Source: an optimization exercise on an open RTL-to-GDS flow (aim: small area and a short achievable clock period). Production flows keep margins and buffers that such runs may drop. Where RTL was checked, it was by simulation tests only, not by an equivalence proof against the original. Some runs may be left out. An edit can pass the tests and still lose a function that they never use. Function not checked in run 5: the RTL went through the layout flow alone. No activity file was given, so power comes from the tool's default toggle rates.

--- config.mk ---
export PLATFORM = sky130hd
export DESIGN_NAME = glm_update_datapath
export DESIGN_NICKNAME = glm_update_datapath
export VERILOG_FILES = /design/flow/design.v
export SDC_FILE = /design/flow/constraint.sdc
export NUM_CORES = 4
export LEC_CHECK = 0
export CAP_MARGIN = 20
export CORE_MARGIN = 2
export CORE_UTILIZATION = 55
export SETUP_SLACK_MARGIN = 5
export SLEW_MARGIN = 20
--- constraint.sdc ---
create_clock -name core_clock -period 10.0 [get_ports {clk}]
set_input_delay 2.0000 -clock core_clock [delete_from_list [all_inputs] [get_ports {clk}]]
set_output_delay 2.0000 -clock core_clock [all_outputs]
set_load 0.01 [all_outputs]
--- run.sh ---
#!/bin/bash
# synth_recipe.tcl (not shown) runs the flow's synth.tcl, then flattens the netlist and writes it again
# the make line also repeats each setting of config.mk as NAME=value (left out here)
make -C /OpenROAD-flow-scripts/flow DESIGN_CONFIG=/design/flow/config.mk WORK_HOME=/design/flow/orfs CLKGATE_MAP_FILE= SYNTH_SCRIPT=/design/flow/synth_recipe.tcl finish
--- design.v ---
module glm_mul (
    input  wire        clk,
    input  wire [12:0] one,
    input  wire [12:0] two,
    input  wire [12:0] neg,
    input  wire [23:0] a,
    output wire [47:0] x,
    output wire [47:0] y
);
    wire pp0_0 = ((one[0] & a[0])) ^ neg[0];
    wire pp0_1 = ((one[0] & a[1]) | (two[0] & a[0])) ^ neg[0];
    wire pp0_2 = ((one[0] & a[2]) | (two[0] & a[1])) ^ neg[0];
    wire pp0_3 = ((one[0] & a[3]) | (two[0] & a[2])) ^ neg[0];
    wire pp0_4 = ((one[0] & a[4]) | (two[0] & a[3])) ^ neg[0];
    wire pp0_5 = ((one[0] & a[5]) | (two[0] & a[4])) ^ neg[0];
    wire pp0_6 = ((one[0] & a[6]) | (two[0] & a[5])) ^ neg[0];
    wire pp0_7 = ((one[0] & a[7]) | (two[0] & a[6])) ^ neg[0];
    wire pp0_8 = ((one[0] & a[8]) | (two[0] & a[7])) ^ neg[0];
    wire pp0_9 = ((one[0] & a[9]) | (two[0] & a[8])) ^ neg[0];
    wire pp0_10 = ((one[0] & a[10]) | (two[0] & a[9])) ^ neg[0];
    wire pp0_11 = ((one[0] & a[11]) | (two[0] & a[10])) ^ neg[0];
    wire pp0_12 = ((one[0] & a[12]) | (two[0] & a[11])) ^ neg[0];
    wire pp0_13 = ((one[0] & a[13]) | (two[0] & a[12])) ^ neg[0];
    wire pp0_14 = ((one[0] & a[14]) | (two[0] & a[13])) ^ neg[0];
    wire pp0_15 = ((one[0] & a[15]) | (two[0] & a[14])) ^ neg[0];
    wire pp0_16 = ((one[0] & a[16]) | (two[0] & a[15])) ^ neg[0];
    wire pp0_17 = ((one[0] & a[17]) | (two[0] & a[16])) ^ neg[0];
    wire pp0_18 = ((one[0] & a[18]) | (two[0] & a[17])) ^ neg[0];
    wire pp0_19 = ((one[0] & a[19]) | (two[0] & a[18])) ^ neg[0];
    wire pp0_20 = ((one[0] & a[20]) | (two[0] & a[19])) ^ neg[0];
    wire pp0_21 = ((one[0] & a[21]) | (two[0] & a[20])) ^ neg[0];
    wire pp0_22 = ((one[0] & a[22]) | (two[0] & a[21])) ^ neg[0];
    wire pp0_23 = ((one[0] & a[23]) | (two[0] & a[22])) ^ neg[0];
    wire pp0_24 = ((two[0] & a[23])) ^ neg[0];
    wire pn0 = ~neg[0];
    wire pp1_0 = ((one[1] & a[0])) ^ neg[1];
    wire pp1_1 = ((one[1] & a[1]) | (two[1] & a[0])) ^ neg[1];
    wire pp1_2 = ((one[1] & a[2]) | (two[1] & a[1])) ^ neg[1];
    wire pp1_3 = ((one[1] & a[3]) | (two[1] & a[2])) ^ neg[1];
    wire pp1_4 = ((one[1] & a[4]) | (two[1] & a[3])) ^ neg[1];
    wire pp1_5 = ((one[1] & a[5]) | (two[1] & a[4])) ^ neg[1];
    wire pp1_6 = ((one[1] & a[6]) | (two[1] & a[5])) ^ neg[1];
    wire pp1_7 = ((one[1] & a[7]) | (two[1] & a[6])) ^ neg[1];
    wire pp1_8 = ((one[1] & a[8]) | (two[1] & a[7])) ^ neg[1];
    wire pp1_9 = ((one[1] & a[9]) | (two[1] & a[8])) ^ neg[1];
    wire pp1_10 = ((one[1] & a[10]) | (two[1] & a[9])) ^ neg[1];
    wire pp1_11 = ((one[1] & a[11]) | (two[1] & a[10])) ^ neg[1];
    wire pp1_12 = ((one[1] & a[12]) | (two[1] & a[11])) ^ neg[1];
    wire pp1_13 = ((one[1] & a[13]) | (two[1] & a[12])) ^ neg[1];
    wire pp1_14 = ((one[1] & a[14]) | (two[1] & a[13])) ^ neg[1];
    wire pp1_15 = ((one[1] & a[15]) | (two[1] & a[14])) ^ neg[1];
    wire pp1_16 = ((one[1] & a[16]) | (two[1] & a[15])) ^ neg[1];
    wire pp1_17 = ((one[1] & a[17]) | (two[1] & a[16])) ^ neg[1];
    wire pp1_18 = ((one[1] & a[18]) | (two[1] & a[17])) ^ neg[1];
    wire pp1_19 = ((one[1] & a[19]) | (two[1] & a[18])) ^ neg[1];
    wire pp1_20 = ((one[1] & a[20]) | (two[1] & a[19])) ^ neg[1];
    wire pp1_21 = ((one[1] & a[21]) | (two[1] & a[20])) ^ neg[1];
    wire pp1_22 = ((one[1] & a[22]) | (two[1] & a[21])) ^ neg[1];
    wire pp1_23 = ((one[1] & a[23]) | (two[1] & a[22])) ^ neg[1];
    wire pp1_24 = ((two[1] & a[23])) ^ neg[1];
    wire pn1 = ~neg[1];
    wire pp2_0 = ((one[2] & a[0])) ^ neg[2];
    wire pp2_1 = ((one[2] & a[1]) | (two[2] & a[0])) ^ neg[2];
    wire pp2_2 = ((one[2] & a[2]) | (two[2] & a[1])) ^ neg[2];
    wire pp2_3 = ((one[2] & a[3]) | (two[2] & a[2])) ^ neg[2];
    wire pp2_4 = ((one[2] & a[4]) | (two[2] & a[3])) ^ neg[2];
    wire pp2_5 = ((one[2] & a[5]) | (two[2] & a[4])) ^ neg[2];
    wire pp2_6 = ((one[2] & a[6]) | (two[2] & a[5])) ^ neg[2];
    wire pp2_7 = ((one[2] & a[7]) | (two[2] & a[6])) ^ neg[2];
    wire pp2_8 = ((one[2] & a[8]) | (two[2] & a[7])) ^ neg[2];
    wire pp2_9 = ((one[2] & a[9]) | (two[2] & a[8])) ^ neg[2];
    wire pp2_10 = ((one[2] & a[10]) | (two[2] & a[9])) ^ neg[2];
    wire pp2_11 = ((one[2] & a[11]) | (two[2] & a[10])) ^ neg[2];
    wire pp2_12 = ((one[2] & a[12]) | (two[2] & a[11])) ^ neg[2];
    wire pp2_13 = ((one[2] & a[13]) | (two[2] & a[12])) ^ neg[2];
    wire pp2_14 = ((one[2] & a[14]) | (two[2] & a[13])) ^ neg[2];
    wire pp2_15 = ((one[2] & a[15]) | (two[2] & a[14])) ^ neg[2];
    wire pp2_16 = ((one[2] & a[16]) | (two[2] & a[15])) ^ neg[2];
    wire pp2_17 = ((one[2] & a[17]) | (two[2] & a[16])) ^ neg[2];
    wire pp2_18 = ((one[2] & a[18]) | (two[2] & a[17])) ^ neg[2];
    wire pp2_19 = ((one[2] & a[19]) | (two[2] & a[18])) ^ neg[2];
    wire pp2_20 = ((one[2] & a[20]) | (two[2] & a[19])) ^ neg[2];
    wire pp2_21 = ((one[2] & a[21]) | (two[2] & a[20])) ^ neg[2];
    wire pp2_22 = ((one[2] & a[22]) | (two[2] & a[21])) ^ neg[2];
    wire pp2_23 = ((one[2] & a[23]) | (two[2] & a[22])) ^ neg[2];
    wire pp2_24 = ((two[2] & a[23])) ^ neg[2];
    wire pn2 = ~neg[2];
    wire pp3_0 = ((one[3] & a[0])) ^ neg[3];
    wire pp3_1 = ((one[3] & a[1]) | (two[3] & a[0])) ^ neg[3];
    wire pp3_2 = ((one[3] & a[2]) | (two[3] & a[1])) ^ neg[3];
    wire pp3_3 = ((one[3] & a[3]) | (two[3] & a[2])) ^ neg[3];
    wire pp3_4 = ((one[3] & a[4]) | (two[3] & a[3])) ^ neg[3];
    wire pp3_5 = ((one[3] & a[5]) | (two[3] & a[4])) ^ neg[3];
    wire pp3_6 = ((one[3] & a[6]) | (two[3] & a[5])) ^ neg[3];
    wire pp3_7 = ((one[3] & a[7]) | (two[3] & a[6])) ^ neg[3];
    wire pp3_8 = ((one[3] & a[8]) | (two[3] & a[7])) ^ neg[3];
    wire pp3_9 = ((one[3] & a[9]) | (two[3] & a[8])) ^ neg[3];
    wire pp3_10 = ((one[3] & a[10]) | (two[3] & a[9])) ^ neg[3];
    wire pp3_11 = ((one[3] & a[11]) | (two[3] & a[10])) ^ neg[3];
    wire pp3_12 = ((one[3] & a[12]) | (two[3] & a[11])) ^ neg[3];
    wire pp3_13 = ((one[3] & a[13]) | (two[3] & a[12])) ^ neg[3];
    wire pp3_14 = ((one[3] & a[14]) | (two[3] & a[13])) ^ neg[3];
    wire pp3_15 = ((one[3] & a[15]) | (two[3] & a[14])) ^ neg[3];
    wire pp3_16 = ((one[3] & a[16]) | (two[3] & a[15])) ^ neg[3];
    wire pp3_17 = ((one[3] & a[17]) | (two[3] & a[16])) ^ neg[3];
    wire pp3_18 = ((one[3] & a[18]) | (two[3] & a[17])) ^ neg[3];
    wire pp3_19 = ((one[3] & a[19]) | (two[3] & a[18])) ^ neg[3];
    wire pp3_20 = ((one[3] & a[20]) | (two[3] & a[19])) ^ neg[3];
    wire pp3_21 = ((one[3] & a[21]) | (two[3] & a[20])) ^ neg[3];
    wire pp3_22 = ((one[3] & a[22]) | (two[3] & a[21])) ^ neg[3];
    wire pp3_23 = ((one[3] & a[23]) | (two[3] & a[22])) ^ neg[3];
    wire pp3_24 = ((two[3] & a[23])) ^ neg[3];
    wire pn3 = ~neg[3];
    wire pp4_0 = ((one[4] & a[0])) ^ neg[4];
    wire pp4_1 = ((one[4] & a[1]) | (two[4] & a[0])) ^ neg[4];
    wire pp4_2 = ((one[4] & a[2]) | (two[4] & a[1])) ^ neg[4];
    wire pp4_3 = ((one[4] & a[3]) | (two[4] & a[2])) ^ neg[4];
    wire pp4_4 = ((one[4] & a[4]) | (two[4] & a[3])) ^ neg[4];
    wire pp4_5 = ((one[4] & a[5]) | (two[4] & a[4])) ^ neg[4];
    wire pp4_6 = ((one[4] & a[6]) | (two[4] & a[5])) ^ neg[4];
    wire pp4_7 = ((one[4] & a[7]) | (two[4] & a[6])) ^ neg[4];
    wire pp4_8 = ((one[4] & a[8]) | (two[4] & a[7])) ^ neg[4];
    wire pp4_9 = ((one[4] & a[9]) | (two[4] & a[8])) ^ neg[4];
    wire pp4_10 = ((one[4] & a[10]) | (two[4] & a[9])) ^ neg[4];
    wire pp4_11 = ((one[4] & a[11]) | (two[4] & a[10])) ^ neg[4];
    wire pp4_12 = ((one[4] & a[12]) | (two[4] & a[11])) ^ neg[4];
    wire pp4_13 = ((one[4] & a[13]) | (two[4] & a[12])) ^ neg[4];
    wire pp4_14 = ((one[4] & a[14]) | (two[4] & a[13])) ^ neg[4];
    wire pp4_15 = ((one[4] & a[15]) | (two[4] & a[14])) ^ neg[4];
    wire pp4_16 = ((one[4] & a[16]) | (two[4] & a[15])) ^ neg[4];
    wire pp4_17 = ((one[4] & a[17]) | (two[4] & a[16])) ^ neg[4];
    wire pp4_18 = ((one[4] & a[18]) | (two[4] & a[17])) ^ neg[4];
    wire pp4_19 = ((one[4] & a[19]) | (two[4] & a[18])) ^ neg[4];
    wire pp4_20 = ((one[4] & a[20]) | (two[4] & a[19])) ^ neg[4];
    wire pp4_21 = ((one[4] & a[21]) | (two[4] & a[20])) ^ neg[4];
    wire pp4_22 = ((one[4] & a[22]) | (two[4] & a[21])) ^ neg[4];
    wire pp4_23 = ((one[4] & a[23]) | (two[4] & a[22])) ^ neg[4];
    wire pp4_24 = ((two[4] & a[23])) ^ neg[4];
    wire pn4 = ~neg[4];
    wire pp5_0 = ((one[5] & a[0])) ^ neg[5];
    wire pp5_1 = ((one[5] & a[1]) | (two[5] & a[0])) ^ neg[5];
    wire pp5_2 = ((one[5] & a[2]) | (two[5] & a[1])) ^ neg[5];
    wire pp5_3 = ((one[5] & a[3]) | (two[5] & a[2])) ^ neg[5];
    wire pp5_4 = ((one[5] & a[4]) | (two[5] & a[3])) ^ neg[5];
    wire pp5_5 = ((one[5] & a[5]) | (two[5] & a[4])) ^ neg[5];
    wire pp5_6 = ((one[5] & a[6]) | (two[5] & a[5])) ^ neg[5];
    wire pp5_7 = ((one[5] & a[7]) | (two[5] & a[6])) ^ neg[5];
    wire pp5_8 = ((one[5] & a[8]) | (two[5] & a[7])) ^ neg[5];
    wire pp5_9 = ((one[5] & a[9]) | (two[5] & a[8])) ^ neg[5];
    wire pp5_10 = ((one[5] & a[10]) | (two[5] & a[9])) ^ neg[5];
    wire pp5_11 = ((one[5] & a[11]) | (two[5] & a[10])) ^ neg[5];
    wire pp5_12 = ((one[5] & a[12]) | (two[5] & a[11])) ^ neg[5];
    wire pp5_13 = ((one[5] & a[13]) | (two[5] & a[12])) ^ neg[5];
    wire pp5_14 = ((one[5] & a[14]) | (two[5] & a[13])) ^ neg[5];
    wire pp5_15 = ((one[5] & a[15]) | (two[5] & a[14])) ^ neg[5];
    wire pp5_16 = ((one[5] & a[16]) | (two[5] & a[15])) ^ neg[5];
    wire pp5_17 = ((one[5] & a[17]) | (two[5] & a[16])) ^ neg[5];
    wire pp5_18 = ((one[5] & a[18]) | (two[5] & a[17])) ^ neg[5];
    wire pp5_19 = ((one[5] & a[19]) | (two[5] & a[18])) ^ neg[5];
    wire pp5_20 = ((one[5] & a[20]) | (two[5] & a[19])) ^ neg[5];
    wire pp5_21 = ((one[5] & a[21]) | (two[5] & a[20])) ^ neg[5];
    wire pp5_22 = ((one[5] & a[22]) | (two[5] & a[21])) ^ neg[5];
    wire pp5_23 = ((one[5] & a[23]) | (two[5] & a[22])) ^ neg[5];
    wire pp5_24 = ((two[5] & a[23])) ^ neg[5];
    wire pn5 = ~neg[5];
    wire pp6_0 = ((one[6] & a[0])) ^ neg[6];
    wire pp6_1 = ((one[6] & a[1]) | (two[6] & a[0])) ^ neg[6];
    wire pp6_2 = ((one[6] & a[2]) | (two[6] & a[1])) ^ neg[6];
    wire pp6_3 = ((one[6] & a[3]) | (two[6] & a[2])) ^ neg[6];
    wire pp6_4 = ((one[6] & a[4]) | (two[6] & a[3])) ^ neg[6];
    wire pp6_5 = ((one[6] & a[5]) | (two[6] & a[4])) ^ neg[6];
    wire pp6_6 = ((one[6] & a[6]) | (two[6] & a[5])) ^ neg[6];
    wire pp6_7 = ((one[6] & a[7]) | (two[6] & a[6])) ^ neg[6];
    wire pp6_8 = ((one[6] & a[8]) | (two[6] & a[7])) ^ neg[6];
    wire pp6_9 = ((one[6] & a[9]) | (two[6] & a[8])) ^ neg[6];
    wire pp6_10 = ((one[6] & a[10]) | (two[6] & a[9])) ^ neg[6];
    wire pp6_11 = ((one[6] & a[11]) | (two[6] & a[10])) ^ neg[6];
    wire pp6_12 = ((one[6] & a[12]) | (two[6] & a[11])) ^ neg[6];
    wire pp6_13 = ((one[6] & a[13]) | (two[6] & a[12])) ^ neg[6];
    wire pp6_14 = ((one[6] & a[14]) | (two[6] & a[13])) ^ neg[6];
    wire pp6_15 = ((one[6] & a[15]) | (two[6] & a[14])) ^ neg[6];
    wire pp6_16 = ((one[6] & a[16]) | (two[6] & a[15])) ^ neg[6];
    wire pp6_17 = ((one[6] & a[17]) | (two[6] & a[16])) ^ neg[6];
    wire pp6_18 = ((one[6] & a[18]) | (two[6] & a[17])) ^ neg[6];
    wire pp6_19 = ((one[6] & a[19]) | (two[6] & a[18])) ^ neg[6];
    wire pp6_20 = ((one[6] & a[20]) | (two[6] & a[19])) ^ neg[6];
    wire pp6_21 = ((one[6] & a[21]) | (two[6] & a[20])) ^ neg[6];
    wire pp6_22 = ((one[6] & a[22]) | (two[6] & a[21])) ^ neg[6];
    wire pp6_23 = ((one[6] & a[23]) | (two[6] & a[22])) ^ neg[6];
    wire pp6_24 = ((two[6] & a[23])) ^ neg[6];
    wire pn6 = ~neg[6];
    wire pp7_0 = ((one[7] & a[0])) ^ neg[7];
    wire pp7_1 = ((one[7] & a[1]) | (two[7] & a[0])) ^ neg[7];
    wire pp7_2 = ((one[7] & a[2]) | (two[7] & a[1])) ^ neg[7];
    wire pp7_3 = ((one[7] & a[3]) | (two[7] & a[2])) ^ neg[7];
    wire pp7_4 = ((one[7] & a[4]) | (two[7] & a[3])) ^ neg[7];
    wire pp7_5 = ((one[7] & a[5]) | (two[7] & a[4])) ^ neg[7];
    wire pp7_6 = ((one[7] & a[6]) | (two[7] & a[5])) ^ neg[7];
    wire pp7_7 = ((one[7] & a[7]) | (two[7] & a[6])) ^ neg[7];
    wire pp7_8 = ((one[7] & a[8]) | (two[7] & a[7])) ^ neg[7];
    wire pp7_9 = ((one[7] & a[9]) | (two[7] & a[8])) ^ neg[7];
    wire pp7_10 = ((one[7] & a[10]) | (two[7] & a[9])) ^ neg[7];
    wire pp7_11 = ((one[7] & a[11]) | (two[7] & a[10])) ^ neg[7];
    wire pp7_12 = ((one[7] & a[12]) | (two[7] & a[11])) ^ neg[7];
    wire pp7_13 = ((one[7] & a[13]) | (two[7] & a[12])) ^ neg[7];
    wire pp7_14 = ((one[7] & a[14]) | (two[7] & a[13])) ^ neg[7];
    wire pp7_15 = ((one[7] & a[15]) | (two[7] & a[14])) ^ neg[7];
    wire pp7_16 = ((one[7] & a[16]) | (two[7] & a[15])) ^ neg[7];
    wire pp7_17 = ((one[7] & a[17]) | (two[7] & a[16])) ^ neg[7];
    wire pp7_18 = ((one[7] & a[18]) | (two[7] & a[17])) ^ neg[7];
    wire pp7_19 = ((one[7] & a[19]) | (two[7] & a[18])) ^ neg[7];
    wire pp7_20 = ((one[7] & a[20]) | (two[7] & a[19])) ^ neg[7];
    wire pp7_21 = ((one[7] & a[21]) | (two[7] & a[20])) ^ neg[7];
    wire pp7_22 = ((one[7] & a[22]) | (two[7] & a[21])) ^ neg[7];
    wire pp7_23 = ((one[7] & a[23]) | (two[7] & a[22])) ^ neg[7];
    wire pp7_24 = ((two[7] & a[23])) ^ neg[7];
    wire pn7 = ~neg[7];
    wire pp8_0 = ((one[8] & a[0])) ^ neg[8];
    wire pp8_1 = ((one[8] & a[1]) | (two[8] & a[0])) ^ neg[8];
    wire pp8_2 = ((one[8] & a[2]) | (two[8] & a[1])) ^ neg[8];
    wire pp8_3 = ((one[8] & a[3]) | (two[8] & a[2])) ^ neg[8];
    wire pp8_4 = ((one[8] & a[4]) | (two[8] & a[3])) ^ neg[8];
    wire pp8_5 = ((one[8] & a[5]) | (two[8] & a[4])) ^ neg[8];
    wire pp8_6 = ((one[8] & a[6]) | (two[8] & a[5])) ^ neg[8];
    wire pp8_7 = ((one[8] & a[7]) | (two[8] & a[6])) ^ neg[8];
    wire pp8_8 = ((one[8] & a[8]) | (two[8] & a[7])) ^ neg[8];
    wire pp8_9 = ((one[8] & a[9]) | (two[8] & a[8])) ^ neg[8];
    wire pp8_10 = ((one[8] & a[10]) | (two[8] & a[9])) ^ neg[8];
    wire pp8_11 = ((one[8] & a[11]) | (two[8] & a[10])) ^ neg[8];
    wire pp8_12 = ((one[8] & a[12]) | (two[8] & a[11])) ^ neg[8];
    wire pp8_13 = ((one[8] & a[13]) | (two[8] & a[12])) ^ neg[8];
    wire pp8_14 = ((one[8] & a[14]) | (two[8] & a[13])) ^ neg[8];
    wire pp8_15 = ((one[8] & a[15]) | (two[8] & a[14])) ^ neg[8];
    wire pp8_16 = ((one[8] & a[16]) | (two[8] & a[15])) ^ neg[8];
    wire pp8_17 = ((one[8] & a[17]) | (two[8] & a[16])) ^ neg[8];
    wire pp8_18 = ((one[8] & a[18]) | (two[8] & a[17])) ^ neg[8];
    wire pp8_19 = ((one[8] & a[19]) | (two[8] & a[18])) ^ neg[8];
    wire pp8_20 = ((one[8] & a[20]) | (two[8] & a[19])) ^ neg[8];
    wire pp8_21 = ((one[8] & a[21]) | (two[8] & a[20])) ^ neg[8];
    wire pp8_22 = ((one[8] & a[22]) | (two[8] & a[21])) ^ neg[8];
    wire pp8_23 = ((one[8] & a[23]) | (two[8] & a[22])) ^ neg[8];
    wire pp8_24 = ((two[8] & a[23])) ^ neg[8];
    wire pn8 = ~neg[8];
    wire pp9_0 = ((one[9] & a[0])) ^ neg[9];
    wire pp9_1 = ((one[9] & a[1]) | (two[9] & a[0])) ^ neg[9];
    wire pp9_2 = ((one[9] & a[2]) | (two[9] & a[1])) ^ neg[9];
    wire pp9_3 = ((one[9] & a[3]) | (two[9] & a[2])) ^ neg[9];
    wire pp9_4 = ((one[9] & a[4]) | (two[9] & a[3])) ^ neg[9];
    wire pp9_5 = ((one[9] & a[5]) | (two[9] & a[4])) ^ neg[9];
    wire pp9_6 = ((one[9] & a[6]) | (two[9] & a[5])) ^ neg[9];
    wire pp9_7 = ((one[9] & a[7]) | (two[9] & a[6])) ^ neg[9];
    wire pp9_8 = ((one[9] & a[8]) | (two[9] & a[7])) ^ neg[9];
    wire pp9_9 = ((one[9] & a[9]) | (two[9] & a[8])) ^ neg[9];
    wire pp9_10 = ((one[9] & a[10]) | (two[9] & a[9])) ^ neg[9];
    wire pp9_11 = ((one[9] & a[11]) | (two[9] & a[10])) ^ neg[9];
    wire pp9_12 = ((one[9] & a[12]) | (two[9] & a[11])) ^ neg[9];
    wire pp9_13 = ((one[9] & a[13]) | (two[9] & a[12])) ^ neg[9];
    wire pp9_14 = ((one[9] & a[14]) | (two[9] & a[13])) ^ neg[9];
    wire pp9_15 = ((one[9] & a[15]) | (two[9] & a[14])) ^ neg[9];
    wire pp9_16 = ((one[9] & a[16]) | (two[9] & a[15])) ^ neg[9];
    wire pp9_17 = ((one[9] & a[17]) | (two[9] & a[16])) ^ neg[9];
    wire pp9_18 = ((one[9] & a[18]) | (two[9] & a[17])) ^ neg[9];
    wire pp9_19 = ((one[9] & a[19]) | (two[9] & a[18])) ^ neg[9];
    wire pp9_20 = ((one[9] & a[20]) | (two[9] & a[19])) ^ neg[9];
    wire pp9_21 = ((one[9] & a[21]) | (two[9] & a[20])) ^ neg[9];
    wire pp9_22 = ((one[9] & a[22]) | (two[9] & a[21])) ^ neg[9];
    wire pp9_23 = ((one[9] & a[23]) | (two[9] & a[22])) ^ neg[9];
    wire pp9_24 = ((two[9] & a[23])) ^ neg[9];
    wire pn9 = ~neg[9];
    wire pp10_0 = ((one[10] & a[0])) ^ neg[10];
    wire pp10_1 = ((one[10] & a[1]) | (two[10] & a[0])) ^ neg[10];
    wire pp10_2 = ((one[10] & a[2]) | (two[10] & a[1])) ^ neg[10];
    wire pp10_3 = ((one[10] & a[3]) | (two[10] & a[2])) ^ neg[10];
    wire pp10_4 = ((one[10] & a[4]) | (two[10] & a[3])) ^ neg[10];
    wire pp10_5 = ((one[10] & a[5]) | (two[10] & a[4])) ^ neg[10];
    wire pp10_6 = ((one[10] & a[6]) | (two[10] & a[5])) ^ neg[10];
    wire pp10_7 = ((one[10] & a[7]) | (two[10] & a[6])) ^ neg[10];
    wire pp10_8 = ((one[10] & a[8]) | (two[10] & a[7])) ^ neg[10];
    wire pp10_9 = ((one[10] & a[9]) | (two[10] & a[8])) ^ neg[10];
    wire pp10_10 = ((one[10] & a[10]) | (two[10] & a[9])) ^ neg[10];
    wire pp10_11 = ((one[10] & a[11]) | (two[10] & a[10])) ^ neg[10];
    wire pp10_12 = ((one[10] & a[12]) | (two[10] & a[11])) ^ neg[10];
    wire pp10_13 = ((one[10] & a[13]) | (two[10] & a[12])) ^ neg[10];
    wire pp10_14 = ((one[10] & a[14]) | (two[10] & a[13])) ^ neg[10];
    wire pp10_15 = ((one[10] & a[15]) | (two[10] & a[14])) ^ neg[10];
    wire pp10_16 = ((one[10] & a[16]) | (two[10] & a[15])) ^ neg[10];
    wire pp10_17 = ((one[10] & a[17]) | (two[10] & a[16])) ^ neg[10];
    wire pp10_18 = ((one[10] & a[18]) | (two[10] & a[17])) ^ neg[10];
    wire pp10_19 = ((one[10] & a[19]) | (two[10] & a[18])) ^ neg[10];
    wire pp10_20 = ((one[10] & a[20]) | (two[10] & a[19])) ^ neg[10];
    wire pp10_21 = ((one[10] & a[21]) | (two[10] & a[20])) ^ neg[10];
    wire pp10_22 = ((one[10] & a[22]) | (two[10] & a[21])) ^ neg[10];
    wire pp10_23 = ((one[10] & a[23]) | (two[10] & a[22])) ^ neg[10];
    wire pp10_24 = ((two[10] & a[23])) ^ neg[10];
    wire pn10 = ~neg[10];
    wire pp11_0 = ((one[11] & a[0])) ^ neg[11];
    wire pp11_1 = ((one[11] & a[1]) | (two[11] & a[0])) ^ neg[11];
    wire pp11_2 = ((one[11] & a[2]) | (two[11] & a[1])) ^ neg[11];
    wire pp11_3 = ((one[11] & a[3]) | (two[11] & a[2])) ^ neg[11];
    wire pp11_4 = ((one[11] & a[4]) | (two[11] & a[3])) ^ neg[11];
    wire pp11_5 = ((one[11] & a[5]) | (two[11] & a[4])) ^ neg[11];
    wire pp11_6 = ((one[11] & a[6]) | (two[11] & a[5])) ^ neg[11];
    wire pp11_7 = ((one[11] & a[7]) | (two[11] & a[6])) ^ neg[11];
    wire pp11_8 = ((one[11] & a[8]) | (two[11] & a[7])) ^ neg[11];
    wire pp11_9 = ((one[11] & a[9]) | (two[11] & a[8])) ^ neg[11];
    wire pp11_10 = ((one[11] & a[10]) | (two[11] & a[9])) ^ neg[11];
    wire pp11_11 = ((one[11] & a[11]) | (two[11] & a[10])) ^ neg[11];
    wire pp11_12 = ((one[11] & a[12]) | (two[11] & a[11])) ^ neg[11];
    wire pp11_13 = ((one[11] & a[13]) | (two[11] & a[12])) ^ neg[11];
    wire pp11_14 = ((one[11] & a[14]) | (two[11] & a[13])) ^ neg[11];
    wire pp11_15 = ((one[11] & a[15]) | (two[11] & a[14])) ^ neg[11];
    wire pp11_16 = ((one[11] & a[16]) | (two[11] & a[15])) ^ neg[11];
    wire pp11_17 = ((one[11] & a[17]) | (two[11] & a[16])) ^ neg[11];
    wire pp11_18 = ((one[11] & a[18]) | (two[11] & a[17])) ^ neg[11];
    wire pp11_19 = ((one[11] & a[19]) | (two[11] & a[18])) ^ neg[11];
    wire pp11_20 = ((one[11] & a[20]) | (two[11] & a[19])) ^ neg[11];
    wire pp11_21 = ((one[11] & a[21]) | (two[11] & a[20])) ^ neg[11];
    wire pp11_22 = ((one[11] & a[22]) | (two[11] & a[21])) ^ neg[11];
    wire pp11_23 = ((one[11] & a[23]) | (two[11] & a[22])) ^ neg[11];
    wire pp11_24 = ((two[11] & a[23])) ^ neg[11];
    wire pn11 = ~neg[11];
    wire pp12_0 = one[12] & a[0];
    wire pp12_1 = one[12] & a[1];
    wire pp12_2 = one[12] & a[2];
    wire pp12_3 = one[12] & a[3];
    wire pp12_4 = one[12] & a[4];
    wire pp12_5 = one[12] & a[5];
    wire pp12_6 = one[12] & a[6];
    wire pp12_7 = one[12] & a[7];
    wire pp12_8 = one[12] & a[8];
    wire pp12_9 = one[12] & a[9];
    wire pp12_10 = one[12] & a[10];
    wire pp12_11 = one[12] & a[11];
    wire pp12_12 = one[12] & a[12];
    wire pp12_13 = one[12] & a[13];
    wire pp12_14 = one[12] & a[14];
    wire pp12_15 = one[12] & a[15];
    wire pp12_16 = one[12] & a[16];
    wire pp12_17 = one[12] & a[17];
    wire pp12_18 = one[12] & a[18];
    wire pp12_19 = one[12] & a[19];
    wire pp12_20 = one[12] & a[20];
    wire pp12_21 = one[12] & a[21];
    wire pp12_22 = one[12] & a[22];
    wire pp12_23 = one[12] & a[23];
    wire s1 = pn0 ^ pp1_23;
    wire c2 = pn0 & pp1_23;
    wire s3 = pp1_24 ^ pp2_22;
    wire c4 = pp1_24 & pp2_22;
    wire s5 = pp0_16 ^ pp1_14;
    wire c6 = pp0_16 & pp1_14;
    wire s7 = pp0_17 ^ pp1_15;
    wire c8 = pp0_17 & pp1_15;
    wire s9 = pp0_18 ^ pp1_16 ^ pp2_14;
    wire c10 = (pp0_18 & pp1_16) | (pp0_18 & pp2_14) | (pp1_16 & pp2_14);
    wire s11 = pp3_12 ^ pp4_10;
    wire c12 = pp3_12 & pp4_10;
    wire s13 = pp0_19 ^ pp1_17 ^ pp2_15;
    wire c14 = (pp0_19 & pp1_17) | (pp0_19 & pp2_15) | (pp1_17 & pp2_15);
    wire s15 = pp3_13 ^ pp4_11;
    wire c16 = pp3_13 & pp4_11;
    wire s17 = pp0_20 ^ pp1_18 ^ pp2_16;
    wire c18 = (pp0_20 & pp1_18) | (pp0_20 & pp2_16) | (pp1_18 & pp2_16);
    wire s19 = pp3_14 ^ pp4_12 ^ pp5_10;
    wire c20 = (pp3_14 & pp4_12) | (pp3_14 & pp5_10) | (pp4_12 & pp5_10);
    wire s21 = pp6_8 ^ pp7_6;
    wire c22 = pp6_8 & pp7_6;
    wire s23 = pp0_21 ^ pp1_19 ^ pp2_17;
    wire c24 = (pp0_21 & pp1_19) | (pp0_21 & pp2_17) | (pp1_19 & pp2_17);
    wire s25 = pp3_15 ^ pp4_13 ^ pp5_11;
    wire c26 = (pp3_15 & pp4_13) | (pp3_15 & pp5_11) | (pp4_13 & pp5_11);
    wire s27 = pp6_9 ^ pp7_7;
    wire c28 = pp6_9 & pp7_7;
    wire s29 = pp0_22 ^ pp1_20 ^ pp2_18;
    wire c30 = (pp0_22 & pp1_20) | (pp0_22 & pp2_18) | (pp1_20 & pp2_18);
    wire s31 = pp3_16 ^ pp4_14 ^ pp5_12;
    wire c32 = (pp3_16 & pp4_14) | (pp3_16 & pp5_12) | (pp4_14 & pp5_12);
    wire s33 = pp6_10 ^ pp7_8 ^ pp8_6;
    wire c34 = (pp6_10 & pp7_8) | (pp6_10 & pp8_6) | (pp7_8 & pp8_6);
    wire s35 = pp9_4 ^ pp10_2;
    wire c36 = pp9_4 & pp10_2;
    wire s37 = pp0_23 ^ pp1_21 ^ pp2_19;
    wire c38 = (pp0_23 & pp1_21) | (pp0_23 & pp2_19) | (pp1_21 & pp2_19);
    wire s39 = pp3_17 ^ pp4_15 ^ pp5_13;
    wire c40 = (pp3_17 & pp4_15) | (pp3_17 & pp5_13) | (pp4_15 & pp5_13);
    wire s41 = pp6_11 ^ pp7_9 ^ pp8_7;
    wire c42 = (pp6_11 & pp7_9) | (pp6_11 & pp8_7) | (pp7_9 & pp8_7);
    wire s43 = pp9_5 ^ pp10_3;
    wire c44 = pp9_5 & pp10_3;
    wire s45 = pp0_24 ^ pp1_22 ^ pp2_20;
    wire c46 = (pp0_24 & pp1_22) | (pp0_24 & pp2_20) | (pp1_22 & pp2_20);
    wire s47 = pp3_18 ^ pp4_16 ^ pp5_14;
    wire c48 = (pp3_18 & pp4_16) | (pp3_18 & pp5_14) | (pp4_16 & pp5_14);
    wire s49 = pp6_12 ^ pp7_10 ^ pp8_8;
    wire c50 = (pp6_12 & pp7_10) | (pp6_12 & pp8_8) | (pp7_10 & pp8_8);
    wire s51 = pp9_6 ^ pp10_4 ^ pp11_2;
    wire c52 = (pp9_6 & pp10_4) | (pp9_6 & pp11_2) | (pp10_4 & pp11_2);
    wire s53 = pp2_21 ^ pp3_19 ^ pp4_17;
    wire c54 = (pp2_21 & pp3_19) | (pp2_21 & pp4_17) | (pp3_19 & pp4_17);
    wire s55 = pp5_15 ^ pp6_13 ^ pp7_11;
    wire c56 = (pp5_15 & pp6_13) | (pp5_15 & pp7_11) | (pp6_13 & pp7_11);
    wire s57 = pp8_9 ^ pp9_7 ^ pp10_5;
    wire c58 = (pp8_9 & pp9_7) | (pp8_9 & pp10_5) | (pp9_7 & pp10_5);
    wire s59 = pp11_3 ^ pp12_1 ^ 1'b1;
    wire c60 = (pp11_3 & pp12_1) | (pp11_3 & 1'b1) | (pp12_1 & 1'b1);
    wire s61 = pp3_20 ^ pp4_18 ^ pp5_16;
    wire c62 = (pp3_20 & pp4_18) | (pp3_20 & pp5_16) | (pp4_18 & pp5_16);
    wire s63 = pp6_14 ^ pp7_12 ^ pp8_10;
    wire c64 = (pp6_14 & pp7_12) | (pp6_14 & pp8_10) | (pp7_12 & pp8_10);
    wire s65 = pp9_8 ^ pp10_6 ^ pp11_4;
    wire c66 = (pp9_8 & pp10_6) | (pp9_8 & pp11_4) | (pp10_6 & pp11_4);
    wire s67 = pp12_2 ^ 1'b1 ^ s3;
    wire c68 = (pp12_2 & 1'b1) | (pp12_2 & s3) | (1'b1 & s3);
    wire s69 = pn1 ^ pp2_23 ^ pp3_21;
    wire c70 = (pn1 & pp2_23) | (pn1 & pp3_21) | (pp2_23 & pp3_21);
    wire s71 = pp4_19 ^ pp5_17 ^ pp6_15;
    wire c72 = (pp4_19 & pp5_17) | (pp4_19 & pp6_15) | (pp5_17 & pp6_15);
    wire s73 = pp7_13 ^ pp8_11 ^ pp9_9;
    wire c74 = (pp7_13 & pp8_11) | (pp7_13 & pp9_9) | (pp8_11 & pp9_9);
    wire s75 = pp10_7 ^ pp11_5 ^ pp12_3;
    wire c76 = (pp10_7 & pp11_5) | (pp10_7 & pp12_3) | (pp11_5 & pp12_3);
    wire s77 = pp2_24 ^ pp3_22 ^ pp4_20;
    wire c78 = (pp2_24 & pp3_22) | (pp2_24 & pp4_20) | (pp3_22 & pp4_20);
    wire s79 = pp5_18 ^ pp6_16 ^ pp7_14;
    wire c80 = (pp5_18 & pp6_16) | (pp5_18 & pp7_14) | (pp6_16 & pp7_14);
    wire s81 = pp8_12 ^ pp9_10 ^ pp10_8;
    wire c82 = (pp8_12 & pp9_10) | (pp8_12 & pp10_8) | (pp9_10 & pp10_8);
    wire s83 = pp11_6 ^ pp12_4;
    wire c84 = pp11_6 & pp12_4;
    wire s85 = pn2 ^ pp3_23 ^ pp4_21;
    wire c86 = (pn2 & pp3_23) | (pn2 & pp4_21) | (pp3_23 & pp4_21);
    wire s87 = pp5_19 ^ pp6_17 ^ pp7_15;
    wire c88 = (pp5_19 & pp6_17) | (pp5_19 & pp7_15) | (pp6_17 & pp7_15);
    wire s89 = pp8_13 ^ pp9_11 ^ pp10_9;
    wire c90 = (pp8_13 & pp9_11) | (pp8_13 & pp10_9) | (pp9_11 & pp10_9);
    wire s91 = pp3_24 ^ pp4_22 ^ pp5_20;
    wire c92 = (pp3_24 & pp4_22) | (pp3_24 & pp5_20) | (pp4_22 & pp5_20);
    wire s93 = pp6_18 ^ pp7_16 ^ pp8_14;
    wire c94 = (pp6_18 & pp7_16) | (pp6_18 & pp8_14) | (pp7_16 & pp8_14);
    wire s95 = pp9_12 ^ pp10_10;
    wire c96 = pp9_12 & pp10_10;
    wire s97 = pn3 ^ pp4_23 ^ pp5_21;
    wire c98 = (pn3 & pp4_23) | (pn3 & pp5_21) | (pp4_23 & pp5_21);
    wire s99 = pp6_19 ^ pp7_17 ^ pp8_15;
    wire c100 = (pp6_19 & pp7_17) | (pp6_19 & pp8_15) | (pp7_17 & pp8_15);
    wire s101 = pp4_24 ^ pp5_22 ^ pp6_20;
    wire c102 = (pp4_24 & pp5_22) | (pp4_24 & pp6_20) | (pp5_22 & pp6_20);
    wire s103 = pp7_18 ^ pp8_16;
    wire c104 = pp7_18 & pp8_16;
    wire s105 = pn4 ^ pp5_23 ^ pp6_21;
    wire c106 = (pn4 & pp5_23) | (pn4 & pp6_21) | (pp5_23 & pp6_21);
    wire s107 = pp5_24 ^ pp6_22;
    wire c108 = pp5_24 & pp6_22;
    wire s109 = pp0_10 ^ pp1_8;
    wire c110 = pp0_10 & pp1_8;
    wire s111 = pp0_11 ^ pp1_9;
    wire c112 = pp0_11 & pp1_9;
    wire s113 = pp0_12 ^ pp1_10 ^ pp2_8;
    wire c114 = (pp0_12 & pp1_10) | (pp0_12 & pp2_8) | (pp1_10 & pp2_8);
    wire s115 = pp3_6 ^ pp4_4;
    wire c116 = pp3_6 & pp4_4;
    wire s117 = pp0_13 ^ pp1_11 ^ pp2_9;
    wire c118 = (pp0_13 & pp1_11) | (pp0_13 & pp2_9) | (pp1_11 & pp2_9);
    wire s119 = pp3_7 ^ pp4_5;
    wire c120 = pp3_7 & pp4_5;
    wire s121 = pp0_14 ^ pp1_12 ^ pp2_10;
    wire c122 = (pp0_14 & pp1_12) | (pp0_14 & pp2_10) | (pp1_12 & pp2_10);
    wire s123 = pp3_8 ^ pp4_6 ^ pp5_4;
    wire c124 = (pp3_8 & pp4_6) | (pp3_8 & pp5_4) | (pp4_6 & pp5_4);
    wire s125 = pp6_2 ^ pp7_0;
    wire c126 = pp6_2 & pp7_0;
    wire s127 = pp0_15 ^ pp1_13 ^ pp2_11;
    wire c128 = (pp0_15 & pp1_13) | (pp0_15 & pp2_11) | (pp1_13 & pp2_11);
    wire s129 = pp3_9 ^ pp4_7 ^ pp5_5;
    wire c130 = (pp3_9 & pp4_7) | (pp3_9 & pp5_5) | (pp4_7 & pp5_5);
    wire s131 = pp6_3 ^ pp7_1;
    wire c132 = pp6_3 & pp7_1;
    wire s133 = pp2_12 ^ pp3_10 ^ pp4_8;
    wire c134 = (pp2_12 & pp3_10) | (pp2_12 & pp4_8) | (pp3_10 & pp4_8);
    wire s135 = pp5_6 ^ pp6_4 ^ pp7_2;
    wire c136 = (pp5_6 & pp6_4) | (pp5_6 & pp7_2) | (pp6_4 & pp7_2);
    wire s137 = pp8_0 ^ neg[8] ^ s5;
    wire c138 = (pp8_0 & neg[8]) | (pp8_0 & s5) | (neg[8] & s5);
    wire s139 = pp2_13 ^ pp3_11 ^ pp4_9;
    wire c140 = (pp2_13 & pp3_11) | (pp2_13 & pp4_9) | (pp3_11 & pp4_9);
    wire s141 = pp5_7 ^ pp6_5 ^ pp7_3;
    wire c142 = (pp5_7 & pp6_5) | (pp5_7 & pp7_3) | (pp6_5 & pp7_3);
    wire s143 = pp8_1 ^ s7 ^ c6;
    wire c144 = (pp8_1 & s7) | (pp8_1 & c6) | (s7 & c6);
    wire s145 = pp5_8 ^ pp6_6 ^ pp7_4;
    wire c146 = (pp5_8 & pp6_6) | (pp5_8 & pp7_4) | (pp6_6 & pp7_4);
    wire s147 = pp8_2 ^ pp9_0 ^ neg[9];
    wire c148 = (pp8_2 & pp9_0) | (pp8_2 & neg[9]) | (pp9_0 & neg[9]);
    wire s149 = s9 ^ s11 ^ c8;
    wire c150 = (s9 & s11) | (s9 & c8) | (s11 & c8);
    wire s151 = pp5_9 ^ pp6_7 ^ pp7_5;
    wire c152 = (pp5_9 & pp6_7) | (pp5_9 & pp7_5) | (pp6_7 & pp7_5);
    wire s153 = pp8_3 ^ pp9_1 ^ s13;
    wire c154 = (pp8_3 & pp9_1) | (pp8_3 & s13) | (pp9_1 & s13);
    wire s155 = s15 ^ c10 ^ c12;
    wire c156 = (s15 & c10) | (s15 & c12) | (c10 & c12);
    wire s157 = pp8_4 ^ pp9_2 ^ pp10_0;
    wire c158 = (pp8_4 & pp9_2) | (pp8_4 & pp10_0) | (pp9_2 & pp10_0);
    wire s159 = neg[10] ^ s17 ^ s19;
    wire c160 = (neg[10] & s17) | (neg[10] & s19) | (s17 & s19);
    wire s161 = s21 ^ c14 ^ c16;
    wire c162 = (s21 & c14) | (s21 & c16) | (c14 & c16);
    wire s163 = pp8_5 ^ pp9_3 ^ pp10_1;
    wire c164 = (pp8_5 & pp9_3) | (pp8_5 & pp10_1) | (pp9_3 & pp10_1);
    wire s165 = s23 ^ s25 ^ s27;
    wire c166 = (s23 & s25) | (s23 & s27) | (s25 & s27);
    wire s167 = c18 ^ c20 ^ c22;
    wire c168 = (c18 & c20) | (c18 & c22) | (c20 & c22);
    wire s169 = pp11_0 ^ neg[11] ^ s29;
    wire c170 = (pp11_0 & neg[11]) | (pp11_0 & s29) | (neg[11] & s29);
    wire s171 = s31 ^ s33 ^ s35;
    wire c172 = (s31 & s33) | (s31 & s35) | (s33 & s35);
    wire s173 = c24 ^ c26 ^ c28;
    wire c174 = (c24 & c26) | (c24 & c28) | (c26 & c28);
    wire s175 = pp11_1 ^ s37 ^ s39;
    wire c176 = (pp11_1 & s37) | (pp11_1 & s39) | (s37 & s39);
    wire s177 = s41 ^ s43 ^ c30;
    wire c178 = (s41 & s43) | (s41 & c30) | (s43 & c30);
    wire s179 = c32 ^ c34 ^ c36;
    wire c180 = (c32 & c34) | (c32 & c36) | (c34 & c36);
    wire s181 = pp12_0 ^ s45 ^ s47;
    wire c182 = (pp12_0 & s45) | (pp12_0 & s47) | (s45 & s47);
    wire s183 = s49 ^ s51 ^ c38;
    wire c184 = (s49 & s51) | (s49 & c38) | (s51 & c38);
    wire s185 = c40 ^ c42 ^ c44;
    wire c186 = (c40 & c42) | (c40 & c44) | (c42 & c44);
    wire s187 = s1 ^ s53 ^ s55;
    wire c188 = (s1 & s53) | (s1 & s55) | (s53 & s55);
    wire s189 = s57 ^ s59 ^ c46;
    wire c190 = (s57 & s59) | (s57 & c46) | (s59 & c46);
    wire s191 = c48 ^ c50 ^ c52;
    wire c192 = (c48 & c50) | (c48 & c52) | (c50 & c52);
    wire s193 = c2 ^ s61 ^ s63;
    wire c194 = (c2 & s61) | (c2 & s63) | (s61 & s63);
    wire s195 = s65 ^ s67 ^ c54;
    wire c196 = (s65 & s67) | (s65 & c54) | (s67 & c54);
    wire s197 = c56 ^ c58 ^ c60;
    wire c198 = (c56 & c58) | (c56 & c60) | (c58 & c60);
    wire s199 = c4 ^ s69 ^ s71;
    wire c200 = (c4 & s69) | (c4 & s71) | (s69 & s71);
    wire s201 = s73 ^ s75 ^ c62;
    wire c202 = (s73 & s75) | (s73 & c62) | (s75 & c62);
    wire s203 = c64 ^ c66 ^ c68;
    wire c204 = (c64 & c66) | (c64 & c68) | (c66 & c68);
    wire s205 = 1'b1 ^ s77 ^ s79;
    wire c206 = (1'b1 & s77) | (1'b1 & s79) | (s77 & s79);
    wire s207 = s81 ^ s83 ^ c70;
    wire c208 = (s81 & s83) | (s81 & c70) | (s83 & c70);
    wire s209 = c72 ^ c74 ^ c76;
    wire c210 = (c72 & c74) | (c72 & c76) | (c74 & c76);
    wire s211 = pp11_7 ^ pp12_5 ^ s85;
    wire c212 = (pp11_7 & pp12_5) | (pp11_7 & s85) | (pp12_5 & s85);
    wire s213 = s87 ^ s89 ^ c78;
    wire c214 = (s87 & s89) | (s87 & c78) | (s89 & c78);
    wire s215 = c80 ^ c82 ^ c84;
    wire c216 = (c80 & c82) | (c80 & c84) | (c82 & c84);
    wire s217 = pp11_8 ^ pp12_6 ^ 1'b1;
    wire c218 = (pp11_8 & pp12_6) | (pp11_8 & 1'b1) | (pp12_6 & 1'b1);
    wire s219 = s91 ^ s93 ^ s95;
    wire c220 = (s91 & s93) | (s91 & s95) | (s93 & s95);
    wire s221 = c86 ^ c88 ^ c90;
    wire c222 = (c86 & c88) | (c86 & c90) | (c88 & c90);
    wire s223 = pp9_13 ^ pp10_11 ^ pp11_9;
    wire c224 = (pp9_13 & pp10_11) | (pp9_13 & pp11_9) | (pp10_11 & pp11_9);
    wire s225 = pp12_7 ^ s97 ^ s99;
    wire c226 = (pp12_7 & s97) | (pp12_7 & s99) | (s97 & s99);
    wire s227 = c92 ^ c94 ^ c96;
    wire c228 = (c92 & c94) | (c92 & c96) | (c94 & c96);
    wire s229 = pp9_14 ^ pp10_12 ^ pp11_10;
    wire c230 = (pp9_14 & pp10_12) | (pp9_14 & pp11_10) | (pp10_12 & pp11_10);
    wire s231 = pp12_8 ^ 1'b1 ^ s101;
    wire c232 = (pp12_8 & 1'b1) | (pp12_8 & s101) | (1'b1 & s101);
    wire s233 = s103 ^ c98 ^ c100;
    wire c234 = (s103 & c98) | (s103 & c100) | (c98 & c100);
    wire s235 = pp7_19 ^ pp8_17 ^ pp9_15;
    wire c236 = (pp7_19 & pp8_17) | (pp7_19 & pp9_15) | (pp8_17 & pp9_15);
    wire s237 = pp10_13 ^ pp11_11 ^ pp12_9;
    wire c238 = (pp10_13 & pp11_11) | (pp10_13 & pp12_9) | (pp11_11 & pp12_9);
    wire s239 = s105 ^ c102 ^ c104;
    wire c240 = (s105 & c102) | (s105 & c104) | (c102 & c104);
    wire s241 = pp7_20 ^ pp8_18 ^ pp9_16;
    wire c242 = (pp7_20 & pp8_18) | (pp7_20 & pp9_16) | (pp8_18 & pp9_16);
    wire s243 = pp10_14 ^ pp11_12 ^ pp12_10;
    wire c244 = (pp10_14 & pp11_12) | (pp10_14 & pp12_10) | (pp11_12 & pp12_10);
    wire s245 = 1'b1 ^ s107 ^ c106;
    wire c246 = (1'b1 & s107) | (1'b1 & c106) | (s107 & c106);
    wire s247 = pn5 ^ pp6_23 ^ pp7_21;
    wire c248 = (pn5 & pp6_23) | (pn5 & pp7_21) | (pp6_23 & pp7_21);
    wire s249 = pp8_19 ^ pp9_17 ^ pp10_15;
    wire c250 = (pp8_19 & pp9_17) | (pp8_19 & pp10_15) | (pp9_17 & pp10_15);
    wire s251 = pp11_13 ^ pp12_11 ^ c108;
    wire c252 = (pp11_13 & pp12_11) | (pp11_13 & c108) | (pp12_11 & c108);
    wire s253 = pp6_24 ^ pp7_22 ^ pp8_20;
    wire c254 = (pp6_24 & pp7_22) | (pp6_24 & pp8_20) | (pp7_22 & pp8_20);
    wire s255 = pp9_18 ^ pp10_16 ^ pp11_14;
    wire c256 = (pp9_18 & pp10_16) | (pp9_18 & pp11_14) | (pp10_16 & pp11_14);
    wire s257 = pp12_12 ^ 1'b1;
    wire c258 = pp12_12 & 1'b1;
    wire s259 = pn6 ^ pp7_23 ^ pp8_21;
    wire c260 = (pn6 & pp7_23) | (pn6 & pp8_21) | (pp7_23 & pp8_21);
    wire s261 = pp9_19 ^ pp10_17 ^ pp11_15;
    wire c262 = (pp9_19 & pp10_17) | (pp9_19 & pp11_15) | (pp10_17 & pp11_15);
    wire s263 = pp7_24 ^ pp8_22 ^ pp9_20;
    wire c264 = (pp7_24 & pp8_22) | (pp7_24 & pp9_20) | (pp8_22 & pp9_20);
    wire s265 = pp10_18 ^ pp11_16;
    wire c266 = pp10_18 & pp11_16;
    wire s267 = pn7 ^ pp8_23 ^ pp9_21;
    wire c268 = (pn7 & pp8_23) | (pn7 & pp9_21) | (pp8_23 & pp9_21);
    wire s269 = pp8_24 ^ pp9_22;
    wire c270 = pp8_24 & pp9_22;
    wire s271 = pp0_6 ^ pp1_4;
    wire c272 = pp0_6 & pp1_4;
    wire s273 = pp0_7 ^ pp1_5;
    wire c274 = pp0_7 & pp1_5;
    wire s275 = pp0_8 ^ pp1_6 ^ pp2_4;
    wire c276 = (pp0_8 & pp1_6) | (pp0_8 & pp2_4) | (pp1_6 & pp2_4);
    wire s277 = pp3_2 ^ pp4_0;
    wire c278 = pp3_2 & pp4_0;
    wire s279 = pp0_9 ^ pp1_7 ^ pp2_5;
    wire c280 = (pp0_9 & pp1_7) | (pp0_9 & pp2_5) | (pp1_7 & pp2_5);
    wire s281 = pp3_3 ^ pp4_1;
    wire c282 = pp3_3 & pp4_1;
    wire s283 = pp2_6 ^ pp3_4 ^ pp4_2;
    wire c284 = (pp2_6 & pp3_4) | (pp2_6 & pp4_2) | (pp3_4 & pp4_2);
    wire s285 = pp5_0 ^ neg[5] ^ s109;
    wire c286 = (pp5_0 & neg[5]) | (pp5_0 & s109) | (neg[5] & s109);
    wire s287 = pp2_7 ^ pp3_5 ^ pp4_3;
    wire c288 = (pp2_7 & pp3_5) | (pp2_7 & pp4_3) | (pp3_5 & pp4_3);
    wire s289 = pp5_1 ^ s111 ^ c110;
    wire c290 = (pp5_1 & s111) | (pp5_1 & c110) | (s111 & c110);
    wire s291 = pp5_2 ^ pp6_0 ^ neg[6];
    wire c292 = (pp5_2 & pp6_0) | (pp5_2 & neg[6]) | (pp6_0 & neg[6]);
    wire s293 = s113 ^ s115 ^ c112;
    wire c294 = (s113 & s115) | (s113 & c112) | (s115 & c112);
    wire s295 = pp5_3 ^ pp6_1 ^ s117;
    wire c296 = (pp5_3 & pp6_1) | (pp5_3 & s117) | (pp6_1 & s117);
    wire s297 = s119 ^ c114 ^ c116;
    wire c298 = (s119 & c114) | (s119 & c116) | (c114 & c116);
    wire s299 = neg[7] ^ s121 ^ s123;
    wire c300 = (neg[7] & s121) | (neg[7] & s123) | (s121 & s123);
    wire s301 = s125 ^ c118 ^ c120;
    wire c302 = (s125 & c118) | (s125 & c120) | (c118 & c120);
    wire s303 = s127 ^ s129 ^ s131;
    wire c304 = (s127 & s129) | (s127 & s131) | (s129 & s131);
    wire s305 = c122 ^ c124 ^ c126;
    wire c306 = (c122 & c124) | (c122 & c126) | (c124 & c126);
    wire s307 = s133 ^ s135 ^ s137;
    wire c308 = (s133 & s135) | (s133 & s137) | (s135 & s137);
    wire s309 = c128 ^ c130 ^ c132;
    wire c310 = (c128 & c130) | (c128 & c132) | (c130 & c132);
    wire s311 = s139 ^ s141 ^ s143;
    wire c312 = (s139 & s141) | (s139 & s143) | (s141 & s143);
    wire s313 = c134 ^ c136 ^ c138;
    wire c314 = (c134 & c136) | (c134 & c138) | (c136 & c138);
    wire s315 = s145 ^ s147 ^ s149;
    wire c316 = (s145 & s147) | (s145 & s149) | (s147 & s149);
    wire s317 = c140 ^ c142 ^ c144;
    wire c318 = (c140 & c142) | (c140 & c144) | (c142 & c144);
    wire s319 = s151 ^ s153 ^ s155;
    wire c320 = (s151 & s153) | (s151 & s155) | (s153 & s155);
    wire s321 = c146 ^ c148 ^ c150;
    wire c322 = (c146 & c148) | (c146 & c150) | (c148 & c150);
    wire s323 = s157 ^ s159 ^ s161;
    wire c324 = (s157 & s159) | (s157 & s161) | (s159 & s161);
    wire s325 = c152 ^ c154 ^ c156;
    wire c326 = (c152 & c154) | (c152 & c156) | (c154 & c156);
    wire s327 = s163 ^ s165 ^ s167;
    wire c328 = (s163 & s165) | (s163 & s167) | (s165 & s167);
    wire s329 = c158 ^ c160 ^ c162;
    wire c330 = (c158 & c160) | (c158 & c162) | (c160 & c162);
    wire s331 = s169 ^ s171 ^ s173;
    wire c332 = (s169 & s171) | (s169 & s173) | (s171 & s173);
    wire s333 = c164 ^ c166 ^ c168;
    wire c334 = (c164 & c166) | (c164 & c168) | (c166 & c168);
    wire s335 = s175 ^ s177 ^ s179;
    wire c336 = (s175 & s177) | (s175 & s179) | (s177 & s179);
    wire s337 = c170 ^ c172 ^ c174;
    wire c338 = (c170 & c172) | (c170 & c174) | (c172 & c174);
    wire s339 = s181 ^ s183 ^ s185;
    wire c340 = (s181 & s183) | (s181 & s185) | (s183 & s185);
    wire s341 = c176 ^ c178 ^ c180;
    wire c342 = (c176 & c178) | (c176 & c180) | (c178 & c180);
    wire s343 = s187 ^ s189 ^ s191;
    wire c344 = (s187 & s189) | (s187 & s191) | (s189 & s191);
    wire s345 = c182 ^ c184 ^ c186;
    wire c346 = (c182 & c184) | (c182 & c186) | (c184 & c186);
    wire s347 = s193 ^ s195 ^ s197;
    wire c348 = (s193 & s195) | (s193 & s197) | (s195 & s197);
    wire s349 = c188 ^ c190 ^ c192;
    wire c350 = (c188 & c190) | (c188 & c192) | (c190 & c192);
    wire s351 = s199 ^ s201 ^ s203;
    wire c352 = (s199 & s201) | (s199 & s203) | (s201 & s203);
    wire s353 = c194 ^ c196 ^ c198;
    wire c354 = (c194 & c196) | (c194 & c198) | (c196 & c198);
    wire s355 = s205 ^ s207 ^ s209;
    wire c356 = (s205 & s207) | (s205 & s209) | (s207 & s209);
    wire s357 = c200 ^ c202 ^ c204;
    wire c358 = (c200 & c202) | (c200 & c204) | (c202 & c204);
    wire s359 = s211 ^ s213 ^ s215;
    wire c360 = (s211 & s213) | (s211 & s215) | (s213 & s215);
    wire s361 = c206 ^ c208 ^ c210;
    wire c362 = (c206 & c208) | (c206 & c210) | (c208 & c210);
    wire s363 = s217 ^ s219 ^ s221;
    wire c364 = (s217 & s219) | (s217 & s221) | (s219 & s221);
    wire s365 = c212 ^ c214 ^ c216;
    wire c366 = (c212 & c214) | (c212 & c216) | (c214 & c216);
    wire s367 = s223 ^ s225 ^ s227;
    wire c368 = (s223 & s225) | (s223 & s227) | (s225 & s227);
    wire s369 = c218 ^ c220 ^ c222;
    wire c370 = (c218 & c220) | (c218 & c222) | (c220 & c222);
    wire s371 = s229 ^ s231 ^ s233;
    wire c372 = (s229 & s231) | (s229 & s233) | (s231 & s233);
    wire s373 = c224 ^ c226 ^ c228;
    wire c374 = (c224 & c226) | (c224 & c228) | (c226 & c228);
    wire s375 = s235 ^ s237 ^ s239;
    wire c376 = (s235 & s237) | (s235 & s239) | (s237 & s239);
    wire s377 = c230 ^ c232 ^ c234;
    wire c378 = (c230 & c232) | (c230 & c234) | (c232 & c234);
    wire s379 = s241 ^ s243 ^ s245;
    wire c380 = (s241 & s243) | (s241 & s245) | (s243 & s245);
    wire s381 = c236 ^ c238 ^ c240;
    wire c382 = (c236 & c238) | (c236 & c240) | (c238 & c240);
    wire s383 = s247 ^ s249 ^ s251;
    wire c384 = (s247 & s249) | (s247 & s251) | (s249 & s251);
    wire s385 = c242 ^ c244 ^ c246;
    wire c386 = (c242 & c244) | (c242 & c246) | (c244 & c246);
    wire s387 = s253 ^ s255 ^ s257;
    wire c388 = (s253 & s255) | (s253 & s257) | (s255 & s257);
    wire s389 = c248 ^ c250 ^ c252;
    wire c390 = (c248 & c250) | (c248 & c252) | (c250 & c252);
    wire s391 = pp12_13 ^ s259 ^ s261;
    wire c392 = (pp12_13 & s259) | (pp12_13 & s261) | (s259 & s261);
    wire s393 = c254 ^ c256 ^ c258;
    wire c394 = (c254 & c256) | (c254 & c258) | (c256 & c258);
    wire s395 = pp12_14 ^ 1'b1 ^ s263;
    wire c396 = (pp12_14 & 1'b1) | (pp12_14 & s263) | (1'b1 & s263);
    wire s397 = s265 ^ c260 ^ c262;
    wire c398 = (s265 & c260) | (s265 & c262) | (c260 & c262);
    wire s399 = pp10_19 ^ pp11_17 ^ pp12_15;
    wire c400 = (pp10_19 & pp11_17) | (pp10_19 & pp12_15) | (pp11_17 & pp12_15);
    wire s401 = s267 ^ c264 ^ c266;
    wire c402 = (s267 & c264) | (s267 & c266) | (c264 & c266);
    wire s403 = pp10_20 ^ pp11_18 ^ pp12_16;
    wire c404 = (pp10_20 & pp11_18) | (pp10_20 & pp12_16) | (pp11_18 & pp12_16);
    wire s405 = 1'b1 ^ s269 ^ c268;
    wire c406 = (1'b1 & s269) | (1'b1 & c268) | (s269 & c268);
    wire s407 = pn8 ^ pp9_23 ^ pp10_21;
    wire c408 = (pn8 & pp9_23) | (pn8 & pp10_21) | (pp9_23 & pp10_21);
    wire s409 = pp11_19 ^ pp12_17 ^ c270;
    wire c410 = (pp11_19 & pp12_17) | (pp11_19 & c270) | (pp12_17 & c270);
    wire s411 = pp9_24 ^ pp10_22 ^ pp11_20;
    wire c412 = (pp9_24 & pp10_22) | (pp9_24 & pp11_20) | (pp10_22 & pp11_20);
    wire s413 = pp12_18 ^ 1'b1;
    wire c414 = pp12_18 & 1'b1;
    wire s415 = pn9 ^ pp10_23 ^ pp11_21;
    wire c416 = (pn9 & pp10_23) | (pn9 & pp11_21) | (pp10_23 & pp11_21);
    wire s417 = pp10_24 ^ pp11_22;
    wire c418 = pp10_24 & pp11_22;
    wire s419 = pp0_4 ^ pp1_2;
    wire c420 = pp0_4 & pp1_2;
    wire s421 = pp0_5 ^ pp1_3;
    wire c422 = pp0_5 & pp1_3;
    wire s423 = pp2_2 ^ pp3_0 ^ neg[3];
    wire c424 = (pp2_2 & pp3_0) | (pp2_2 & neg[3]) | (pp3_0 & neg[3]);
    wire s425 = pp2_3 ^ pp3_1 ^ s273;
    wire c426 = (pp2_3 & pp3_1) | (pp2_3 & s273) | (pp3_1 & s273);
    wire s427 = neg[4] ^ s275 ^ s277;
    wire c428 = (neg[4] & s275) | (neg[4] & s277) | (s275 & s277);
    wire s429 = s279 ^ s281 ^ c276;
    wire c430 = (s279 & s281) | (s279 & c276) | (s281 & c276);
    wire s431 = s283 ^ s285 ^ c280;
    wire c432 = (s283 & s285) | (s283 & c280) | (s285 & c280);
    wire s433 = s287 ^ s289 ^ c284;
    wire c434 = (s287 & s289) | (s287 & c284) | (s289 & c284);
    wire s435 = s291 ^ s293 ^ c288;
    wire c436 = (s291 & s293) | (s291 & c288) | (s293 & c288);
    wire s437 = s295 ^ s297 ^ c292;
    wire c438 = (s295 & s297) | (s295 & c292) | (s297 & c292);
    wire s439 = s299 ^ s301 ^ c296;
    wire c440 = (s299 & s301) | (s299 & c296) | (s301 & c296);
    wire s441 = s303 ^ s305 ^ c300;
    wire c442 = (s303 & s305) | (s303 & c300) | (s305 & c300);
    wire s443 = s307 ^ s309 ^ c304;
    wire c444 = (s307 & s309) | (s307 & c304) | (s309 & c304);
    wire s445 = s311 ^ s313 ^ c308;
    wire c446 = (s311 & s313) | (s311 & c308) | (s313 & c308);
    wire s447 = s315 ^ s317 ^ c312;
    wire c448 = (s315 & s317) | (s315 & c312) | (s317 & c312);
    wire s449 = s319 ^ s321 ^ c316;
    wire c450 = (s319 & s321) | (s319 & c316) | (s321 & c316);
    wire s451 = s323 ^ s325 ^ c320;
    wire c452 = (s323 & s325) | (s323 & c320) | (s325 & c320);
    wire s453 = s327 ^ s329 ^ c324;
    wire c454 = (s327 & s329) | (s327 & c324) | (s329 & c324);
    wire s455 = s331 ^ s333 ^ c328;
    wire c456 = (s331 & s333) | (s331 & c328) | (s333 & c328);
    wire s457 = s335 ^ s337 ^ c332;
    wire c458 = (s335 & s337) | (s335 & c332) | (s337 & c332);
    wire s459 = s339 ^ s341 ^ c336;
    wire c460 = (s339 & s341) | (s339 & c336) | (s341 & c336);
    wire s461 = s343 ^ s345 ^ c340;
    wire c462 = (s343 & s345) | (s343 & c340) | (s345 & c340);
    wire s463 = s347 ^ s349 ^ c344;
    wire c464 = (s347 & s349) | (s347 & c344) | (s349 & c344);
    wire s465 = s351 ^ s353 ^ c348;
    wire c466 = (s351 & s353) | (s351 & c348) | (s353 & c348);
    wire s467 = s355 ^ s357 ^ c352;
    wire c468 = (s355 & s357) | (s355 & c352) | (s357 & c352);
    wire s469 = s359 ^ s361 ^ c356;
    wire c470 = (s359 & s361) | (s359 & c356) | (s361 & c356);
    wire s471 = s363 ^ s365 ^ c360;
    wire c472 = (s363 & s365) | (s363 & c360) | (s365 & c360);
    wire s473 = s367 ^ s369 ^ c364;
    wire c474 = (s367 & s369) | (s367 & c364) | (s369 & c364);
    wire s475 = s371 ^ s373 ^ c368;
    wire c476 = (s371 & s373) | (s371 & c368) | (s373 & c368);
    wire s477 = s375 ^ s377 ^ c372;
    wire c478 = (s375 & s377) | (s375 & c372) | (s377 & c372);
    wire s479 = s379 ^ s381 ^ c376;
    wire c480 = (s379 & s381) | (s379 & c376) | (s381 & c376);
    wire s481 = s383 ^ s385 ^ c380;
    wire c482 = (s383 & s385) | (s383 & c380) | (s385 & c380);
    wire s483 = s387 ^ s389 ^ c384;
    wire c484 = (s387 & s389) | (s387 & c384) | (s389 & c384);
    wire s485 = s391 ^ s393 ^ c388;
    wire c486 = (s391 & s393) | (s391 & c388) | (s393 & c388);
    wire s487 = s395 ^ s397 ^ c392;
    wire c488 = (s395 & s397) | (s395 & c392) | (s397 & c392);
    wire s489 = s399 ^ s401 ^ c396;
    wire c490 = (s399 & s401) | (s399 & c396) | (s401 & c396);
    wire s491 = s403 ^ s405 ^ c400;
    wire c492 = (s403 & s405) | (s403 & c400) | (s405 & c400);
    wire s493 = s407 ^ s409 ^ c404;
    wire c494 = (s407 & s409) | (s407 & c404) | (s409 & c404);
    wire s495 = s411 ^ s413 ^ c408;
    wire c496 = (s411 & s413) | (s411 & c408) | (s413 & c408);
    wire s497 = pp12_19 ^ s415 ^ c412;
    wire c498 = (pp12_19 & s415) | (pp12_19 & c412) | (s415 & c412);
    wire s499 = pp12_20 ^ 1'b1 ^ s417;
    wire c500 = (pp12_20 & 1'b1) | (pp12_20 & s417) | (1'b1 & s417);
    wire s501 = pn10 ^ pp11_23 ^ pp12_21;
    wire c502 = (pn10 & pp11_23) | (pn10 & pp12_21) | (pp11_23 & pp12_21);
    wire s503 = pp11_24 ^ pp12_22;
    wire c504 = pp11_24 & pp12_22;
    wire s505 = pp0_2 ^ pp1_0;
    wire c506 = pp0_2 & pp1_0;
    wire s507 = pp0_3 ^ pp1_1;
    wire c508 = pp0_3 & pp1_1;
    wire s509 = pp2_0 ^ neg[2] ^ s419;
    wire c510 = (pp2_0 & neg[2]) | (pp2_0 & s419) | (neg[2] & s419);
    wire s511 = pp2_1 ^ s421 ^ c420;
    wire c512 = (pp2_1 & s421) | (pp2_1 & c420) | (s421 & c420);
    wire s513 = s271 ^ s423 ^ c422;
    wire c514 = (s271 & s423) | (s271 & c422) | (s423 & c422);
    wire s515 = c272 ^ s425 ^ c424;
    wire c516 = (c272 & s425) | (c272 & c424) | (s425 & c424);
    wire s517 = c274 ^ s427 ^ c426;
    wire c518 = (c274 & s427) | (c274 & c426) | (s427 & c426);
    wire s519 = c278 ^ s429 ^ c428;
    wire c520 = (c278 & s429) | (c278 & c428) | (s429 & c428);
    wire s521 = c282 ^ s431 ^ c430;
    wire c522 = (c282 & s431) | (c282 & c430) | (s431 & c430);
    wire s523 = c286 ^ s433 ^ c432;
    wire c524 = (c286 & s433) | (c286 & c432) | (s433 & c432);
    wire s525 = c290 ^ s435 ^ c434;
    wire c526 = (c290 & s435) | (c290 & c434) | (s435 & c434);
    wire s527 = c294 ^ s437 ^ c436;
    wire c528 = (c294 & s437) | (c294 & c436) | (s437 & c436);
    wire s529 = c298 ^ s439 ^ c438;
    wire c530 = (c298 & s439) | (c298 & c438) | (s439 & c438);
    wire s531 = c302 ^ s441 ^ c440;
    wire c532 = (c302 & s441) | (c302 & c440) | (s441 & c440);
    wire s533 = c306 ^ s443 ^ c442;
    wire c534 = (c306 & s443) | (c306 & c442) | (s443 & c442);
    wire s535 = c310 ^ s445 ^ c444;
    wire c536 = (c310 & s445) | (c310 & c444) | (s445 & c444);
    wire s537 = c314 ^ s447 ^ c446;
    wire c538 = (c314 & s447) | (c314 & c446) | (s447 & c446);
    wire s539 = c318 ^ s449 ^ c448;
    wire c540 = (c318 & s449) | (c318 & c448) | (s449 & c448);
    wire s541 = c322 ^ s451 ^ c450;
    wire c542 = (c322 & s451) | (c322 & c450) | (s451 & c450);
    wire s543 = c326 ^ s453 ^ c452;
    wire c544 = (c326 & s453) | (c326 & c452) | (s453 & c452);
    wire s545 = c330 ^ s455 ^ c454;
    wire c546 = (c330 & s455) | (c330 & c454) | (s455 & c454);
    wire s547 = c334 ^ s457 ^ c456;
    wire c548 = (c334 & s457) | (c334 & c456) | (s457 & c456);
    wire s549 = c338 ^ s459 ^ c458;
    wire c550 = (c338 & s459) | (c338 & c458) | (s459 & c458);
    wire s551 = c342 ^ s461 ^ c460;
    wire c552 = (c342 & s461) | (c342 & c460) | (s461 & c460);
    wire s553 = c346 ^ s463 ^ c462;
    wire c554 = (c346 & s463) | (c346 & c462) | (s463 & c462);
    wire s555 = c350 ^ s465 ^ c464;
    wire c556 = (c350 & s465) | (c350 & c464) | (s465 & c464);
    wire s557 = c354 ^ s467 ^ c466;
    wire c558 = (c354 & s467) | (c354 & c466) | (s467 & c466);
    wire s559 = c358 ^ s469 ^ c468;
    wire c560 = (c358 & s469) | (c358 & c468) | (s469 & c468);
    wire s561 = c362 ^ s471 ^ c470;
    wire c562 = (c362 & s471) | (c362 & c470) | (s471 & c470);
    wire s563 = c366 ^ s473 ^ c472;
    wire c564 = (c366 & s473) | (c366 & c472) | (s473 & c472);
    wire s565 = c370 ^ s475 ^ c474;
    wire c566 = (c370 & s475) | (c370 & c474) | (s475 & c474);
    wire s567 = c374 ^ s477 ^ c476;
    wire c568 = (c374 & s477) | (c374 & c476) | (s477 & c476);
    wire s569 = c378 ^ s479 ^ c478;
    wire c570 = (c378 & s479) | (c378 & c478) | (s479 & c478);
    wire s571 = c382 ^ s481 ^ c480;
    wire c572 = (c382 & s481) | (c382 & c480) | (s481 & c480);
    wire s573 = c386 ^ s483 ^ c482;
    wire c574 = (c386 & s483) | (c386 & c482) | (s483 & c482);
    wire s575 = c390 ^ s485 ^ c484;
    wire c576 = (c390 & s485) | (c390 & c484) | (s485 & c484);
    wire s577 = c394 ^ s487 ^ c486;
    wire c578 = (c394 & s487) | (c394 & c486) | (s487 & c486);
    wire s579 = c398 ^ s489 ^ c488;
    wire c580 = (c398 & s489) | (c398 & c488) | (s489 & c488);
    wire s581 = c402 ^ s491 ^ c490;
    wire c582 = (c402 & s491) | (c402 & c490) | (s491 & c490);
    wire s583 = c406 ^ s493 ^ c492;
    wire c584 = (c406 & s493) | (c406 & c492) | (s493 & c492);
    wire s585 = c410 ^ s495 ^ c494;
    wire c586 = (c410 & s495) | (c410 & c494) | (s495 & c494);
    wire s587 = c414 ^ s497 ^ c496;
    wire c588 = (c414 & s497) | (c414 & c496) | (s497 & c496);
    wire s589 = c416 ^ s499 ^ c498;
    wire c590 = (c416 & s499) | (c416 & c498) | (s499 & c498);
    wire s591 = c418 ^ s501 ^ c500;
    wire c592 = (c418 & s501) | (c418 & c500) | (s501 & c500);
    wire s593 = 1'b1 ^ s503 ^ c502;
    wire c594 = (1'b1 & s503) | (1'b1 & c502) | (s503 & c502);
    wire s595 = pn11 ^ pp12_23 ^ c504;
    wire c596 = (pn11 & pp12_23) | (pn11 & c504) | (pp12_23 & c504);
    assign x = {s595, s593, s591, s589, s587, s585, s583, s581, s579, s577, s575, s573, s571, s569, s567, s565, s563, s561, s559, s557, s555, s553, s551, s549, s547, s545, s543, s541, s539, s537, s535, s533, s531, s529, s527, s525, s523, s521, s519, s517, s515, s513, s511, s509, s507, neg[1], pp0_1, pp0_0};
    assign y = {c594, c592, c590, c588, c586, c584, c582, c580, c578, c576, c574, c572, c570, c568, c566, c564, c562, c560, c558, c556, c554, c552, c550, c548, c546, c544, c542, c540, c538, c536, c534, c532, c530, c528, c526, c524, c522, c520, c518, c516, c514, c512, c510, c508, c506, s505, 1'b0, neg[0]};
endmodule  
module glm_update_datapath
#(
    parameter VALUES_PER_LINE = 4
)
(
    input  logic clk,
    input  logic reset,
    input  logic trigger,
    input  logic [31:0] scalar,
    input  logic [32*VALUES_PER_LINE-1:0] vector,
    input  logic [32*VALUES_PER_LINE-1:0] model,
    output logic [32*VALUES_PER_LINE-1:0] result,
    output logic result_valid
);
    localparam LAT = 9;
    logic [LAT-1:0] valid;
    always_ff @(posedge clk)
    begin
        if (reset)
            valid <= '0;
        else
            valid <= {valid[LAT-2:0], trigger};
    end
    assign result_valid = valid[LAT-1];
    wire [25:0] bm = {2'b00, 1'b1, scalar[22:0]};
    logic [12:0] enc_one, enc_two, enc_neg;
    always_comb
    begin
        for (int j = 0; j < 13; j++)
        begin
            logic b1, b0, bl;
            b1 = bm[2*j+1];
            b0 = bm[2*j];
            bl = (j > 0) ? bm[2*j-1] : 1'b0;
            enc_one[j] = b0 ^ bl;
            enc_two[j] = (b1 & ~b0 & ~bl) | (~b1 & b0 & bl);
            enc_neg[j] = b1;
        end
    end
    logic [12:0] c0_one, c0_two, c0_neg;
    logic        c0_sa, c0_za, c0_ia, c0_na;
    logic [7:0]  c0_ea;
    always_ff @(posedge clk)
    begin
        c0_one <= enc_one;
        c0_two <= enc_two;
        c0_neg <= enc_neg;
        c0_sa  <= scalar[31];
        c0_ea  <= scalar[30:23];
        c0_za  <= (scalar[30:23] == 8'd0);
        c0_ia  <= (scalar[30:23] == 8'hFF) && (scalar[22:0] == 23'd0);
        c0_na  <= (scalar[30:23] == 8'hFF) && (scalar[22:0] != 23'd0);
    end
    genvar i;
    generate
        for (i = 0; i < VALUES_PER_LINE; i = i + 1)
        begin: gen_lane
            glm_update_lane lane (
                .clk(clk),
                .one(c0_one),
                .two(c0_two),
                .neg(c0_neg),
                .sa(c0_sa),
                .ea(c0_ea),
                .za(c0_za),
                .ia(c0_ia),
                .na(c0_na),
                .vector(vector[32*i +: 32]),
                .model(model[32*i +: 32]),
                .result(result[32*i +: 32]));
        end
    endgenerate
endmodule  
module glm_update_lane
(
    input  logic        clk,
    input  logic [12:0] one,
    input  logic [12:0] two,
    input  logic [12:0] neg,
    input  logic        sa,
    input  logic [7:0]  ea,
    input  logic        za,
    input  logic        ia,
    input  logic        na,
    input  logic [31:0] vector,
    input  logic [31:0] model,
    output logic [31:0] result
);
    logic [31:0] c0_b, c0_m;
    always_ff @(posedge clk)
    begin
        c0_b <= vector;
        c0_m <= model;
    end
    wire [31:0] b = c0_b;
    wire       zb = (b[30:23] == 8'd0);
    wire       xb = (b[30:23] == 8'hFF);
    wire       fb = (b[22:0] != 23'd0);
    wire       ib = xb & ~fb;
    wire       nb = xb & fb;
    wire [47:0] px, py;
    glm_mul mul (
        .clk(clk),
        .one(one),
        .two(two),
        .neg(neg),
        .a({1'b1, b[22:0]}),
        .x(px),
        .y(py));
    logic        c1_sign, c1_nan, c1_inf, c1_zero;
    logic [9:0]  c1_exp;
    logic [47:0] c1_x, c1_y;
    logic [31:0] c1_m;
    always_ff @(posedge clk)
    begin
        c1_sign <= sa ^ b[31];
        c1_nan  <= na | nb | (ia & zb) | (za & ib);
        c1_inf  <= ia | ib;
        c1_zero <= za | zb;
        c1_exp  <= {2'b00, ea} + {2'b00, b[30:23]} - 10'd127;
        c1_x    <= px;
        c1_y    <= py;
        c1_m    <= c0_m;
    end
    wire [47:0] prod = c1_x + c1_y;
    wire [9:0]  e_sum = c1_exp;
    wire        e_neg = e_sum[9];
    logic        c2_sign, c2_nan, c2_inf, c2_zero, c2_st;
    logic [7:0]  c2_exp;
    logic [2:0]  c2_ovf, c2_unf;
    logic [25:0] c2_prod;
    logic [31:0] c2_m;
    always_ff @(posedge clk)
    begin
        c2_sign <= c1_sign;
        c2_nan  <= c1_nan;
        c2_inf  <= c1_inf;
        c2_zero <= c1_zero;
        c2_exp  <= e_sum[7:0];
        c2_ovf  <= {!e_neg && (e_sum[8:0] >= 9'd253),
                    !e_neg && (e_sum[8:0] >= 9'd254),
                    !e_neg && (e_sum[8:0] >= 9'd255)};
        c2_unf  <= {e_neg && (e_sum != 10'h3FF),
                    e_neg,
                    e_neg || (e_sum == 10'd0)};
        c2_prod <= prod[47:22];
        c2_st   <= |prod[21:0];
        c2_m    <= c1_m;
    end
    wire        p_top  = c2_prod[25];
    wire [22:0] n_mant = p_top ? c2_prod[24:2] : c2_prod[23:1];
    wire        n_g    = p_top ? c2_prod[1] : c2_prod[0];
    wire        n_st   = (p_top & c2_prod[0]) | c2_st;
    wire        n_all1 = p_top ? (&c2_prod[24:2]) : (&c2_prod[23:1]);
    wire        n_rnd  = n_g & (n_st | n_mant[0]);
    wire        n_cy   = n_rnd & n_all1;
    wire [22:0] r_frac = n_mant + {22'd0, n_rnd};
    wire        t0     = ~p_top & ~n_cy;
    wire        t2     = p_top & n_cy;
    wire        t1     = ~t0 & ~t2;
    wire [7:0]  r_exp  = c2_exp + {6'd0, t2, t1};
    wire        m_ovf  = (t0 & c2_ovf[0]) | (t1 & c2_ovf[1]) | (t2 & c2_ovf[2]);
    wire        m_unf  = (t0 & c2_unf[0]) | (t1 & c2_unf[1]) | (t2 & c2_unf[2]);
    logic [31:0] c3_p, c3_m;
    always_ff @(posedge clk)
    begin
        if (c2_nan)
            c3_p <= 32'h7FC00000;
        else if (c2_inf || (!c2_zero && m_ovf))
            c3_p <= {c2_sign, 8'hFF, 23'd0};
        else if (c2_zero || m_unf)
            c3_p <= {c2_sign, 31'd0};
        else
            c3_p <= {c2_sign, r_exp, r_frac};
        c3_m <= c2_m;
    end
    wire        ua = c3_m[31];
    wire        ub = ~c3_p[31];
    wire [7:0]  ga = c3_m[30:23];
    wire [7:0]  gb = c3_p[30:23];
    wire        wa = (ga == 8'd0);
    wire        wb = (gb == 8'd0);
    wire        xa = (ga == 8'hFF);
    wire        xc = (gb == 8'hFF);
    wire        fa = (c3_m[22:0] != 23'd0);
    wire        fc = (c3_p[22:0] != 23'd0);
    wire        ja = xa & ~fa;
    wire        jb = xc & ~fc;
    wire        ka = xa & fa;
    wire        kb = xc & fc;
    wire        a_big  = c3_m[30:0] >= c3_p[30:0];
    logic        c4_sign, c4_sub, c4_nan, c4_inf, c4_bz, c4_ss, c4_smlz;
    logic [7:0]  c4_exp, c4_diff;
    logic [22:0] c4_big, c4_sml;
    always_ff @(posedge clk)
    begin
        c4_sign <= a_big ? ua : ub;
        c4_sub  <= ua ^ ub;
        c4_nan  <= ka | kb | (ja & jb & (ua != ub));
        c4_inf  <= ja | jb;
        c4_bz   <= wa & wb;
        c4_ss   <= (ja | jb) ? (ja ? ua : ub) : (ua & ub);
        c4_smlz <= a_big ? wb : wa;
        c4_exp  <= a_big ? ga : gb;
        c4_diff <= a_big ? (ga - gb) : (gb - ga);
        c4_big  <= a_big ? c3_m[22:0] : c3_p[22:0];
        c4_sml  <= a_big ? c3_p[22:0] : c3_m[22:0];
    end
    wire [23:0] sml_m   = c4_smlz ? 24'd0 : {1'b1, c4_sml};
    wire        far     = c4_diff > 8'd26;
    wire [4:0]  sh      = far ? 5'd26 : c4_diff[4:0];
    wire [49:0] sml_ext = {sml_m, 26'd0} >> sh;
    wire [26:0] sml_al  = far ? {26'd0, ~c4_smlz} : {sml_ext[49:24], |sml_ext[23:0]};
    logic        c5_sign, c5_sub, c5_nan, c5_inf, c5_bz, c5_ss;
    logic [7:0]  c5_exp;
    logic [22:0] c5_big;
    logic [26:0] c5_sml;
    always_ff @(posedge clk)
    begin
        c5_sign <= c4_sign;
        c5_sub  <= c4_sub;
        c5_nan  <= c4_nan;
        c5_inf  <= c4_inf;
        c5_bz   <= c4_bz;
        c5_ss   <= c4_ss;
        c5_exp  <= c4_exp;
        c5_big  <= c4_big;
        c5_sml  <= sml_al;
    end
    wire [27:0] big27 = {2'b01, c5_big, 3'd0};
    wire [27:0] sum   = c5_sub ? (big27 - {1'b0, c5_sml}) : (big27 + {1'b0, c5_sml});
    logic        c6_sign, c6_nan, c6_inf, c6_bz, c6_ss;
    logic [7:0]  c6_exp;
    logic [27:0] c6_sum;
    always_ff @(posedge clk)
    begin
        c6_sign <= c5_sign;
        c6_nan  <= c5_nan;
        c6_inf  <= c5_inf;
        c6_bz   <= c5_bz;
        c6_ss   <= c5_ss;
        c6_exp  <= c5_exp;
        c6_sum  <= sum;
    end
    wire [31:0] z0 = {c6_sum[26:0], 5'd0};
    wire        l4 = (z0[31:16] == 16'd0);
    wire [31:0] z1 = l4 ? {z0[15:0], 16'd0} : z0;
    wire        l3 = (z1[31:24] == 8'd0);
    wire [31:0] z2 = l3 ? {z1[23:0], 8'd0} : z1;
    wire        l2 = (z2[31:28] == 4'd0);
    wire [31:0] z3 = l2 ? {z2[27:0], 4'd0} : z2;
    wire        l1 = (z3[31:30] == 2'd0);
    wire [31:0] z4 = l1 ? {z3[29:0], 2'd0} : z3;
    wire        l0 = ~z4[31];
    wire [31:0] z5 = l0 ? {z4[30:0], 1'd0} : z4;
    wire [4:0]  lz = {l4, l3, l2, l1, l0};
    wire [26:0] s_mant = c6_sum[27] ? {c6_sum[27:2], c6_sum[1] | c6_sum[0]} : z5[31:5];
    logic        c7_sign, c7_nan, c7_inf, c7_bz, c7_ss, c7_cancel;
    logic [8:0]  c7_exp;
    logic [4:0]  c7_lz;
    logic [26:0] c7_mant;
    always_ff @(posedge clk)
    begin
        c7_sign   <= c6_sign;
        c7_nan    <= c6_nan;
        c7_inf    <= c6_inf;
        c7_bz     <= c6_bz;
        c7_ss     <= c6_ss;
        c7_cancel <= (c6_sum == 28'd0);
        c7_exp    <= {1'b0, c6_exp} + {8'd0, c6_sum[27]};
        c7_lz     <= c6_sum[27] ? 5'd0 : lz;
        c7_mant   <= s_mant;
    end
    wire        rnd   = c7_mant[2] & ((|c7_mant[1:0]) | c7_mant[3]);
    wire        cy    = rnd & (&c7_mant[26:3]);
    wire [22:0] f_fr  = c7_mant[25:3] + {22'd0, rnd};
    wire [9:0]  e1    = {1'b0, c7_exp} - {5'd0, c7_lz};
    wire [7:0]  f_exp = e1[7:0] + {7'd0, cy};
    wire        ovf   = !e1[9] && (cy ? (e1[8:0] >= 9'd254) : (e1[8:0] >= 9'd255));
    wire        unf   = e1[9] || (!cy && (e1 == 10'd0));
    logic [31:0] c8_q;
    always_ff @(posedge clk)
    begin
        if (c7_nan)
            c8_q <= 32'h7FC00000;
        else if (c7_inf)
            c8_q <= {c7_ss, 8'hFF, 23'd0};
        else if (c7_bz)
            c8_q <= {c7_ss, 31'd0};
        else if (c7_cancel)
            c8_q <= 32'd0;
        else if (ovf)
            c8_q <= {c7_sign, 8'hFF, 23'd0};
        else if (unf)
            c8_q <= {c7_sign, 31'd0};
        else
            c8_q <= {c7_sign, f_exp, f_fr};
    end
    assign result = c8_q;
endmodule  
==> run_1/layout.png <==
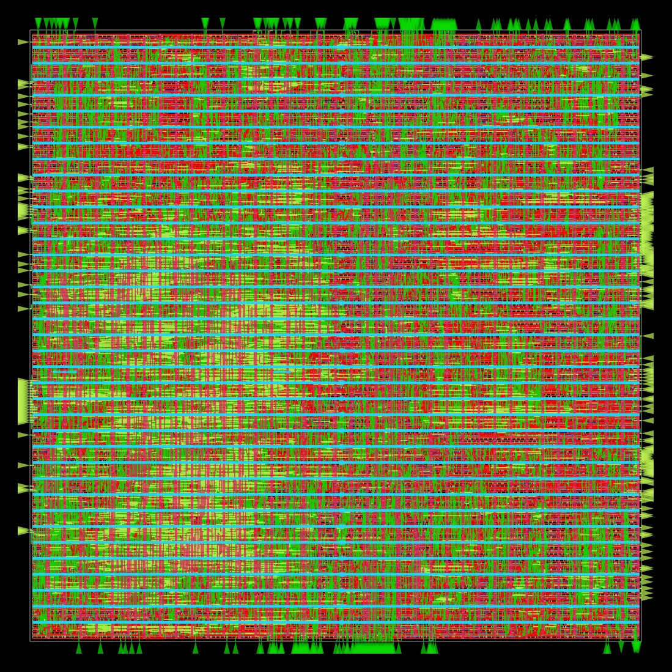
Die Y: 520.6 um
I/O Pins: 420
Cell Rows: 189
WL final: 457600 um

==> run_1/flops_by_reg.png <==
Drawn at 1 px/um. Other sequential cells in the stronger grey, the rest of the logic in the fainter grey.
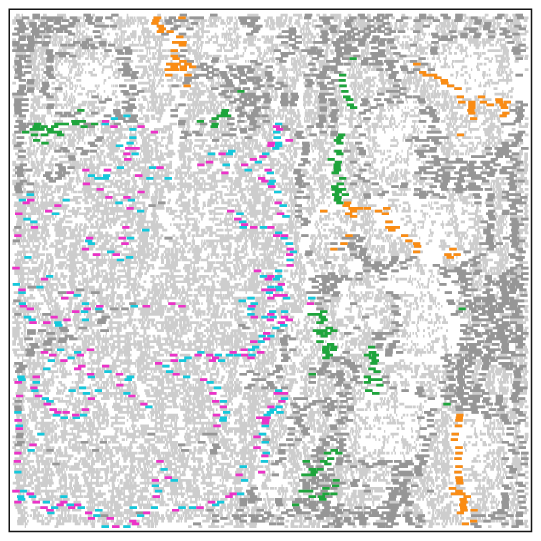
- magenta: `gen_lane.lane.c1_y` (placed flops 185)
- orange: `gen_lane.lane.c6_sum` (placed flops 112)
- cyan: `gen_lane.lane.c1_x` (placed flops 189)
- green: `gen_lane.lane.c3_p` (placed flops 128; where all over the die)
- not coloured: 1832
fraction of area in registers: 30.16%
Final Util: 61.37%
FF/Latch Area: 49120 sq um

==> run_1/placement_by_type.png <==
Drawn at 1 px/um.
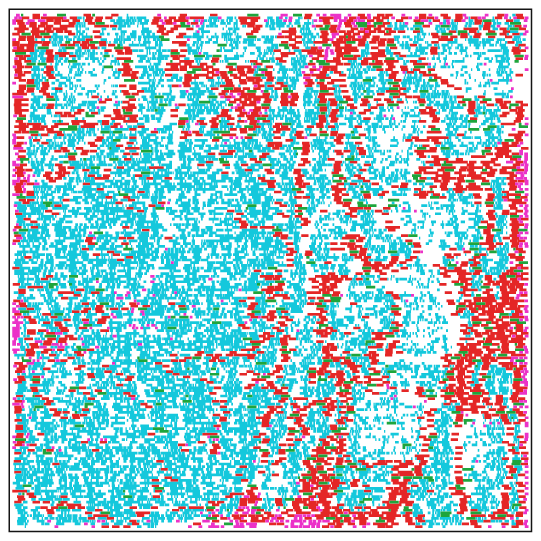
- cyan: combinational and other logic (cells 12296)
- red: flops (cells 2446)
- green: clock drivers and dummy loads (cells 480)
- magenta: other buffers and delay cells (cells 617)
fin area: 162800 sq um
Core Region: 265300 sq um

==> results.ini, run 1 <==
[logic_synthesis]
synth-compound-area-share_pct = 15.99
synth.top_cell.area_share_pct = 33.36
synthArstFlopShare_pct = 0
synth.largest_area_cell = dfxtp_1
synthTopCellsByArea = dfxtp_1, fa_1, ha_1
synth_top_family_by_area = adder cells
yosysUniqueCellTypes = 104
synth_edf_count = 0
synth_common_cells = dfxtp_1, inv_1, xnor2_1, a22oi_1, fa_1
synth_fa_ha_area_share_pct = 20.61
avgSynthCellArea_sq_um = 9.321
netlist_area_sq_um = 146800
yosys.area_share.simple_pct = 10.26
ys.flop_type = dfxtp_1
ys_seq_area_share_pct = 33.36
post-synth-top-count-cell = dfxtp_1
synthMuxAreaShare_pct = 3.165
yosysWarnings = 2
synth_xor_area_share_pct = 9.743
synthCells = 15750
ys_seq_elements = 2446
synth_nets = 17850

[clock_tree]
numCtsBuffers = 269
cts_resized = 9
cts.sinks = 2446
clock-root-buffer = clkbuf_16
clk_latency_ns = 0.93
cts_tree = done
post_cts_buffers = 0
clockBufferDepth = 4
clk_pin_slew_worst_paths_ns = 0.06
cts_max_level = 5
postCtsHoldBufs = 0

[sta]
slew_violations = 0
max_freq_ghz = 0.2001
finalCriticalPeriod_ns = 4.998
timing.final.crit_share_pct = 49.98
hold_viol_final = 0
setup_ws_ns = 5.002
fin_tns_setup_ns = 0
worst_slew_pin_slew_ns = 1.172
relSlewSlack_pct = 21.83
rsz0062_at_grt = false
setup_viol = 0
whs_ns = 0.2869
skew_ns = 0.06135

[grt]
grt_usage_pct = 32.84
grt_max_degree = 102
grt_first_pass_wirelength_um = 698500
grtUsageMet2_pct = 49.25
use_met1_pct = 44.64
antenna_found_initial = 18
top_usage_layer = met2
overflow = 0
grt_pass1_vias = 117600
use_met3_pct = 7.957

[pwr]
switchingPower_uw = 25420
leakage_uw = 0.06950
intPower_uw = 32480
pg_clk_uw = 10400
power.share.clock_pct = 17.9
seqPwrFrac_pct = 28.2
pg_comb_uw = 31200
pg_seq_uw = 16300
total_power_uw = 57900
pwr-share-comb_pct = 53.9
maxPowerGroup = combinational cells
switching_share_pct = 43.91
peakVddDrop_mv = 0.2650
p_per_area_nw_per_um2 = 355.5

[final_layout]
multi_input_area_sq_um = 87900
area_dominant_class = multi-input combinational cells
fillCellCount = 22420
inv_count = 1650
seq_cell_count = 2446
reg_top3 = gen_lane.lane.c1_x (189), gen_lane.lane.c1_y (185)
area_share_nonclk_buffers_pct = 3.574
finalNetCount = 17730
final_common_cell = dfxtp_1
top_register = gen_lane.lane.c1_x
fin_cells = 19390
multi_input_area_share_pct = 53.98
syn2layout_area_growth_pct = 10.93
diodes = 19
largest_reg_flops = 189
layout_common_cells = dfxtp_1, inv_1, xnor2_1
clk_share_pct = 5.715
drive_gt1_share_pct = 5.966
multi_input_cells = 10650
buffers = 617
nClkBuffers = 354

[critical_path]
rrSetupSlack_ns = 5.00
worstPathRequired_ns = 10.75
crit_chain = buf_4 > xnor2_1 > buf_4 > fa_1 > fa_1 > fa_1 > fa_1 > inv_1 > fa_1
cp_common_cell = fa_1
crit_slowest_cell = dfxtp_4
cp.arrival_ns = 5.75
critical_path_class = flop to flop
reg2reg_to = gen_lane[0].lane.c1_x[33]
endpoint = gen_lane[0].lane.c1_x[33]
worstSetupStartpoint = c0_two[4]
r2r_start = c0_two[4]
cp.depth = 9
worstRegToRegCells = 9
path_delay_family = adder cells
crit_buf_inv = 3
crit_path_max_incr_delay_ns = 0.82
end_kind = flop
cp_max_fo = 40
start_kind = flop

[routing]
wl_per_cell_um = 23.60
vias_per_cell = 6.009
first_pass_iters = 9
vias = 116500
wl_met1_um = 193100
routed-wl-met2_um = 194600
drtIter0Drc = 12050
routed-wl-met3_um = 45970
drc_errors = 0
ant_nets = 0
routed.top_layer = met5

[hold_path]
whs_path_depth = 0
whs_endpoint = gen_lane[3].lane.c2_nan
hp-start = gen_lane[3].lane.c1_nan
hp-class = flop to flop

[run]
max-cap-violations = 0

[place]
placed_cell_area_sq_um = 153200
hpwlAfterDp_um = 317500
port_buffers = 419
dp.cells = 18890
gp_congestion = 0.9381
place_ws_ns = 4.427

[floorplan]
initial_core_util_pct = 55.33
dieArea_sq_um = 271100
die_w_um = 520.6
tapCellCount = 3533

[run_status]
status = complete, no violations

==> run_1/by_instance.png <==
Drawn at 1 px/um. Other sequential cells in the stronger grey, the rest of the logic in the fainter grey.
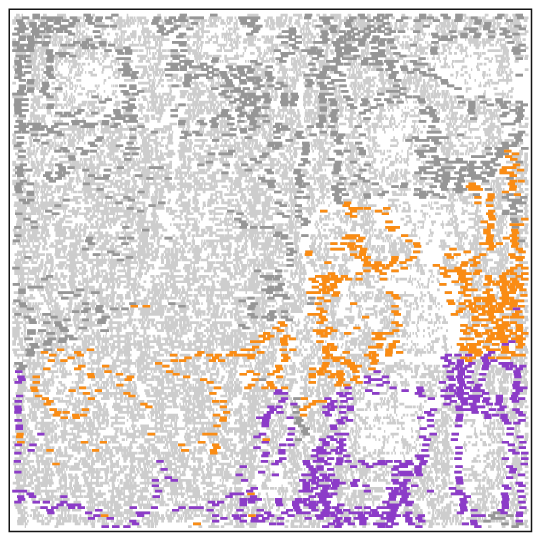

==> run 2: changes to the inputs <==
==> flow/run.sh (new file) <==
#!/bin/bash
set -euo pipefail
MARGIN=${MARGIN:-6}
sed -E "s/SETUP_SLACK_MARGIN=[0-9.]+/SETUP_SLACK_MARGIN=${MARGIN}/" standard.sh > standard_margin.sh
bash standard_margin.sh > standard.log 2>&1
==> standard.sh (new file) <==
#!/bin/bash
# synth_recipe.tcl (not shown) runs the flow's synth.tcl, then flattens the netlist and writes it again
# the make line also repeats each setting of config.mk as NAME=value (left out here)
make -C /OpenROAD-flow-scripts/flow DESIGN_CONFIG=/design/flow/config.mk WORK_HOME=/design/flow/orfs CLKGATE_MAP_FILE= SYNTH_SCRIPT=/design/flow/synth_recipe.tcl "${@:-finish}"
removed: run.sh
==> run_2/by_instance.png <==
Drawn at 1 px/um. Other sequential cells in the stronger grey, the rest of the logic in the fainter grey.
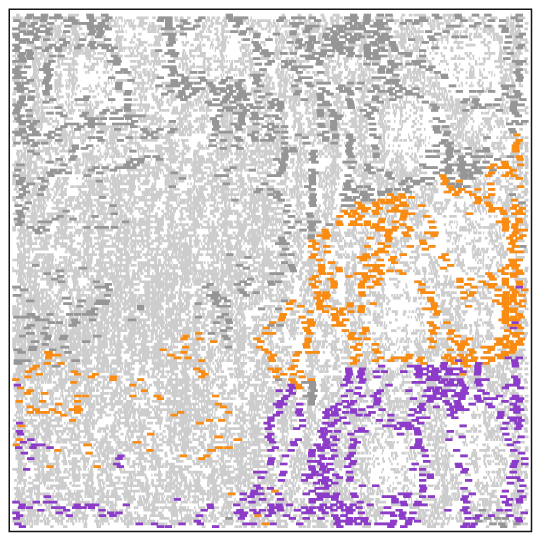
- orange: `gen_lane[0]` (placed flops 599)
- purple: `gen_lane[1]` (placed flops 597)
- not coloured: 1250
die area: 271100 sq um
Final Util: 63.78%
Cell Count, Final, Fillers Out: 19660

==> run_2/layout.png <==
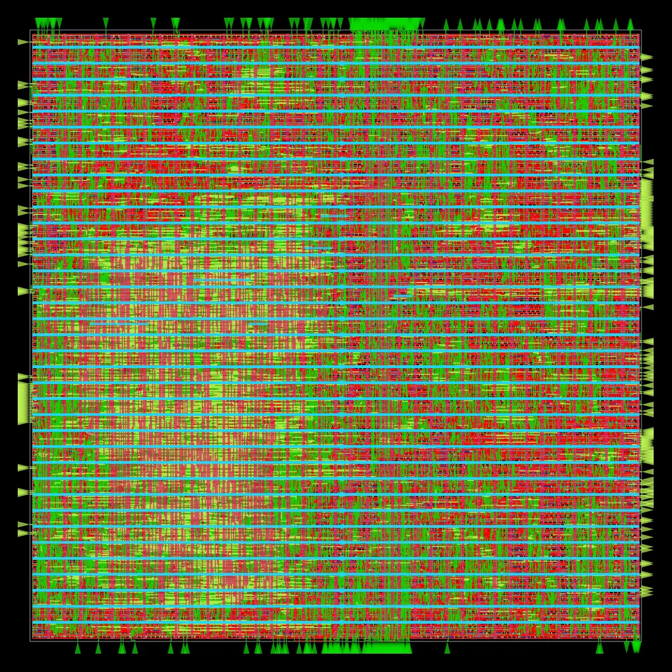
Die Span X: 520.6 um
WL final: 484500 um
fin area: 169200 sq um

==> results.ini, run 2 <==
[final_layout]
diodes = 21  ; was 19
seq_cell_count = 2446  ; unchanged
reg_top3 = gen_lane.lane.c1_x (189), gen_lane.lane.c1_y (185)  ; unchanged
largest_reg_flops = 189  ; unchanged
buffers = 873  ; was 617
seq_share_pct = 29.05  ; was 30.16%
seq_area_sq_um = 49150  ; was 49120 sq um
nClkBuffers = 356  ; was 354
fillCellCount = 21650  ; was 22420
final_common_cell = dfxtp_1  ; unchanged

[hold_path]
whs_endpoint = gen_lane[2].lane.c2_inf  ; was gen_lane[3].lane.c2_nan
hp-start = gen_lane[2].lane.c1_inf  ; was gen_lane[3].lane.c1_nan
whs_path_depth = 0  ; unchanged

[sta]
hold_viol_final = 0  ; unchanged
max_freq_ghz = 0.2459  ; was 0.2001 GHz
skew_ns = 0.04335  ; was 0.06135 ns
rsz0062_at_grt = true  ; was false
worst_slew_pin_slew_ns = 1.168  ; was 1.172 ns
whs_ns = 0.3031  ; was 0.2869 ns
setup_ws_ns = 5.934  ; was 5.002 ns

[logic_synthesis]
synth_top_family_by_area = adder cells  ; unchanged
synth_common_cells = dfxtp_1, inv_1, xnor2_1, a22oi_1, fa_1  ; unchanged
ys_seq_area_share_pct = 33.36  ; unchanged
netlist_area_sq_um = 146800  ; unchanged
synthArstFlopShare_pct = 0  ; unchanged
yosysWarnings = 2  ; unchanged
avgSynthCellArea_sq_um = 9.321  ; unchanged
synthCells = 15750  ; unchanged

[clock_tree]
clk_latency_ns = 0.91  ; was 0.93 ns
postCtsHoldBufs = 0  ; unchanged
cts_max_level = 5  ; unchanged
post_cts_buffers = 119  ; was 0

[run]
max-cap-violations = 0  ; unchanged

[place]
dp.cells = 18900  ; was 18890

[routing]
routed-wl-met2_um = 205200  ; was 194600 um
routed.top_layer = met5  ; unchanged
drtIter0Drc = 13400  ; was 12050
first_pass_iters = 9  ; unchanged
vias_per_cell = 6.056  ; was 6.009
wl_met1_um = 195200  ; was 193100 um

[critical_path]
endpoint = gen_lane[3].lane.c1_x[23]  ; was gen_lane[0].lane.c1_x[33]
worstRegToRegCells = 11  ; was 9
rrSetupSlack_ns = 5.93  ; was 5.00 ns
start_kind = flop  ; unchanged
cp.arrival_ns = 4.83  ; was 5.75 ns
worstSetupStartpoint = c0_neg[0]  ; was c0_two[4]
end_kind = flop  ; unchanged

[grt]
antenna_found_initial = 39  ; was 18
overflow = 0  ; unchanged
grt_first_pass_wirelength_um = 717700  ; was 698500 um

[floorplan]
tapCellCount = 3533  ; unchanged
ios = 420  ; unchanged

[pwr]
peakVddDrop_mv = 0.3321  ; was 0.2650 mV
maxPowerGroup = combinational cells  ; unchanged
intPower_uw = 33230  ; was 32480 uW
p_per_area_nw_per_um2 = 348.9  ; was 355.5 nW/um^2
leakage_uw = 0.07236  ; was 0.06950 uW
pg_clk_uw = 10600  ; was 10400 uW
switching_share_pct = 43.73  ; was 43.91%
pg_comb_uw = 32300  ; was 31200 uW
seqPwrFrac_pct = 27.4  ; was 28.2%

[run_status]
status = complete, no violations  ; unchanged

==> run_2/flops_by_reg.png <==
Drawn at 1 px/um. Other sequential cells in the stronger grey, the rest of the logic in the fainter grey.
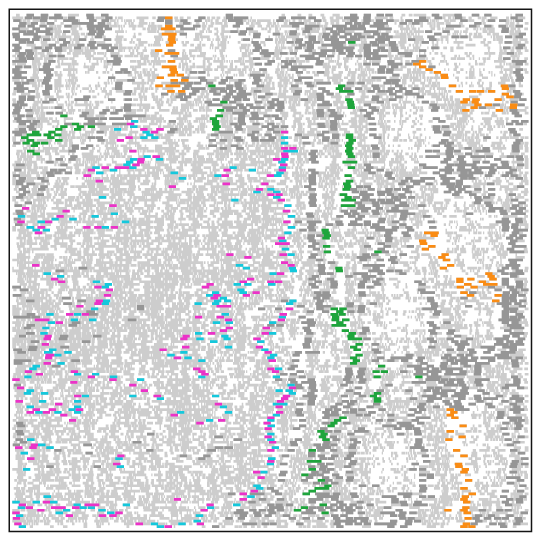

==> run 3: changes to the inputs <==
==> flow/run.sh (replaced) <==
#!/bin/bash
set -euo pipefail
MARGIN=${MARGIN:-6}
CTS="-sink_clustering_enable -repair_clock_nets -dont_use_dummy_load -buf_list sky130_fd_sc_hd__clkbuf_4"
sed -E "s/SETUP_SLACK_MARGIN=[0-9.]+/SETUP_SLACK_MARGIN=${MARGIN} CTS_ARGS='${CTS}'/" standard.sh > standard_margin.sh
bash standard_margin.sh > standard.log 2>&1
==> run_3/flops_by_reg.png <==
Drawn at 1 px/um. Other sequential cells in the stronger grey, the rest of the logic in the fainter grey.
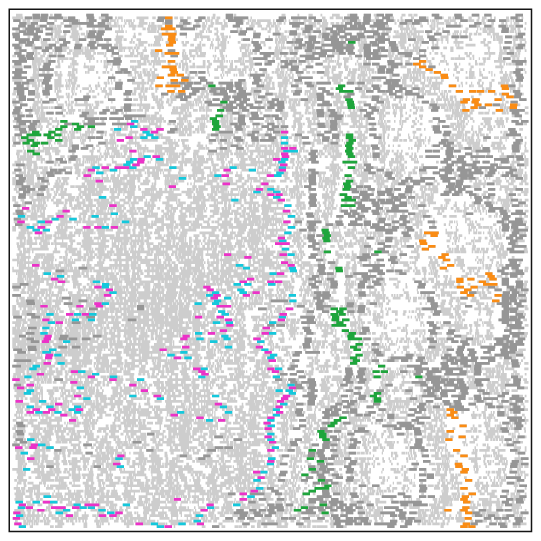
- magenta: `gen_lane.lane.c1_y` (placed flops 185)
- orange: `gen_lane.lane.c6_sum` (placed flops 112; where all over the die)
- green: `gen_lane.lane.c3_p` (placed flops 128)
- cyan: `gen_lane.lane.c1_x` (placed flops 189)
- not coloured: 1832
fraction of area in registers: 29.72%
Final Util: 62.47%
Seq power: 16200 uW
FF/Latch Area: 49260 sq um

==> results.ini, run 3 <==
[logic_synthesis]
synth_xor_area_share_pct = 9.743  ; unchanged
synth.top_cell.area_share_pct = 33.36  ; unchanged
synth_nets = 17850  ; unchanged
synth-compound-area-share_pct = 15.99  ; unchanged
synth.largest_area_cell = dfxtp_1  ; unchanged
yosysWarnings = 2  ; unchanged
yosysUniqueCellTypes = 104  ; unchanged
yosys.area_share.simple_pct = 10.26  ; unchanged
post-synth-top-count-cell = dfxtp_1  ; unchanged
synthArstFlopShare_pct = 0  ; unchanged
netlist_area_sq_um = 146800  ; unchanged
synthTopCellsByArea = dfxtp_1, fa_1, ha_1  ; unchanged
ys_seq_area_share_pct = 33.36  ; unchanged
ys.flop_type = dfxtp_1  ; unchanged

[critical_path]
rrSetupSlack_ns = 5.90  ; was 5.93 ns
worstPathRequired_ns = 11.35  ; was 10.76 ns
endpoint = gen_lane[2].lane.c1_x[31]  ; was gen_lane[3].lane.c1_x[23]
crit_path_max_incr_delay_ns = 0.56  ; was 0.57 ns
cp.arrival_ns = 5.45  ; was 4.83 ns
worstSetupStartpoint = c0_two[7]  ; was c0_neg[0]
r2r_start = c0_two[7]  ; was c0_neg[0]
cp.depth = 13  ; was 11
end_kind = flop  ; unchanged
crit_slowest_cell = fa_1  ; was fa_2

[pwr]
seqPwrFrac_pct = 29.5  ; was 27.4%
pwr-share-comb_pct = 58.8  ; was 54.7%
switchingPower_uw = 25170  ; was 25820 uW
p_per_area_nw_per_um2 = 331.1  ; was 348.9 nW/um^2
leakage_uw = 0.07144  ; was 0.07236 uW
switching_share_pct = 45.86  ; was 43.73%
pg_clk_uw = 6430  ; was 10600 uW

[place]
placed_cell_area_sq_um = 153400  ; unchanged
hpwlAfterDp_um = 313300  ; unchanged
place_ws_ns = 4.542  ; unchanged
port_buffers = 419  ; unchanged

[grt]
grt_pass1_vias = 120300  ; was 118000
grtUsageMet2_pct = 51.14  ; was 51.21%
grt_max_degree = 98  ; unchanged
top_usage_layer = met2  ; unchanged
use_met3_pct = 9.777  ; was 8.522%
use_met1_pct = 44.80  ; was 45.49%
grt_usage_pct = 34.11  ; was 34.00%
grt_first_pass_wirelength_um = 719900  ; was 717700 um
antenna_found_initial = 40  ; was 39

[final_layout]
top_register = gen_lane.lane.c1_x  ; unchanged
area_dominant_class = multi-input combinational cells  ; unchanged
fin_cells = 19880  ; was 19660
nClkBuffers = 634  ; was 356
buffers = 943  ; was 873
reg_top3 = gen_lane.lane.c1_x (189), gen_lane.lane.c1_y (185)  ; unchanged
clk_share_pct = 2.872  ; was 5.609%
inv_count = 1652  ; unchanged
fillCellCount = 22250  ; was 21650
multi_input_cells = 10650  ; unchanged
layout_common_cells = dfxtp_1, inv_1, xnor2_1  ; unchanged
drive_gt1_share_pct = 11.54  ; was 8.482%
largest_reg_flops = 189  ; unchanged
seq_cell_count = 2446  ; unchanged
diodes = 19  ; was 21
multi_input_area_share_pct = 53.81  ; was 52.51%

[sta]
timing.final.crit_share_pct = 41.01  ; was 40.66%
hold_viol_final = 0  ; unchanged
worst_slew_pin_slew_ns = 1.201  ; was 1.168 ns
slew_violations = 0  ; unchanged
rsz0062_at_grt = true  ; unchanged
relSlewSlack_pct = 19.55  ; was 21.74%
setup_ws_ns = 5.899  ; was 5.934 ns
max_freq_ghz = 0.2438  ; was 0.2459 GHz
setup_viol = 0  ; unchanged

[floorplan]
initial_core_util_pct = 55.33  ; unchanged
rows = 189  ; unchanged
ios = 420  ; unchanged
fp.dieH_um = 520.6  ; unchanged
dieArea_sq_um = 271100  ; unchanged

[clock_tree]
cts_max_level = 6  ; was 5
clock-root-buffer = clkbuf_4  ; was clkbuf_16
cts_tree = done  ; unchanged
clockBufferDepth = 4  ; unchanged
numCtsBuffers = 634  ; was 270

[run_status]
status = complete, no violations  ; unchanged

[routing]
wl_met1_um = 194600  ; was 195200 um
finalWirelength_um = 489800  ; was 484500 um
wl_per_cell_um = 24.65  ; was 24.64 um
routed.top_layer = met5  ; unchanged
vias = 121200  ; was 119100
ant_nets = 0  ; unchanged
routed-wl-met3_um = 57090  ; was 53560 um

[hold_path]
hp-start = gen_lane[0].lane.c5_exp[4]  ; was gen_lane[2].lane.c1_inf
whs_path_depth = 0  ; unchanged
hp-class = flop to flop  ; unchanged

[run]
max-cap-violations = 0  ; unchanged

==> run_3/placement_by_type.png <==
Drawn at 1 px/um.
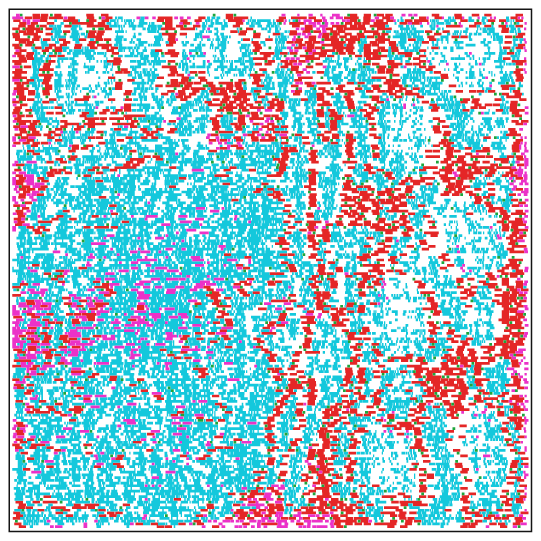
- red: flops (cells 2446)
- green: clock drivers (cells 634)
- magenta: other buffers and delay cells (cells 943)
- cyan: combinational and other logic (cells 12300)
fin area: 165700 sq um

==> run_3/by_instance.png <==
Drawn at 1 px/um. Other sequential cells in the stronger grey, the rest of the logic in the fainter grey.
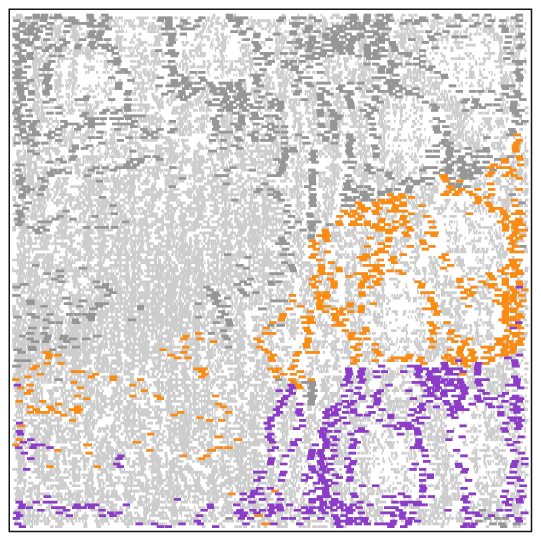

==> run 4: changes to the inputs <==
==> flow/run.sh (replaced) <==
#!/bin/bash
set -euo pipefail
MARGIN=${MARGIN:-6}
CTS="-sink_clustering_enable -repair_clock_nets -dont_use_dummy_load"
PORTS="-buffer_cell sky130_fd_sc_hd__buf_1"
sed -E "s/SETUP_SLACK_MARGIN=[0-9.]+/SETUP_SLACK_MARGIN=${MARGIN} CTS_ARGS='${CTS}' BUFFER_PORTS_ARGS='${PORTS}'/" standard.sh > standard_margin.sh
bash standard_margin.sh > standard.log 2>&1
==> run_4/by_instance.png <==
Drawn at 1 px/um. Other sequential cells in the stronger grey, the rest of the logic in the fainter grey.
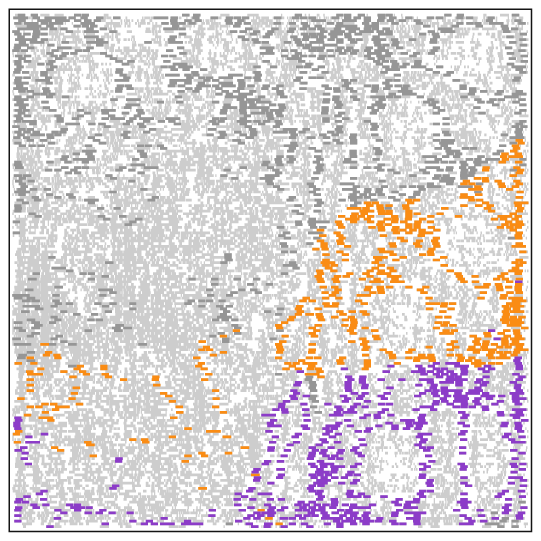
- purple: `gen_lane[1]` (placed flops 597)
- orange: `gen_lane[0]` (placed flops 599)
- not coloured: 1250
Cell Count, Final, Fillers Out: 19520
Final Util: 62.27%

==> results.ini, run 4 <==
[logic_synthesis]
synthCells = 15750  ; unchanged
synth_xor_area_share_pct = 9.743  ; unchanged
netlist_area_sq_um = 146800  ; unchanged
synth.top_cell.area_share_pct = 33.36  ; unchanged
yosysWarnings = 2  ; unchanged
post-synth-top-count-cell = dfxtp_1  ; unchanged
ys_seq_area_share_pct = 33.36  ; unchanged
synth-compound-area-share_pct = 15.99  ; unchanged
synthMuxAreaShare_pct = 3.165  ; unchanged
synth_fa_ha_area_share_pct = 20.61  ; unchanged
yosys.area_share.simple_pct = 10.26  ; unchanged
synth_nets = 17850  ; unchanged
ys_seq_elements = 2446  ; unchanged
ys.flop_type = dfxtp_1  ; unchanged
avgSynthCellArea_sq_um = 9.321  ; unchanged
synth_edf_count = 0  ; unchanged
synth.largest_area_cell = dfxtp_1  ; unchanged

[grt]
use_met3_pct = 8.200  ; was 9.777%
grt_first_pass_wirelength_um = 714800  ; was 719900 um
grt_max_degree = 82  ; was 98

[final_layout]
largest_reg_flops = 189  ; unchanged
finalNetCount = 18070  ; was 18430
area_share_nonclk_buffers_pct = 5.826  ; was 7.104%
buffers = 952  ; was 943
multi_input_area_sq_um = 89020  ; was 89180 sq um
seq_cell_count = 2446  ; unchanged
seq_area_sq_um = 49180  ; was 49260 sq um
nClkBuffers = 266  ; was 634
fillCellCount = 22230  ; was 22250
multi_input_area_share_pct = 53.88  ; was 53.81%
top_register = gen_lane.lane.c1_x  ; unchanged

[pwr]
p_per_area_nw_per_um2 = 341.4  ; was 331.1 nW/um^2
pg_comb_uw = 31900  ; was 32200 uW
power.share.clock_pct = 14.7  ; was 11.7%
switching_share_pct = 44.66  ; was 45.86%
switchingPower_uw = 25190  ; was 25170 uW
pwr-share-comb_pct = 56.6  ; was 58.8%
peakVddDrop_mv = 0.3299  ; was 0.2507 mV
seqPwrFrac_pct = 28.7  ; was 29.5%
pg_clk_uw = 8280  ; was 6430 uW
total_power_uw = 56410  ; was 54880 uW

[critical_path]
cp.arrival_ns = 4.82  ; was 5.45 ns
crit_buf_inv = 5  ; was 6
reg2reg_to = gen_lane[3].lane.c1_x[32]  ; was gen_lane[2].lane.c1_x[31]
endpoint = gen_lane[3].lane.c1_x[32]  ; was gen_lane[2].lane.c1_x[31]
worstRegToRegCells = 12  ; was 13
crit_chain = buf_12 > clkbuf_16 > buf_4 > a22oi_1 > xnor2_1 > ha_1 > inv_1 > fa_1 > fa_1 > fa_1 > inv_1 > fa_1  ; was buf_4 > buf_4 > clkbuf_16 > a22oi_1 > xnor2_1 > fa_1 > inv_1 > fa_1 > inv_1 > fa_1 > fa_1 > inv_1 > fa_1
crit_slowest_cell = fa_1  ; unchanged
path_delay_family = adder cells  ; unchanged
r2r_start = c0_two[8]  ; was c0_two[7]
critical_path_class = flop to flop  ; unchanged
end_kind = flop  ; unchanged
crit_path_max_incr_delay_ns = 0.56  ; about the same
worstSetupStartpoint = c0_two[8]  ; was c0_two[7]
cp_common_cell = fa_1  ; unchanged

[sta]
worst_slew_pin_slew_ns = 1.195  ; was 1.201 ns
relSlewSlack_pct = 20.26  ; was 19.55%
timing.final.crit_share_pct = 40.86  ; was 41.01%
setup_ws_ns = 5.914  ; was 5.899 ns
fin_tns_setup_ns = 0  ; unchanged
setup_viol = 0  ; unchanged
whs_ns = 0.2943  ; was 0.1980 ns
finalCriticalPeriod_ns = 4.086  ; was 4.101 ns
max_freq_ghz = 0.2448  ; was 0.2438 GHz
rsz0062_at_grt = true  ; unchanged
hold_viol_final = 0  ; unchanged
skew_ns = 0.09912  ; was 0.1915 ns

[routing]
routed-wl-met2_um = 205500  ; was 206200 um
finalWirelength_um = 491000  ; was 489800 um
wl_met1_um = 195900  ; was 194600 um
vias = 119800  ; was 121200
vias_per_cell = 6.140  ; was 6.097
drtIter0Drc = 13560  ; was 12900
ant_nets = 0  ; unchanged
first_pass_iters = 10  ; unchanged
routed.top_layer = met5  ; unchanged

[clock_tree]
numCtsBuffers = 266  ; was 634
post_cts_buffers = 115  ; was 124
cts_max_level = 5  ; was 6
clockBufferDepth = 4  ; unchanged
cts_resized = 275  ; was 905

[place]
place_ws_ns = 4.517  ; was 4.542 ns
dp.cells = 18890  ; was 18900
gp_congestion = 0.9686  ; was 0.9456

[run_status]
status = complete, no violations  ; unchanged

[floorplan]
ios = 420  ; unchanged
die_w_um = 520.6  ; unchanged
fp.dieH_um = 520.6  ; unchanged
dieArea_sq_um = 271100  ; unchanged
initial_core_util_pct = 55.33  ; unchanged
core-area_sq_um = 265300  ; unchanged

[hold_path]
hp-class = flop to flop  ; unchanged
hp-start = gen_lane[2].lane.c1_m[27]  ; was gen_lane[0].lane.c5_exp[4]

==> run_4/placement_by_type.png <==
Drawn at 1 px/um.
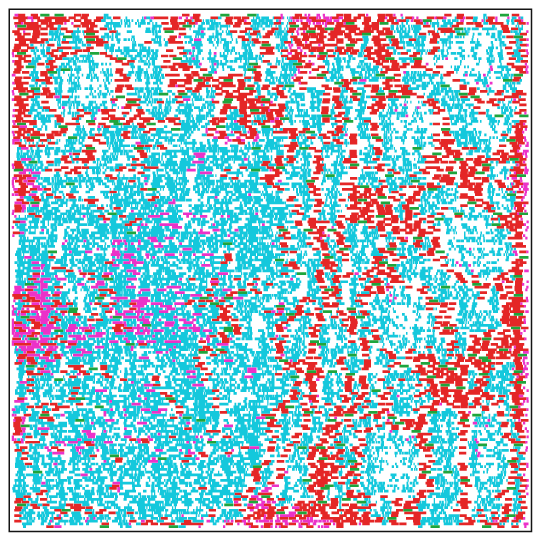
- green: clock drivers (cells 266)
- magenta: other buffers and delay cells (cells 952)
- red: flops (cells 2446)
- cyan: combinational and other logic (cells 12298)
fraction of area in registers: 29.76%
fin area: 165200 sq um

==> run_4/layout.png <==
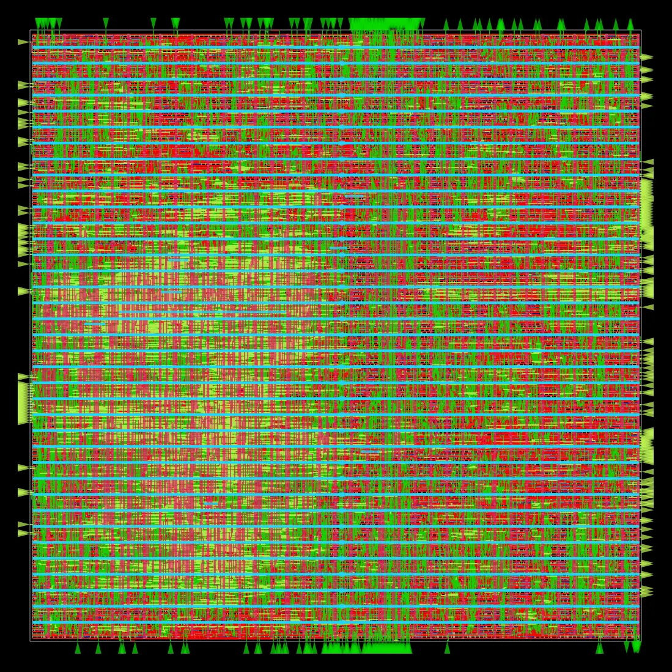

==> run 5: changes to the inputs <==
--- a/design.v
+++ b/design.v
@@ -982,12 +982,8 @@
         end
     end
-    logic [12:0] c0_one, c0_two, c0_neg;
     logic        c0_sa, c0_za, c0_ia, c0_na;
     logic [7:0]  c0_ea;
     always_ff @(posedge clk)
     begin
-        c0_one <= enc_one;
-        c0_two <= enc_two;
-        c0_neg <= enc_neg;
         c0_sa  <= scalar[31];
         c0_ea  <= scalar[30:23];
@@ -1002,7 +998,7 @@
             glm_update_lane lane (
                 .clk(clk),
-                .one(c0_one),
-                .two(c0_two),
-                .neg(c0_neg),
+                .one(enc_one),
+                .two(enc_two),
+                .neg(enc_neg),
                 .sa(c0_sa),
                 .ea(c0_ea),
@@ -1031,9 +1027,14 @@
     output logic [31:0] result
 );
+    wire        vnz = (vector[30:23] != 8'd0);
     logic [31:0] c0_b, c0_m;
+    logic [12:0] c0_one, c0_two, c0_neg;
     always_ff @(posedge clk)
     begin
-        c0_b <= vector;
-        c0_m <= model;
+        c0_b   <= vector;
+        c0_m   <= model;
+        c0_one <= one & {13{vnz}};
+        c0_two <= two & {13{vnz}};
+        c0_neg <= neg & {13{vnz}};
     end
     wire [31:0] b = c0_b;
@@ -1046,7 +1047,7 @@
     glm_mul mul (
         .clk(clk),
-        .one(one),
-        .two(two),
-        .neg(neg),
+        .one(c0_one),
+        .two(c0_two),
+        .neg(c0_neg),
         .a({1'b1, b[22:0]}),
         .x(px),
==> flow/run.sh (replaced) <==
#!/bin/bash
set -euo pipefail
MARGIN=${MARGIN:-6}
sed -E "s/SETUP_SLACK_MARGIN=[0-9.]+/SETUP_SLACK_MARGIN=${MARGIN}/" standard.sh > standard_margin.sh
bash standard_margin.sh > standard.log 2>&1
==> run_5/layout.png <==
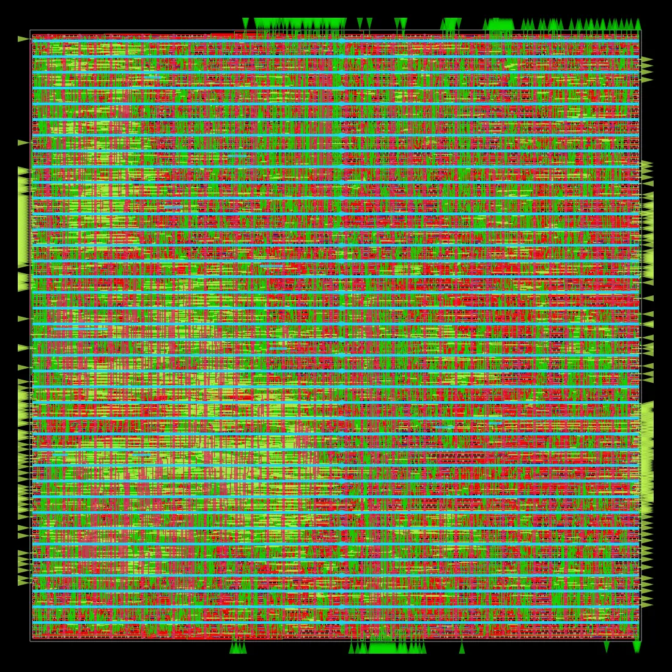
fin area: 170400 sq um
WL final: 469500 um

==> results.ini, run 5 <==
[run_status]
status = complete, no violations  ; unchanged

[logic_synthesis]
ys.flop_type = dfxtp_1  ; unchanged
synth_top_family_by_area = adder cells  ; unchanged
avgSynthCellArea_sq_um = 9.375  ; was 9.321 sq um
synthMuxAreaShare_pct = 3.263  ; was 3.165%
yosysWarnings = 2  ; unchanged
synth_xor_area_share_pct = 10.17  ; was 9.743%
yosys.area_share.simple_pct = 10.51  ; was 10.26%
synth_fa_ha_area_share_pct = 19.89  ; was 20.61%
synthCells = 16170  ; was 15750
ys_seq_elements = 2561  ; was 2446
synthTopCellsByArea = dfxtp_1, fa_1, xnor2_1  ; was dfxtp_1, fa_1, ha_1
netlist_area_sq_um = 151600  ; was 146800 sq um
post-synth-top-count-cell = dfxtp_1  ; unchanged
ys_seq_area_share_pct = 33.82  ; was 33.36%

[final_layout]
inv_count = 1606  ; was 1651
multi_input_area_sq_um = 91020  ; was 89020 sq um
reg_top3 = gen_lane.lane.c1_x (192), gen_lane.lane.c1_y (188)  ; was gen_lane.lane.c1_x (189), gen_lane.lane.c1_y (185)
seq_share_pct = 30.13  ; was 29.76%
area_dominant_class = multi-input combinational cells  ; unchanged
finalNetCount = 18330  ; was 18070
area_share_nonclk_buffers_pct = 4.520  ; was 5.826%
seq_cell_count = 2561  ; was 2446
largest_reg_flops = 192  ; was 189
fin_util_pct = 62.22  ; was 62.27%
multi_input_cells = 11000  ; was 10650
buffers = 782  ; was 952
diodes = 8  ; was 22
fin_cells = 20050  ; was 19520
final_common_cell = dfxtp_1  ; unchanged

[run]
max-cap-violations = 0  ; unchanged

[routing]
drtIter0Drc = 12350  ; was 13560
routed.top_layer = met5  ; unchanged
wl_per_cell_um = 23.41  ; was 25.16 um
routed-wl-met2_um = 206600  ; was 205500 um
vias_per_cell = 5.990  ; was 6.140
routed-wl-met3_um = 44650  ; was 56000 um
vias = 120100  ; was 119800

[hold_path]
hp-start = gen_lane[3].lane.c2_m[0]  ; was gen_lane[2].lane.c1_m[27]

[pwr]
maxPowerGroup = combinational cells  ; unchanged
pg_comb_uw = 32400  ; was 31900 uW
pwr-share-comb_pct = 53.9  ; was 56.6%
pg_seq_uw = 16900  ; was 16200 uW
intPower_uw = 33730  ; was 31220 uW
power.share.clock_pct = 18.0  ; was 14.7%

[critical_path]
rrSetupSlack_ns = 6.02  ; was 5.91 ns
r2r_start = gen_lane[0].lane.c0_b[13]  ; was c0_two[8]
crit_chain = buf_4 > a22oi_1 > xnor2_1 > fa_1 > inv_1 > fa_1 > inv_1 > fa_1 > inv_1 > fa_1 > inv_1 > fa_1  ; was buf_12 > clkbuf_16 > buf_4 > a22oi_1 > xnor2_1 > ha_1 > inv_1 > fa_1 > fa_1 > fa_1 > inv_1 > fa_1
reg2reg_to = gen_lane[0].lane.c1_x[23]  ; was gen_lane[3].lane.c1_x[32]
start_kind = flop  ; unchanged
cp_max_fo = 26  ; was 7
crit_path_max_incr_delay_ns = 0.55  ; was 0.56 ns
worstSetupStartpoint = gen_lane[0].lane.c0_b[13]  ; was c0_two[8]

[floorplan]
initial_core_util_pct = 55.35  ; was 55.33%
tapCellCount = 3589  ; was 3533
ios = 420  ; unchanged
fp.dieH_um = 529.0  ; was 520.6 um
die_w_um = 529.0  ; was 520.6 um

[sta]
skew_ns = 0.05591  ; was 0.09912 ns
max_freq_ghz = 0.2513  ; was 0.2448 GHz
timing.final.crit_share_pct = 39.80  ; was 40.86%
setup_ws_ns = 6.020  ; was 5.914 ns
whs_ns = 0.3035  ; was 0.2943 ns
hold_viol_final = 0  ; unchanged
finalCriticalPeriod_ns = 3.980  ; was 4.086 ns
worst_slew_pin_slew_ns = 1.129  ; was 1.195 ns
relSlewSlack_pct = 24.70  ; was 20.26%

[grt]
overflow = 0  ; unchanged
grt_usage_pct = 32.62  ; was 33.92%
grt_first_pass_wirelength_um = 714400  ; was 714800 um
use_met1_pct = 42.84  ; was 45.02%
grt_pass1_vias = 120600  ; was 117900

[clock_tree]
post_cts_buffers = 33  ; was 115
clk_latency_ns = 0.91  ; was 0.93 ns
clk_pin_slew_worst_paths_ns = 0.06  ; about the same
numCtsBuffers = 283  ; was 266
cts.sinks = 2561  ; was 2446
cts_resized = 95  ; was 275
clockBufferDepth = 4  ; unchanged

[place]
hpwlAfterDp_um = 334700  ; was 311600 um
dp.cells = 19450  ; was 18890
place_ws_ns = 4.874  ; was 4.517 ns
gp_congestion = 0.9436  ; was 0.9686

==> run_5/io_fan.png <==
Drawn at 1 px/um.
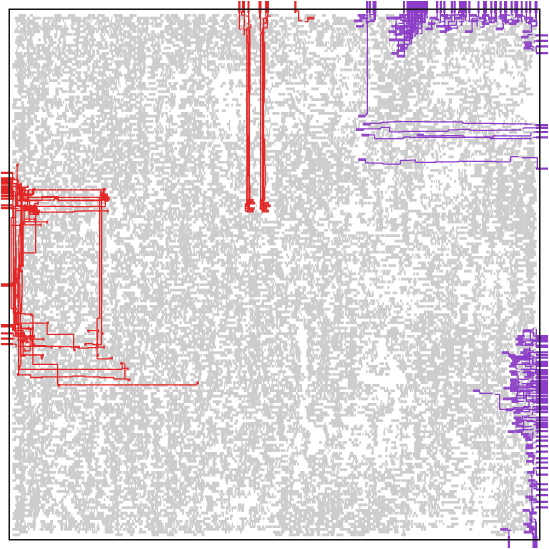
- red: `scalar` (bits 32; direction input; edge 23 left, 9 top; end cells 114; buffers 33; wire 5640 um)
- purple: `result` (bits 128; direction output; edge 68 right, 55 top, 5 bottom; end cells 128; buffers 128; wire 3480 um)
input/output buffers: 419

[re-timing with driven ports]
In the flow no input, the clock included, has a driving cell. The finished layouts below were timed again as built, in two steps. Step 1, drivers: a clkbuf_16 drives clk and a buf_2 each remaining input, both assumed. Step 2 moves the port delays by t, midway between the first and last clock arrival at a register: inputs arrive t later, outputs are due t later. That takes back most of the time a late clock gives input paths. Slacks: ideal ports / drivers / drivers and shift; pairs: ideal ports / drivers.
| run | t (ns) | setup WS [ns] | hold WS [ns] |
|---|---|---|---|
| run 1 | 1.002 | 5.002 / 5.002 / 5.002 | 0.287 / 0.287 / 0.287 |
| run 2 | 1.007 | 5.934 / 5.934 / 5.699 | 0.303 / 0.303 / 0.303 |
| run 3 | 1.590 | 5.899 / 5.899 / 5.647 | 0.198 / 0.198 / 0.198 |
| run 4 | 0.988 | 5.914 / 5.914 / 5.914 | 0.294 / 0.294 / 0.294 |
| run 5 | 1.003 | 6.020 / 5.985 / 5.549 | 0.303 / 0.303 / 0.303 |
After both steps every run listed still meets setup and hold. For run 5, which loses most, drivers alone change the setup slack by -0.035 ns; drivers and shift together by -0.471 ns.
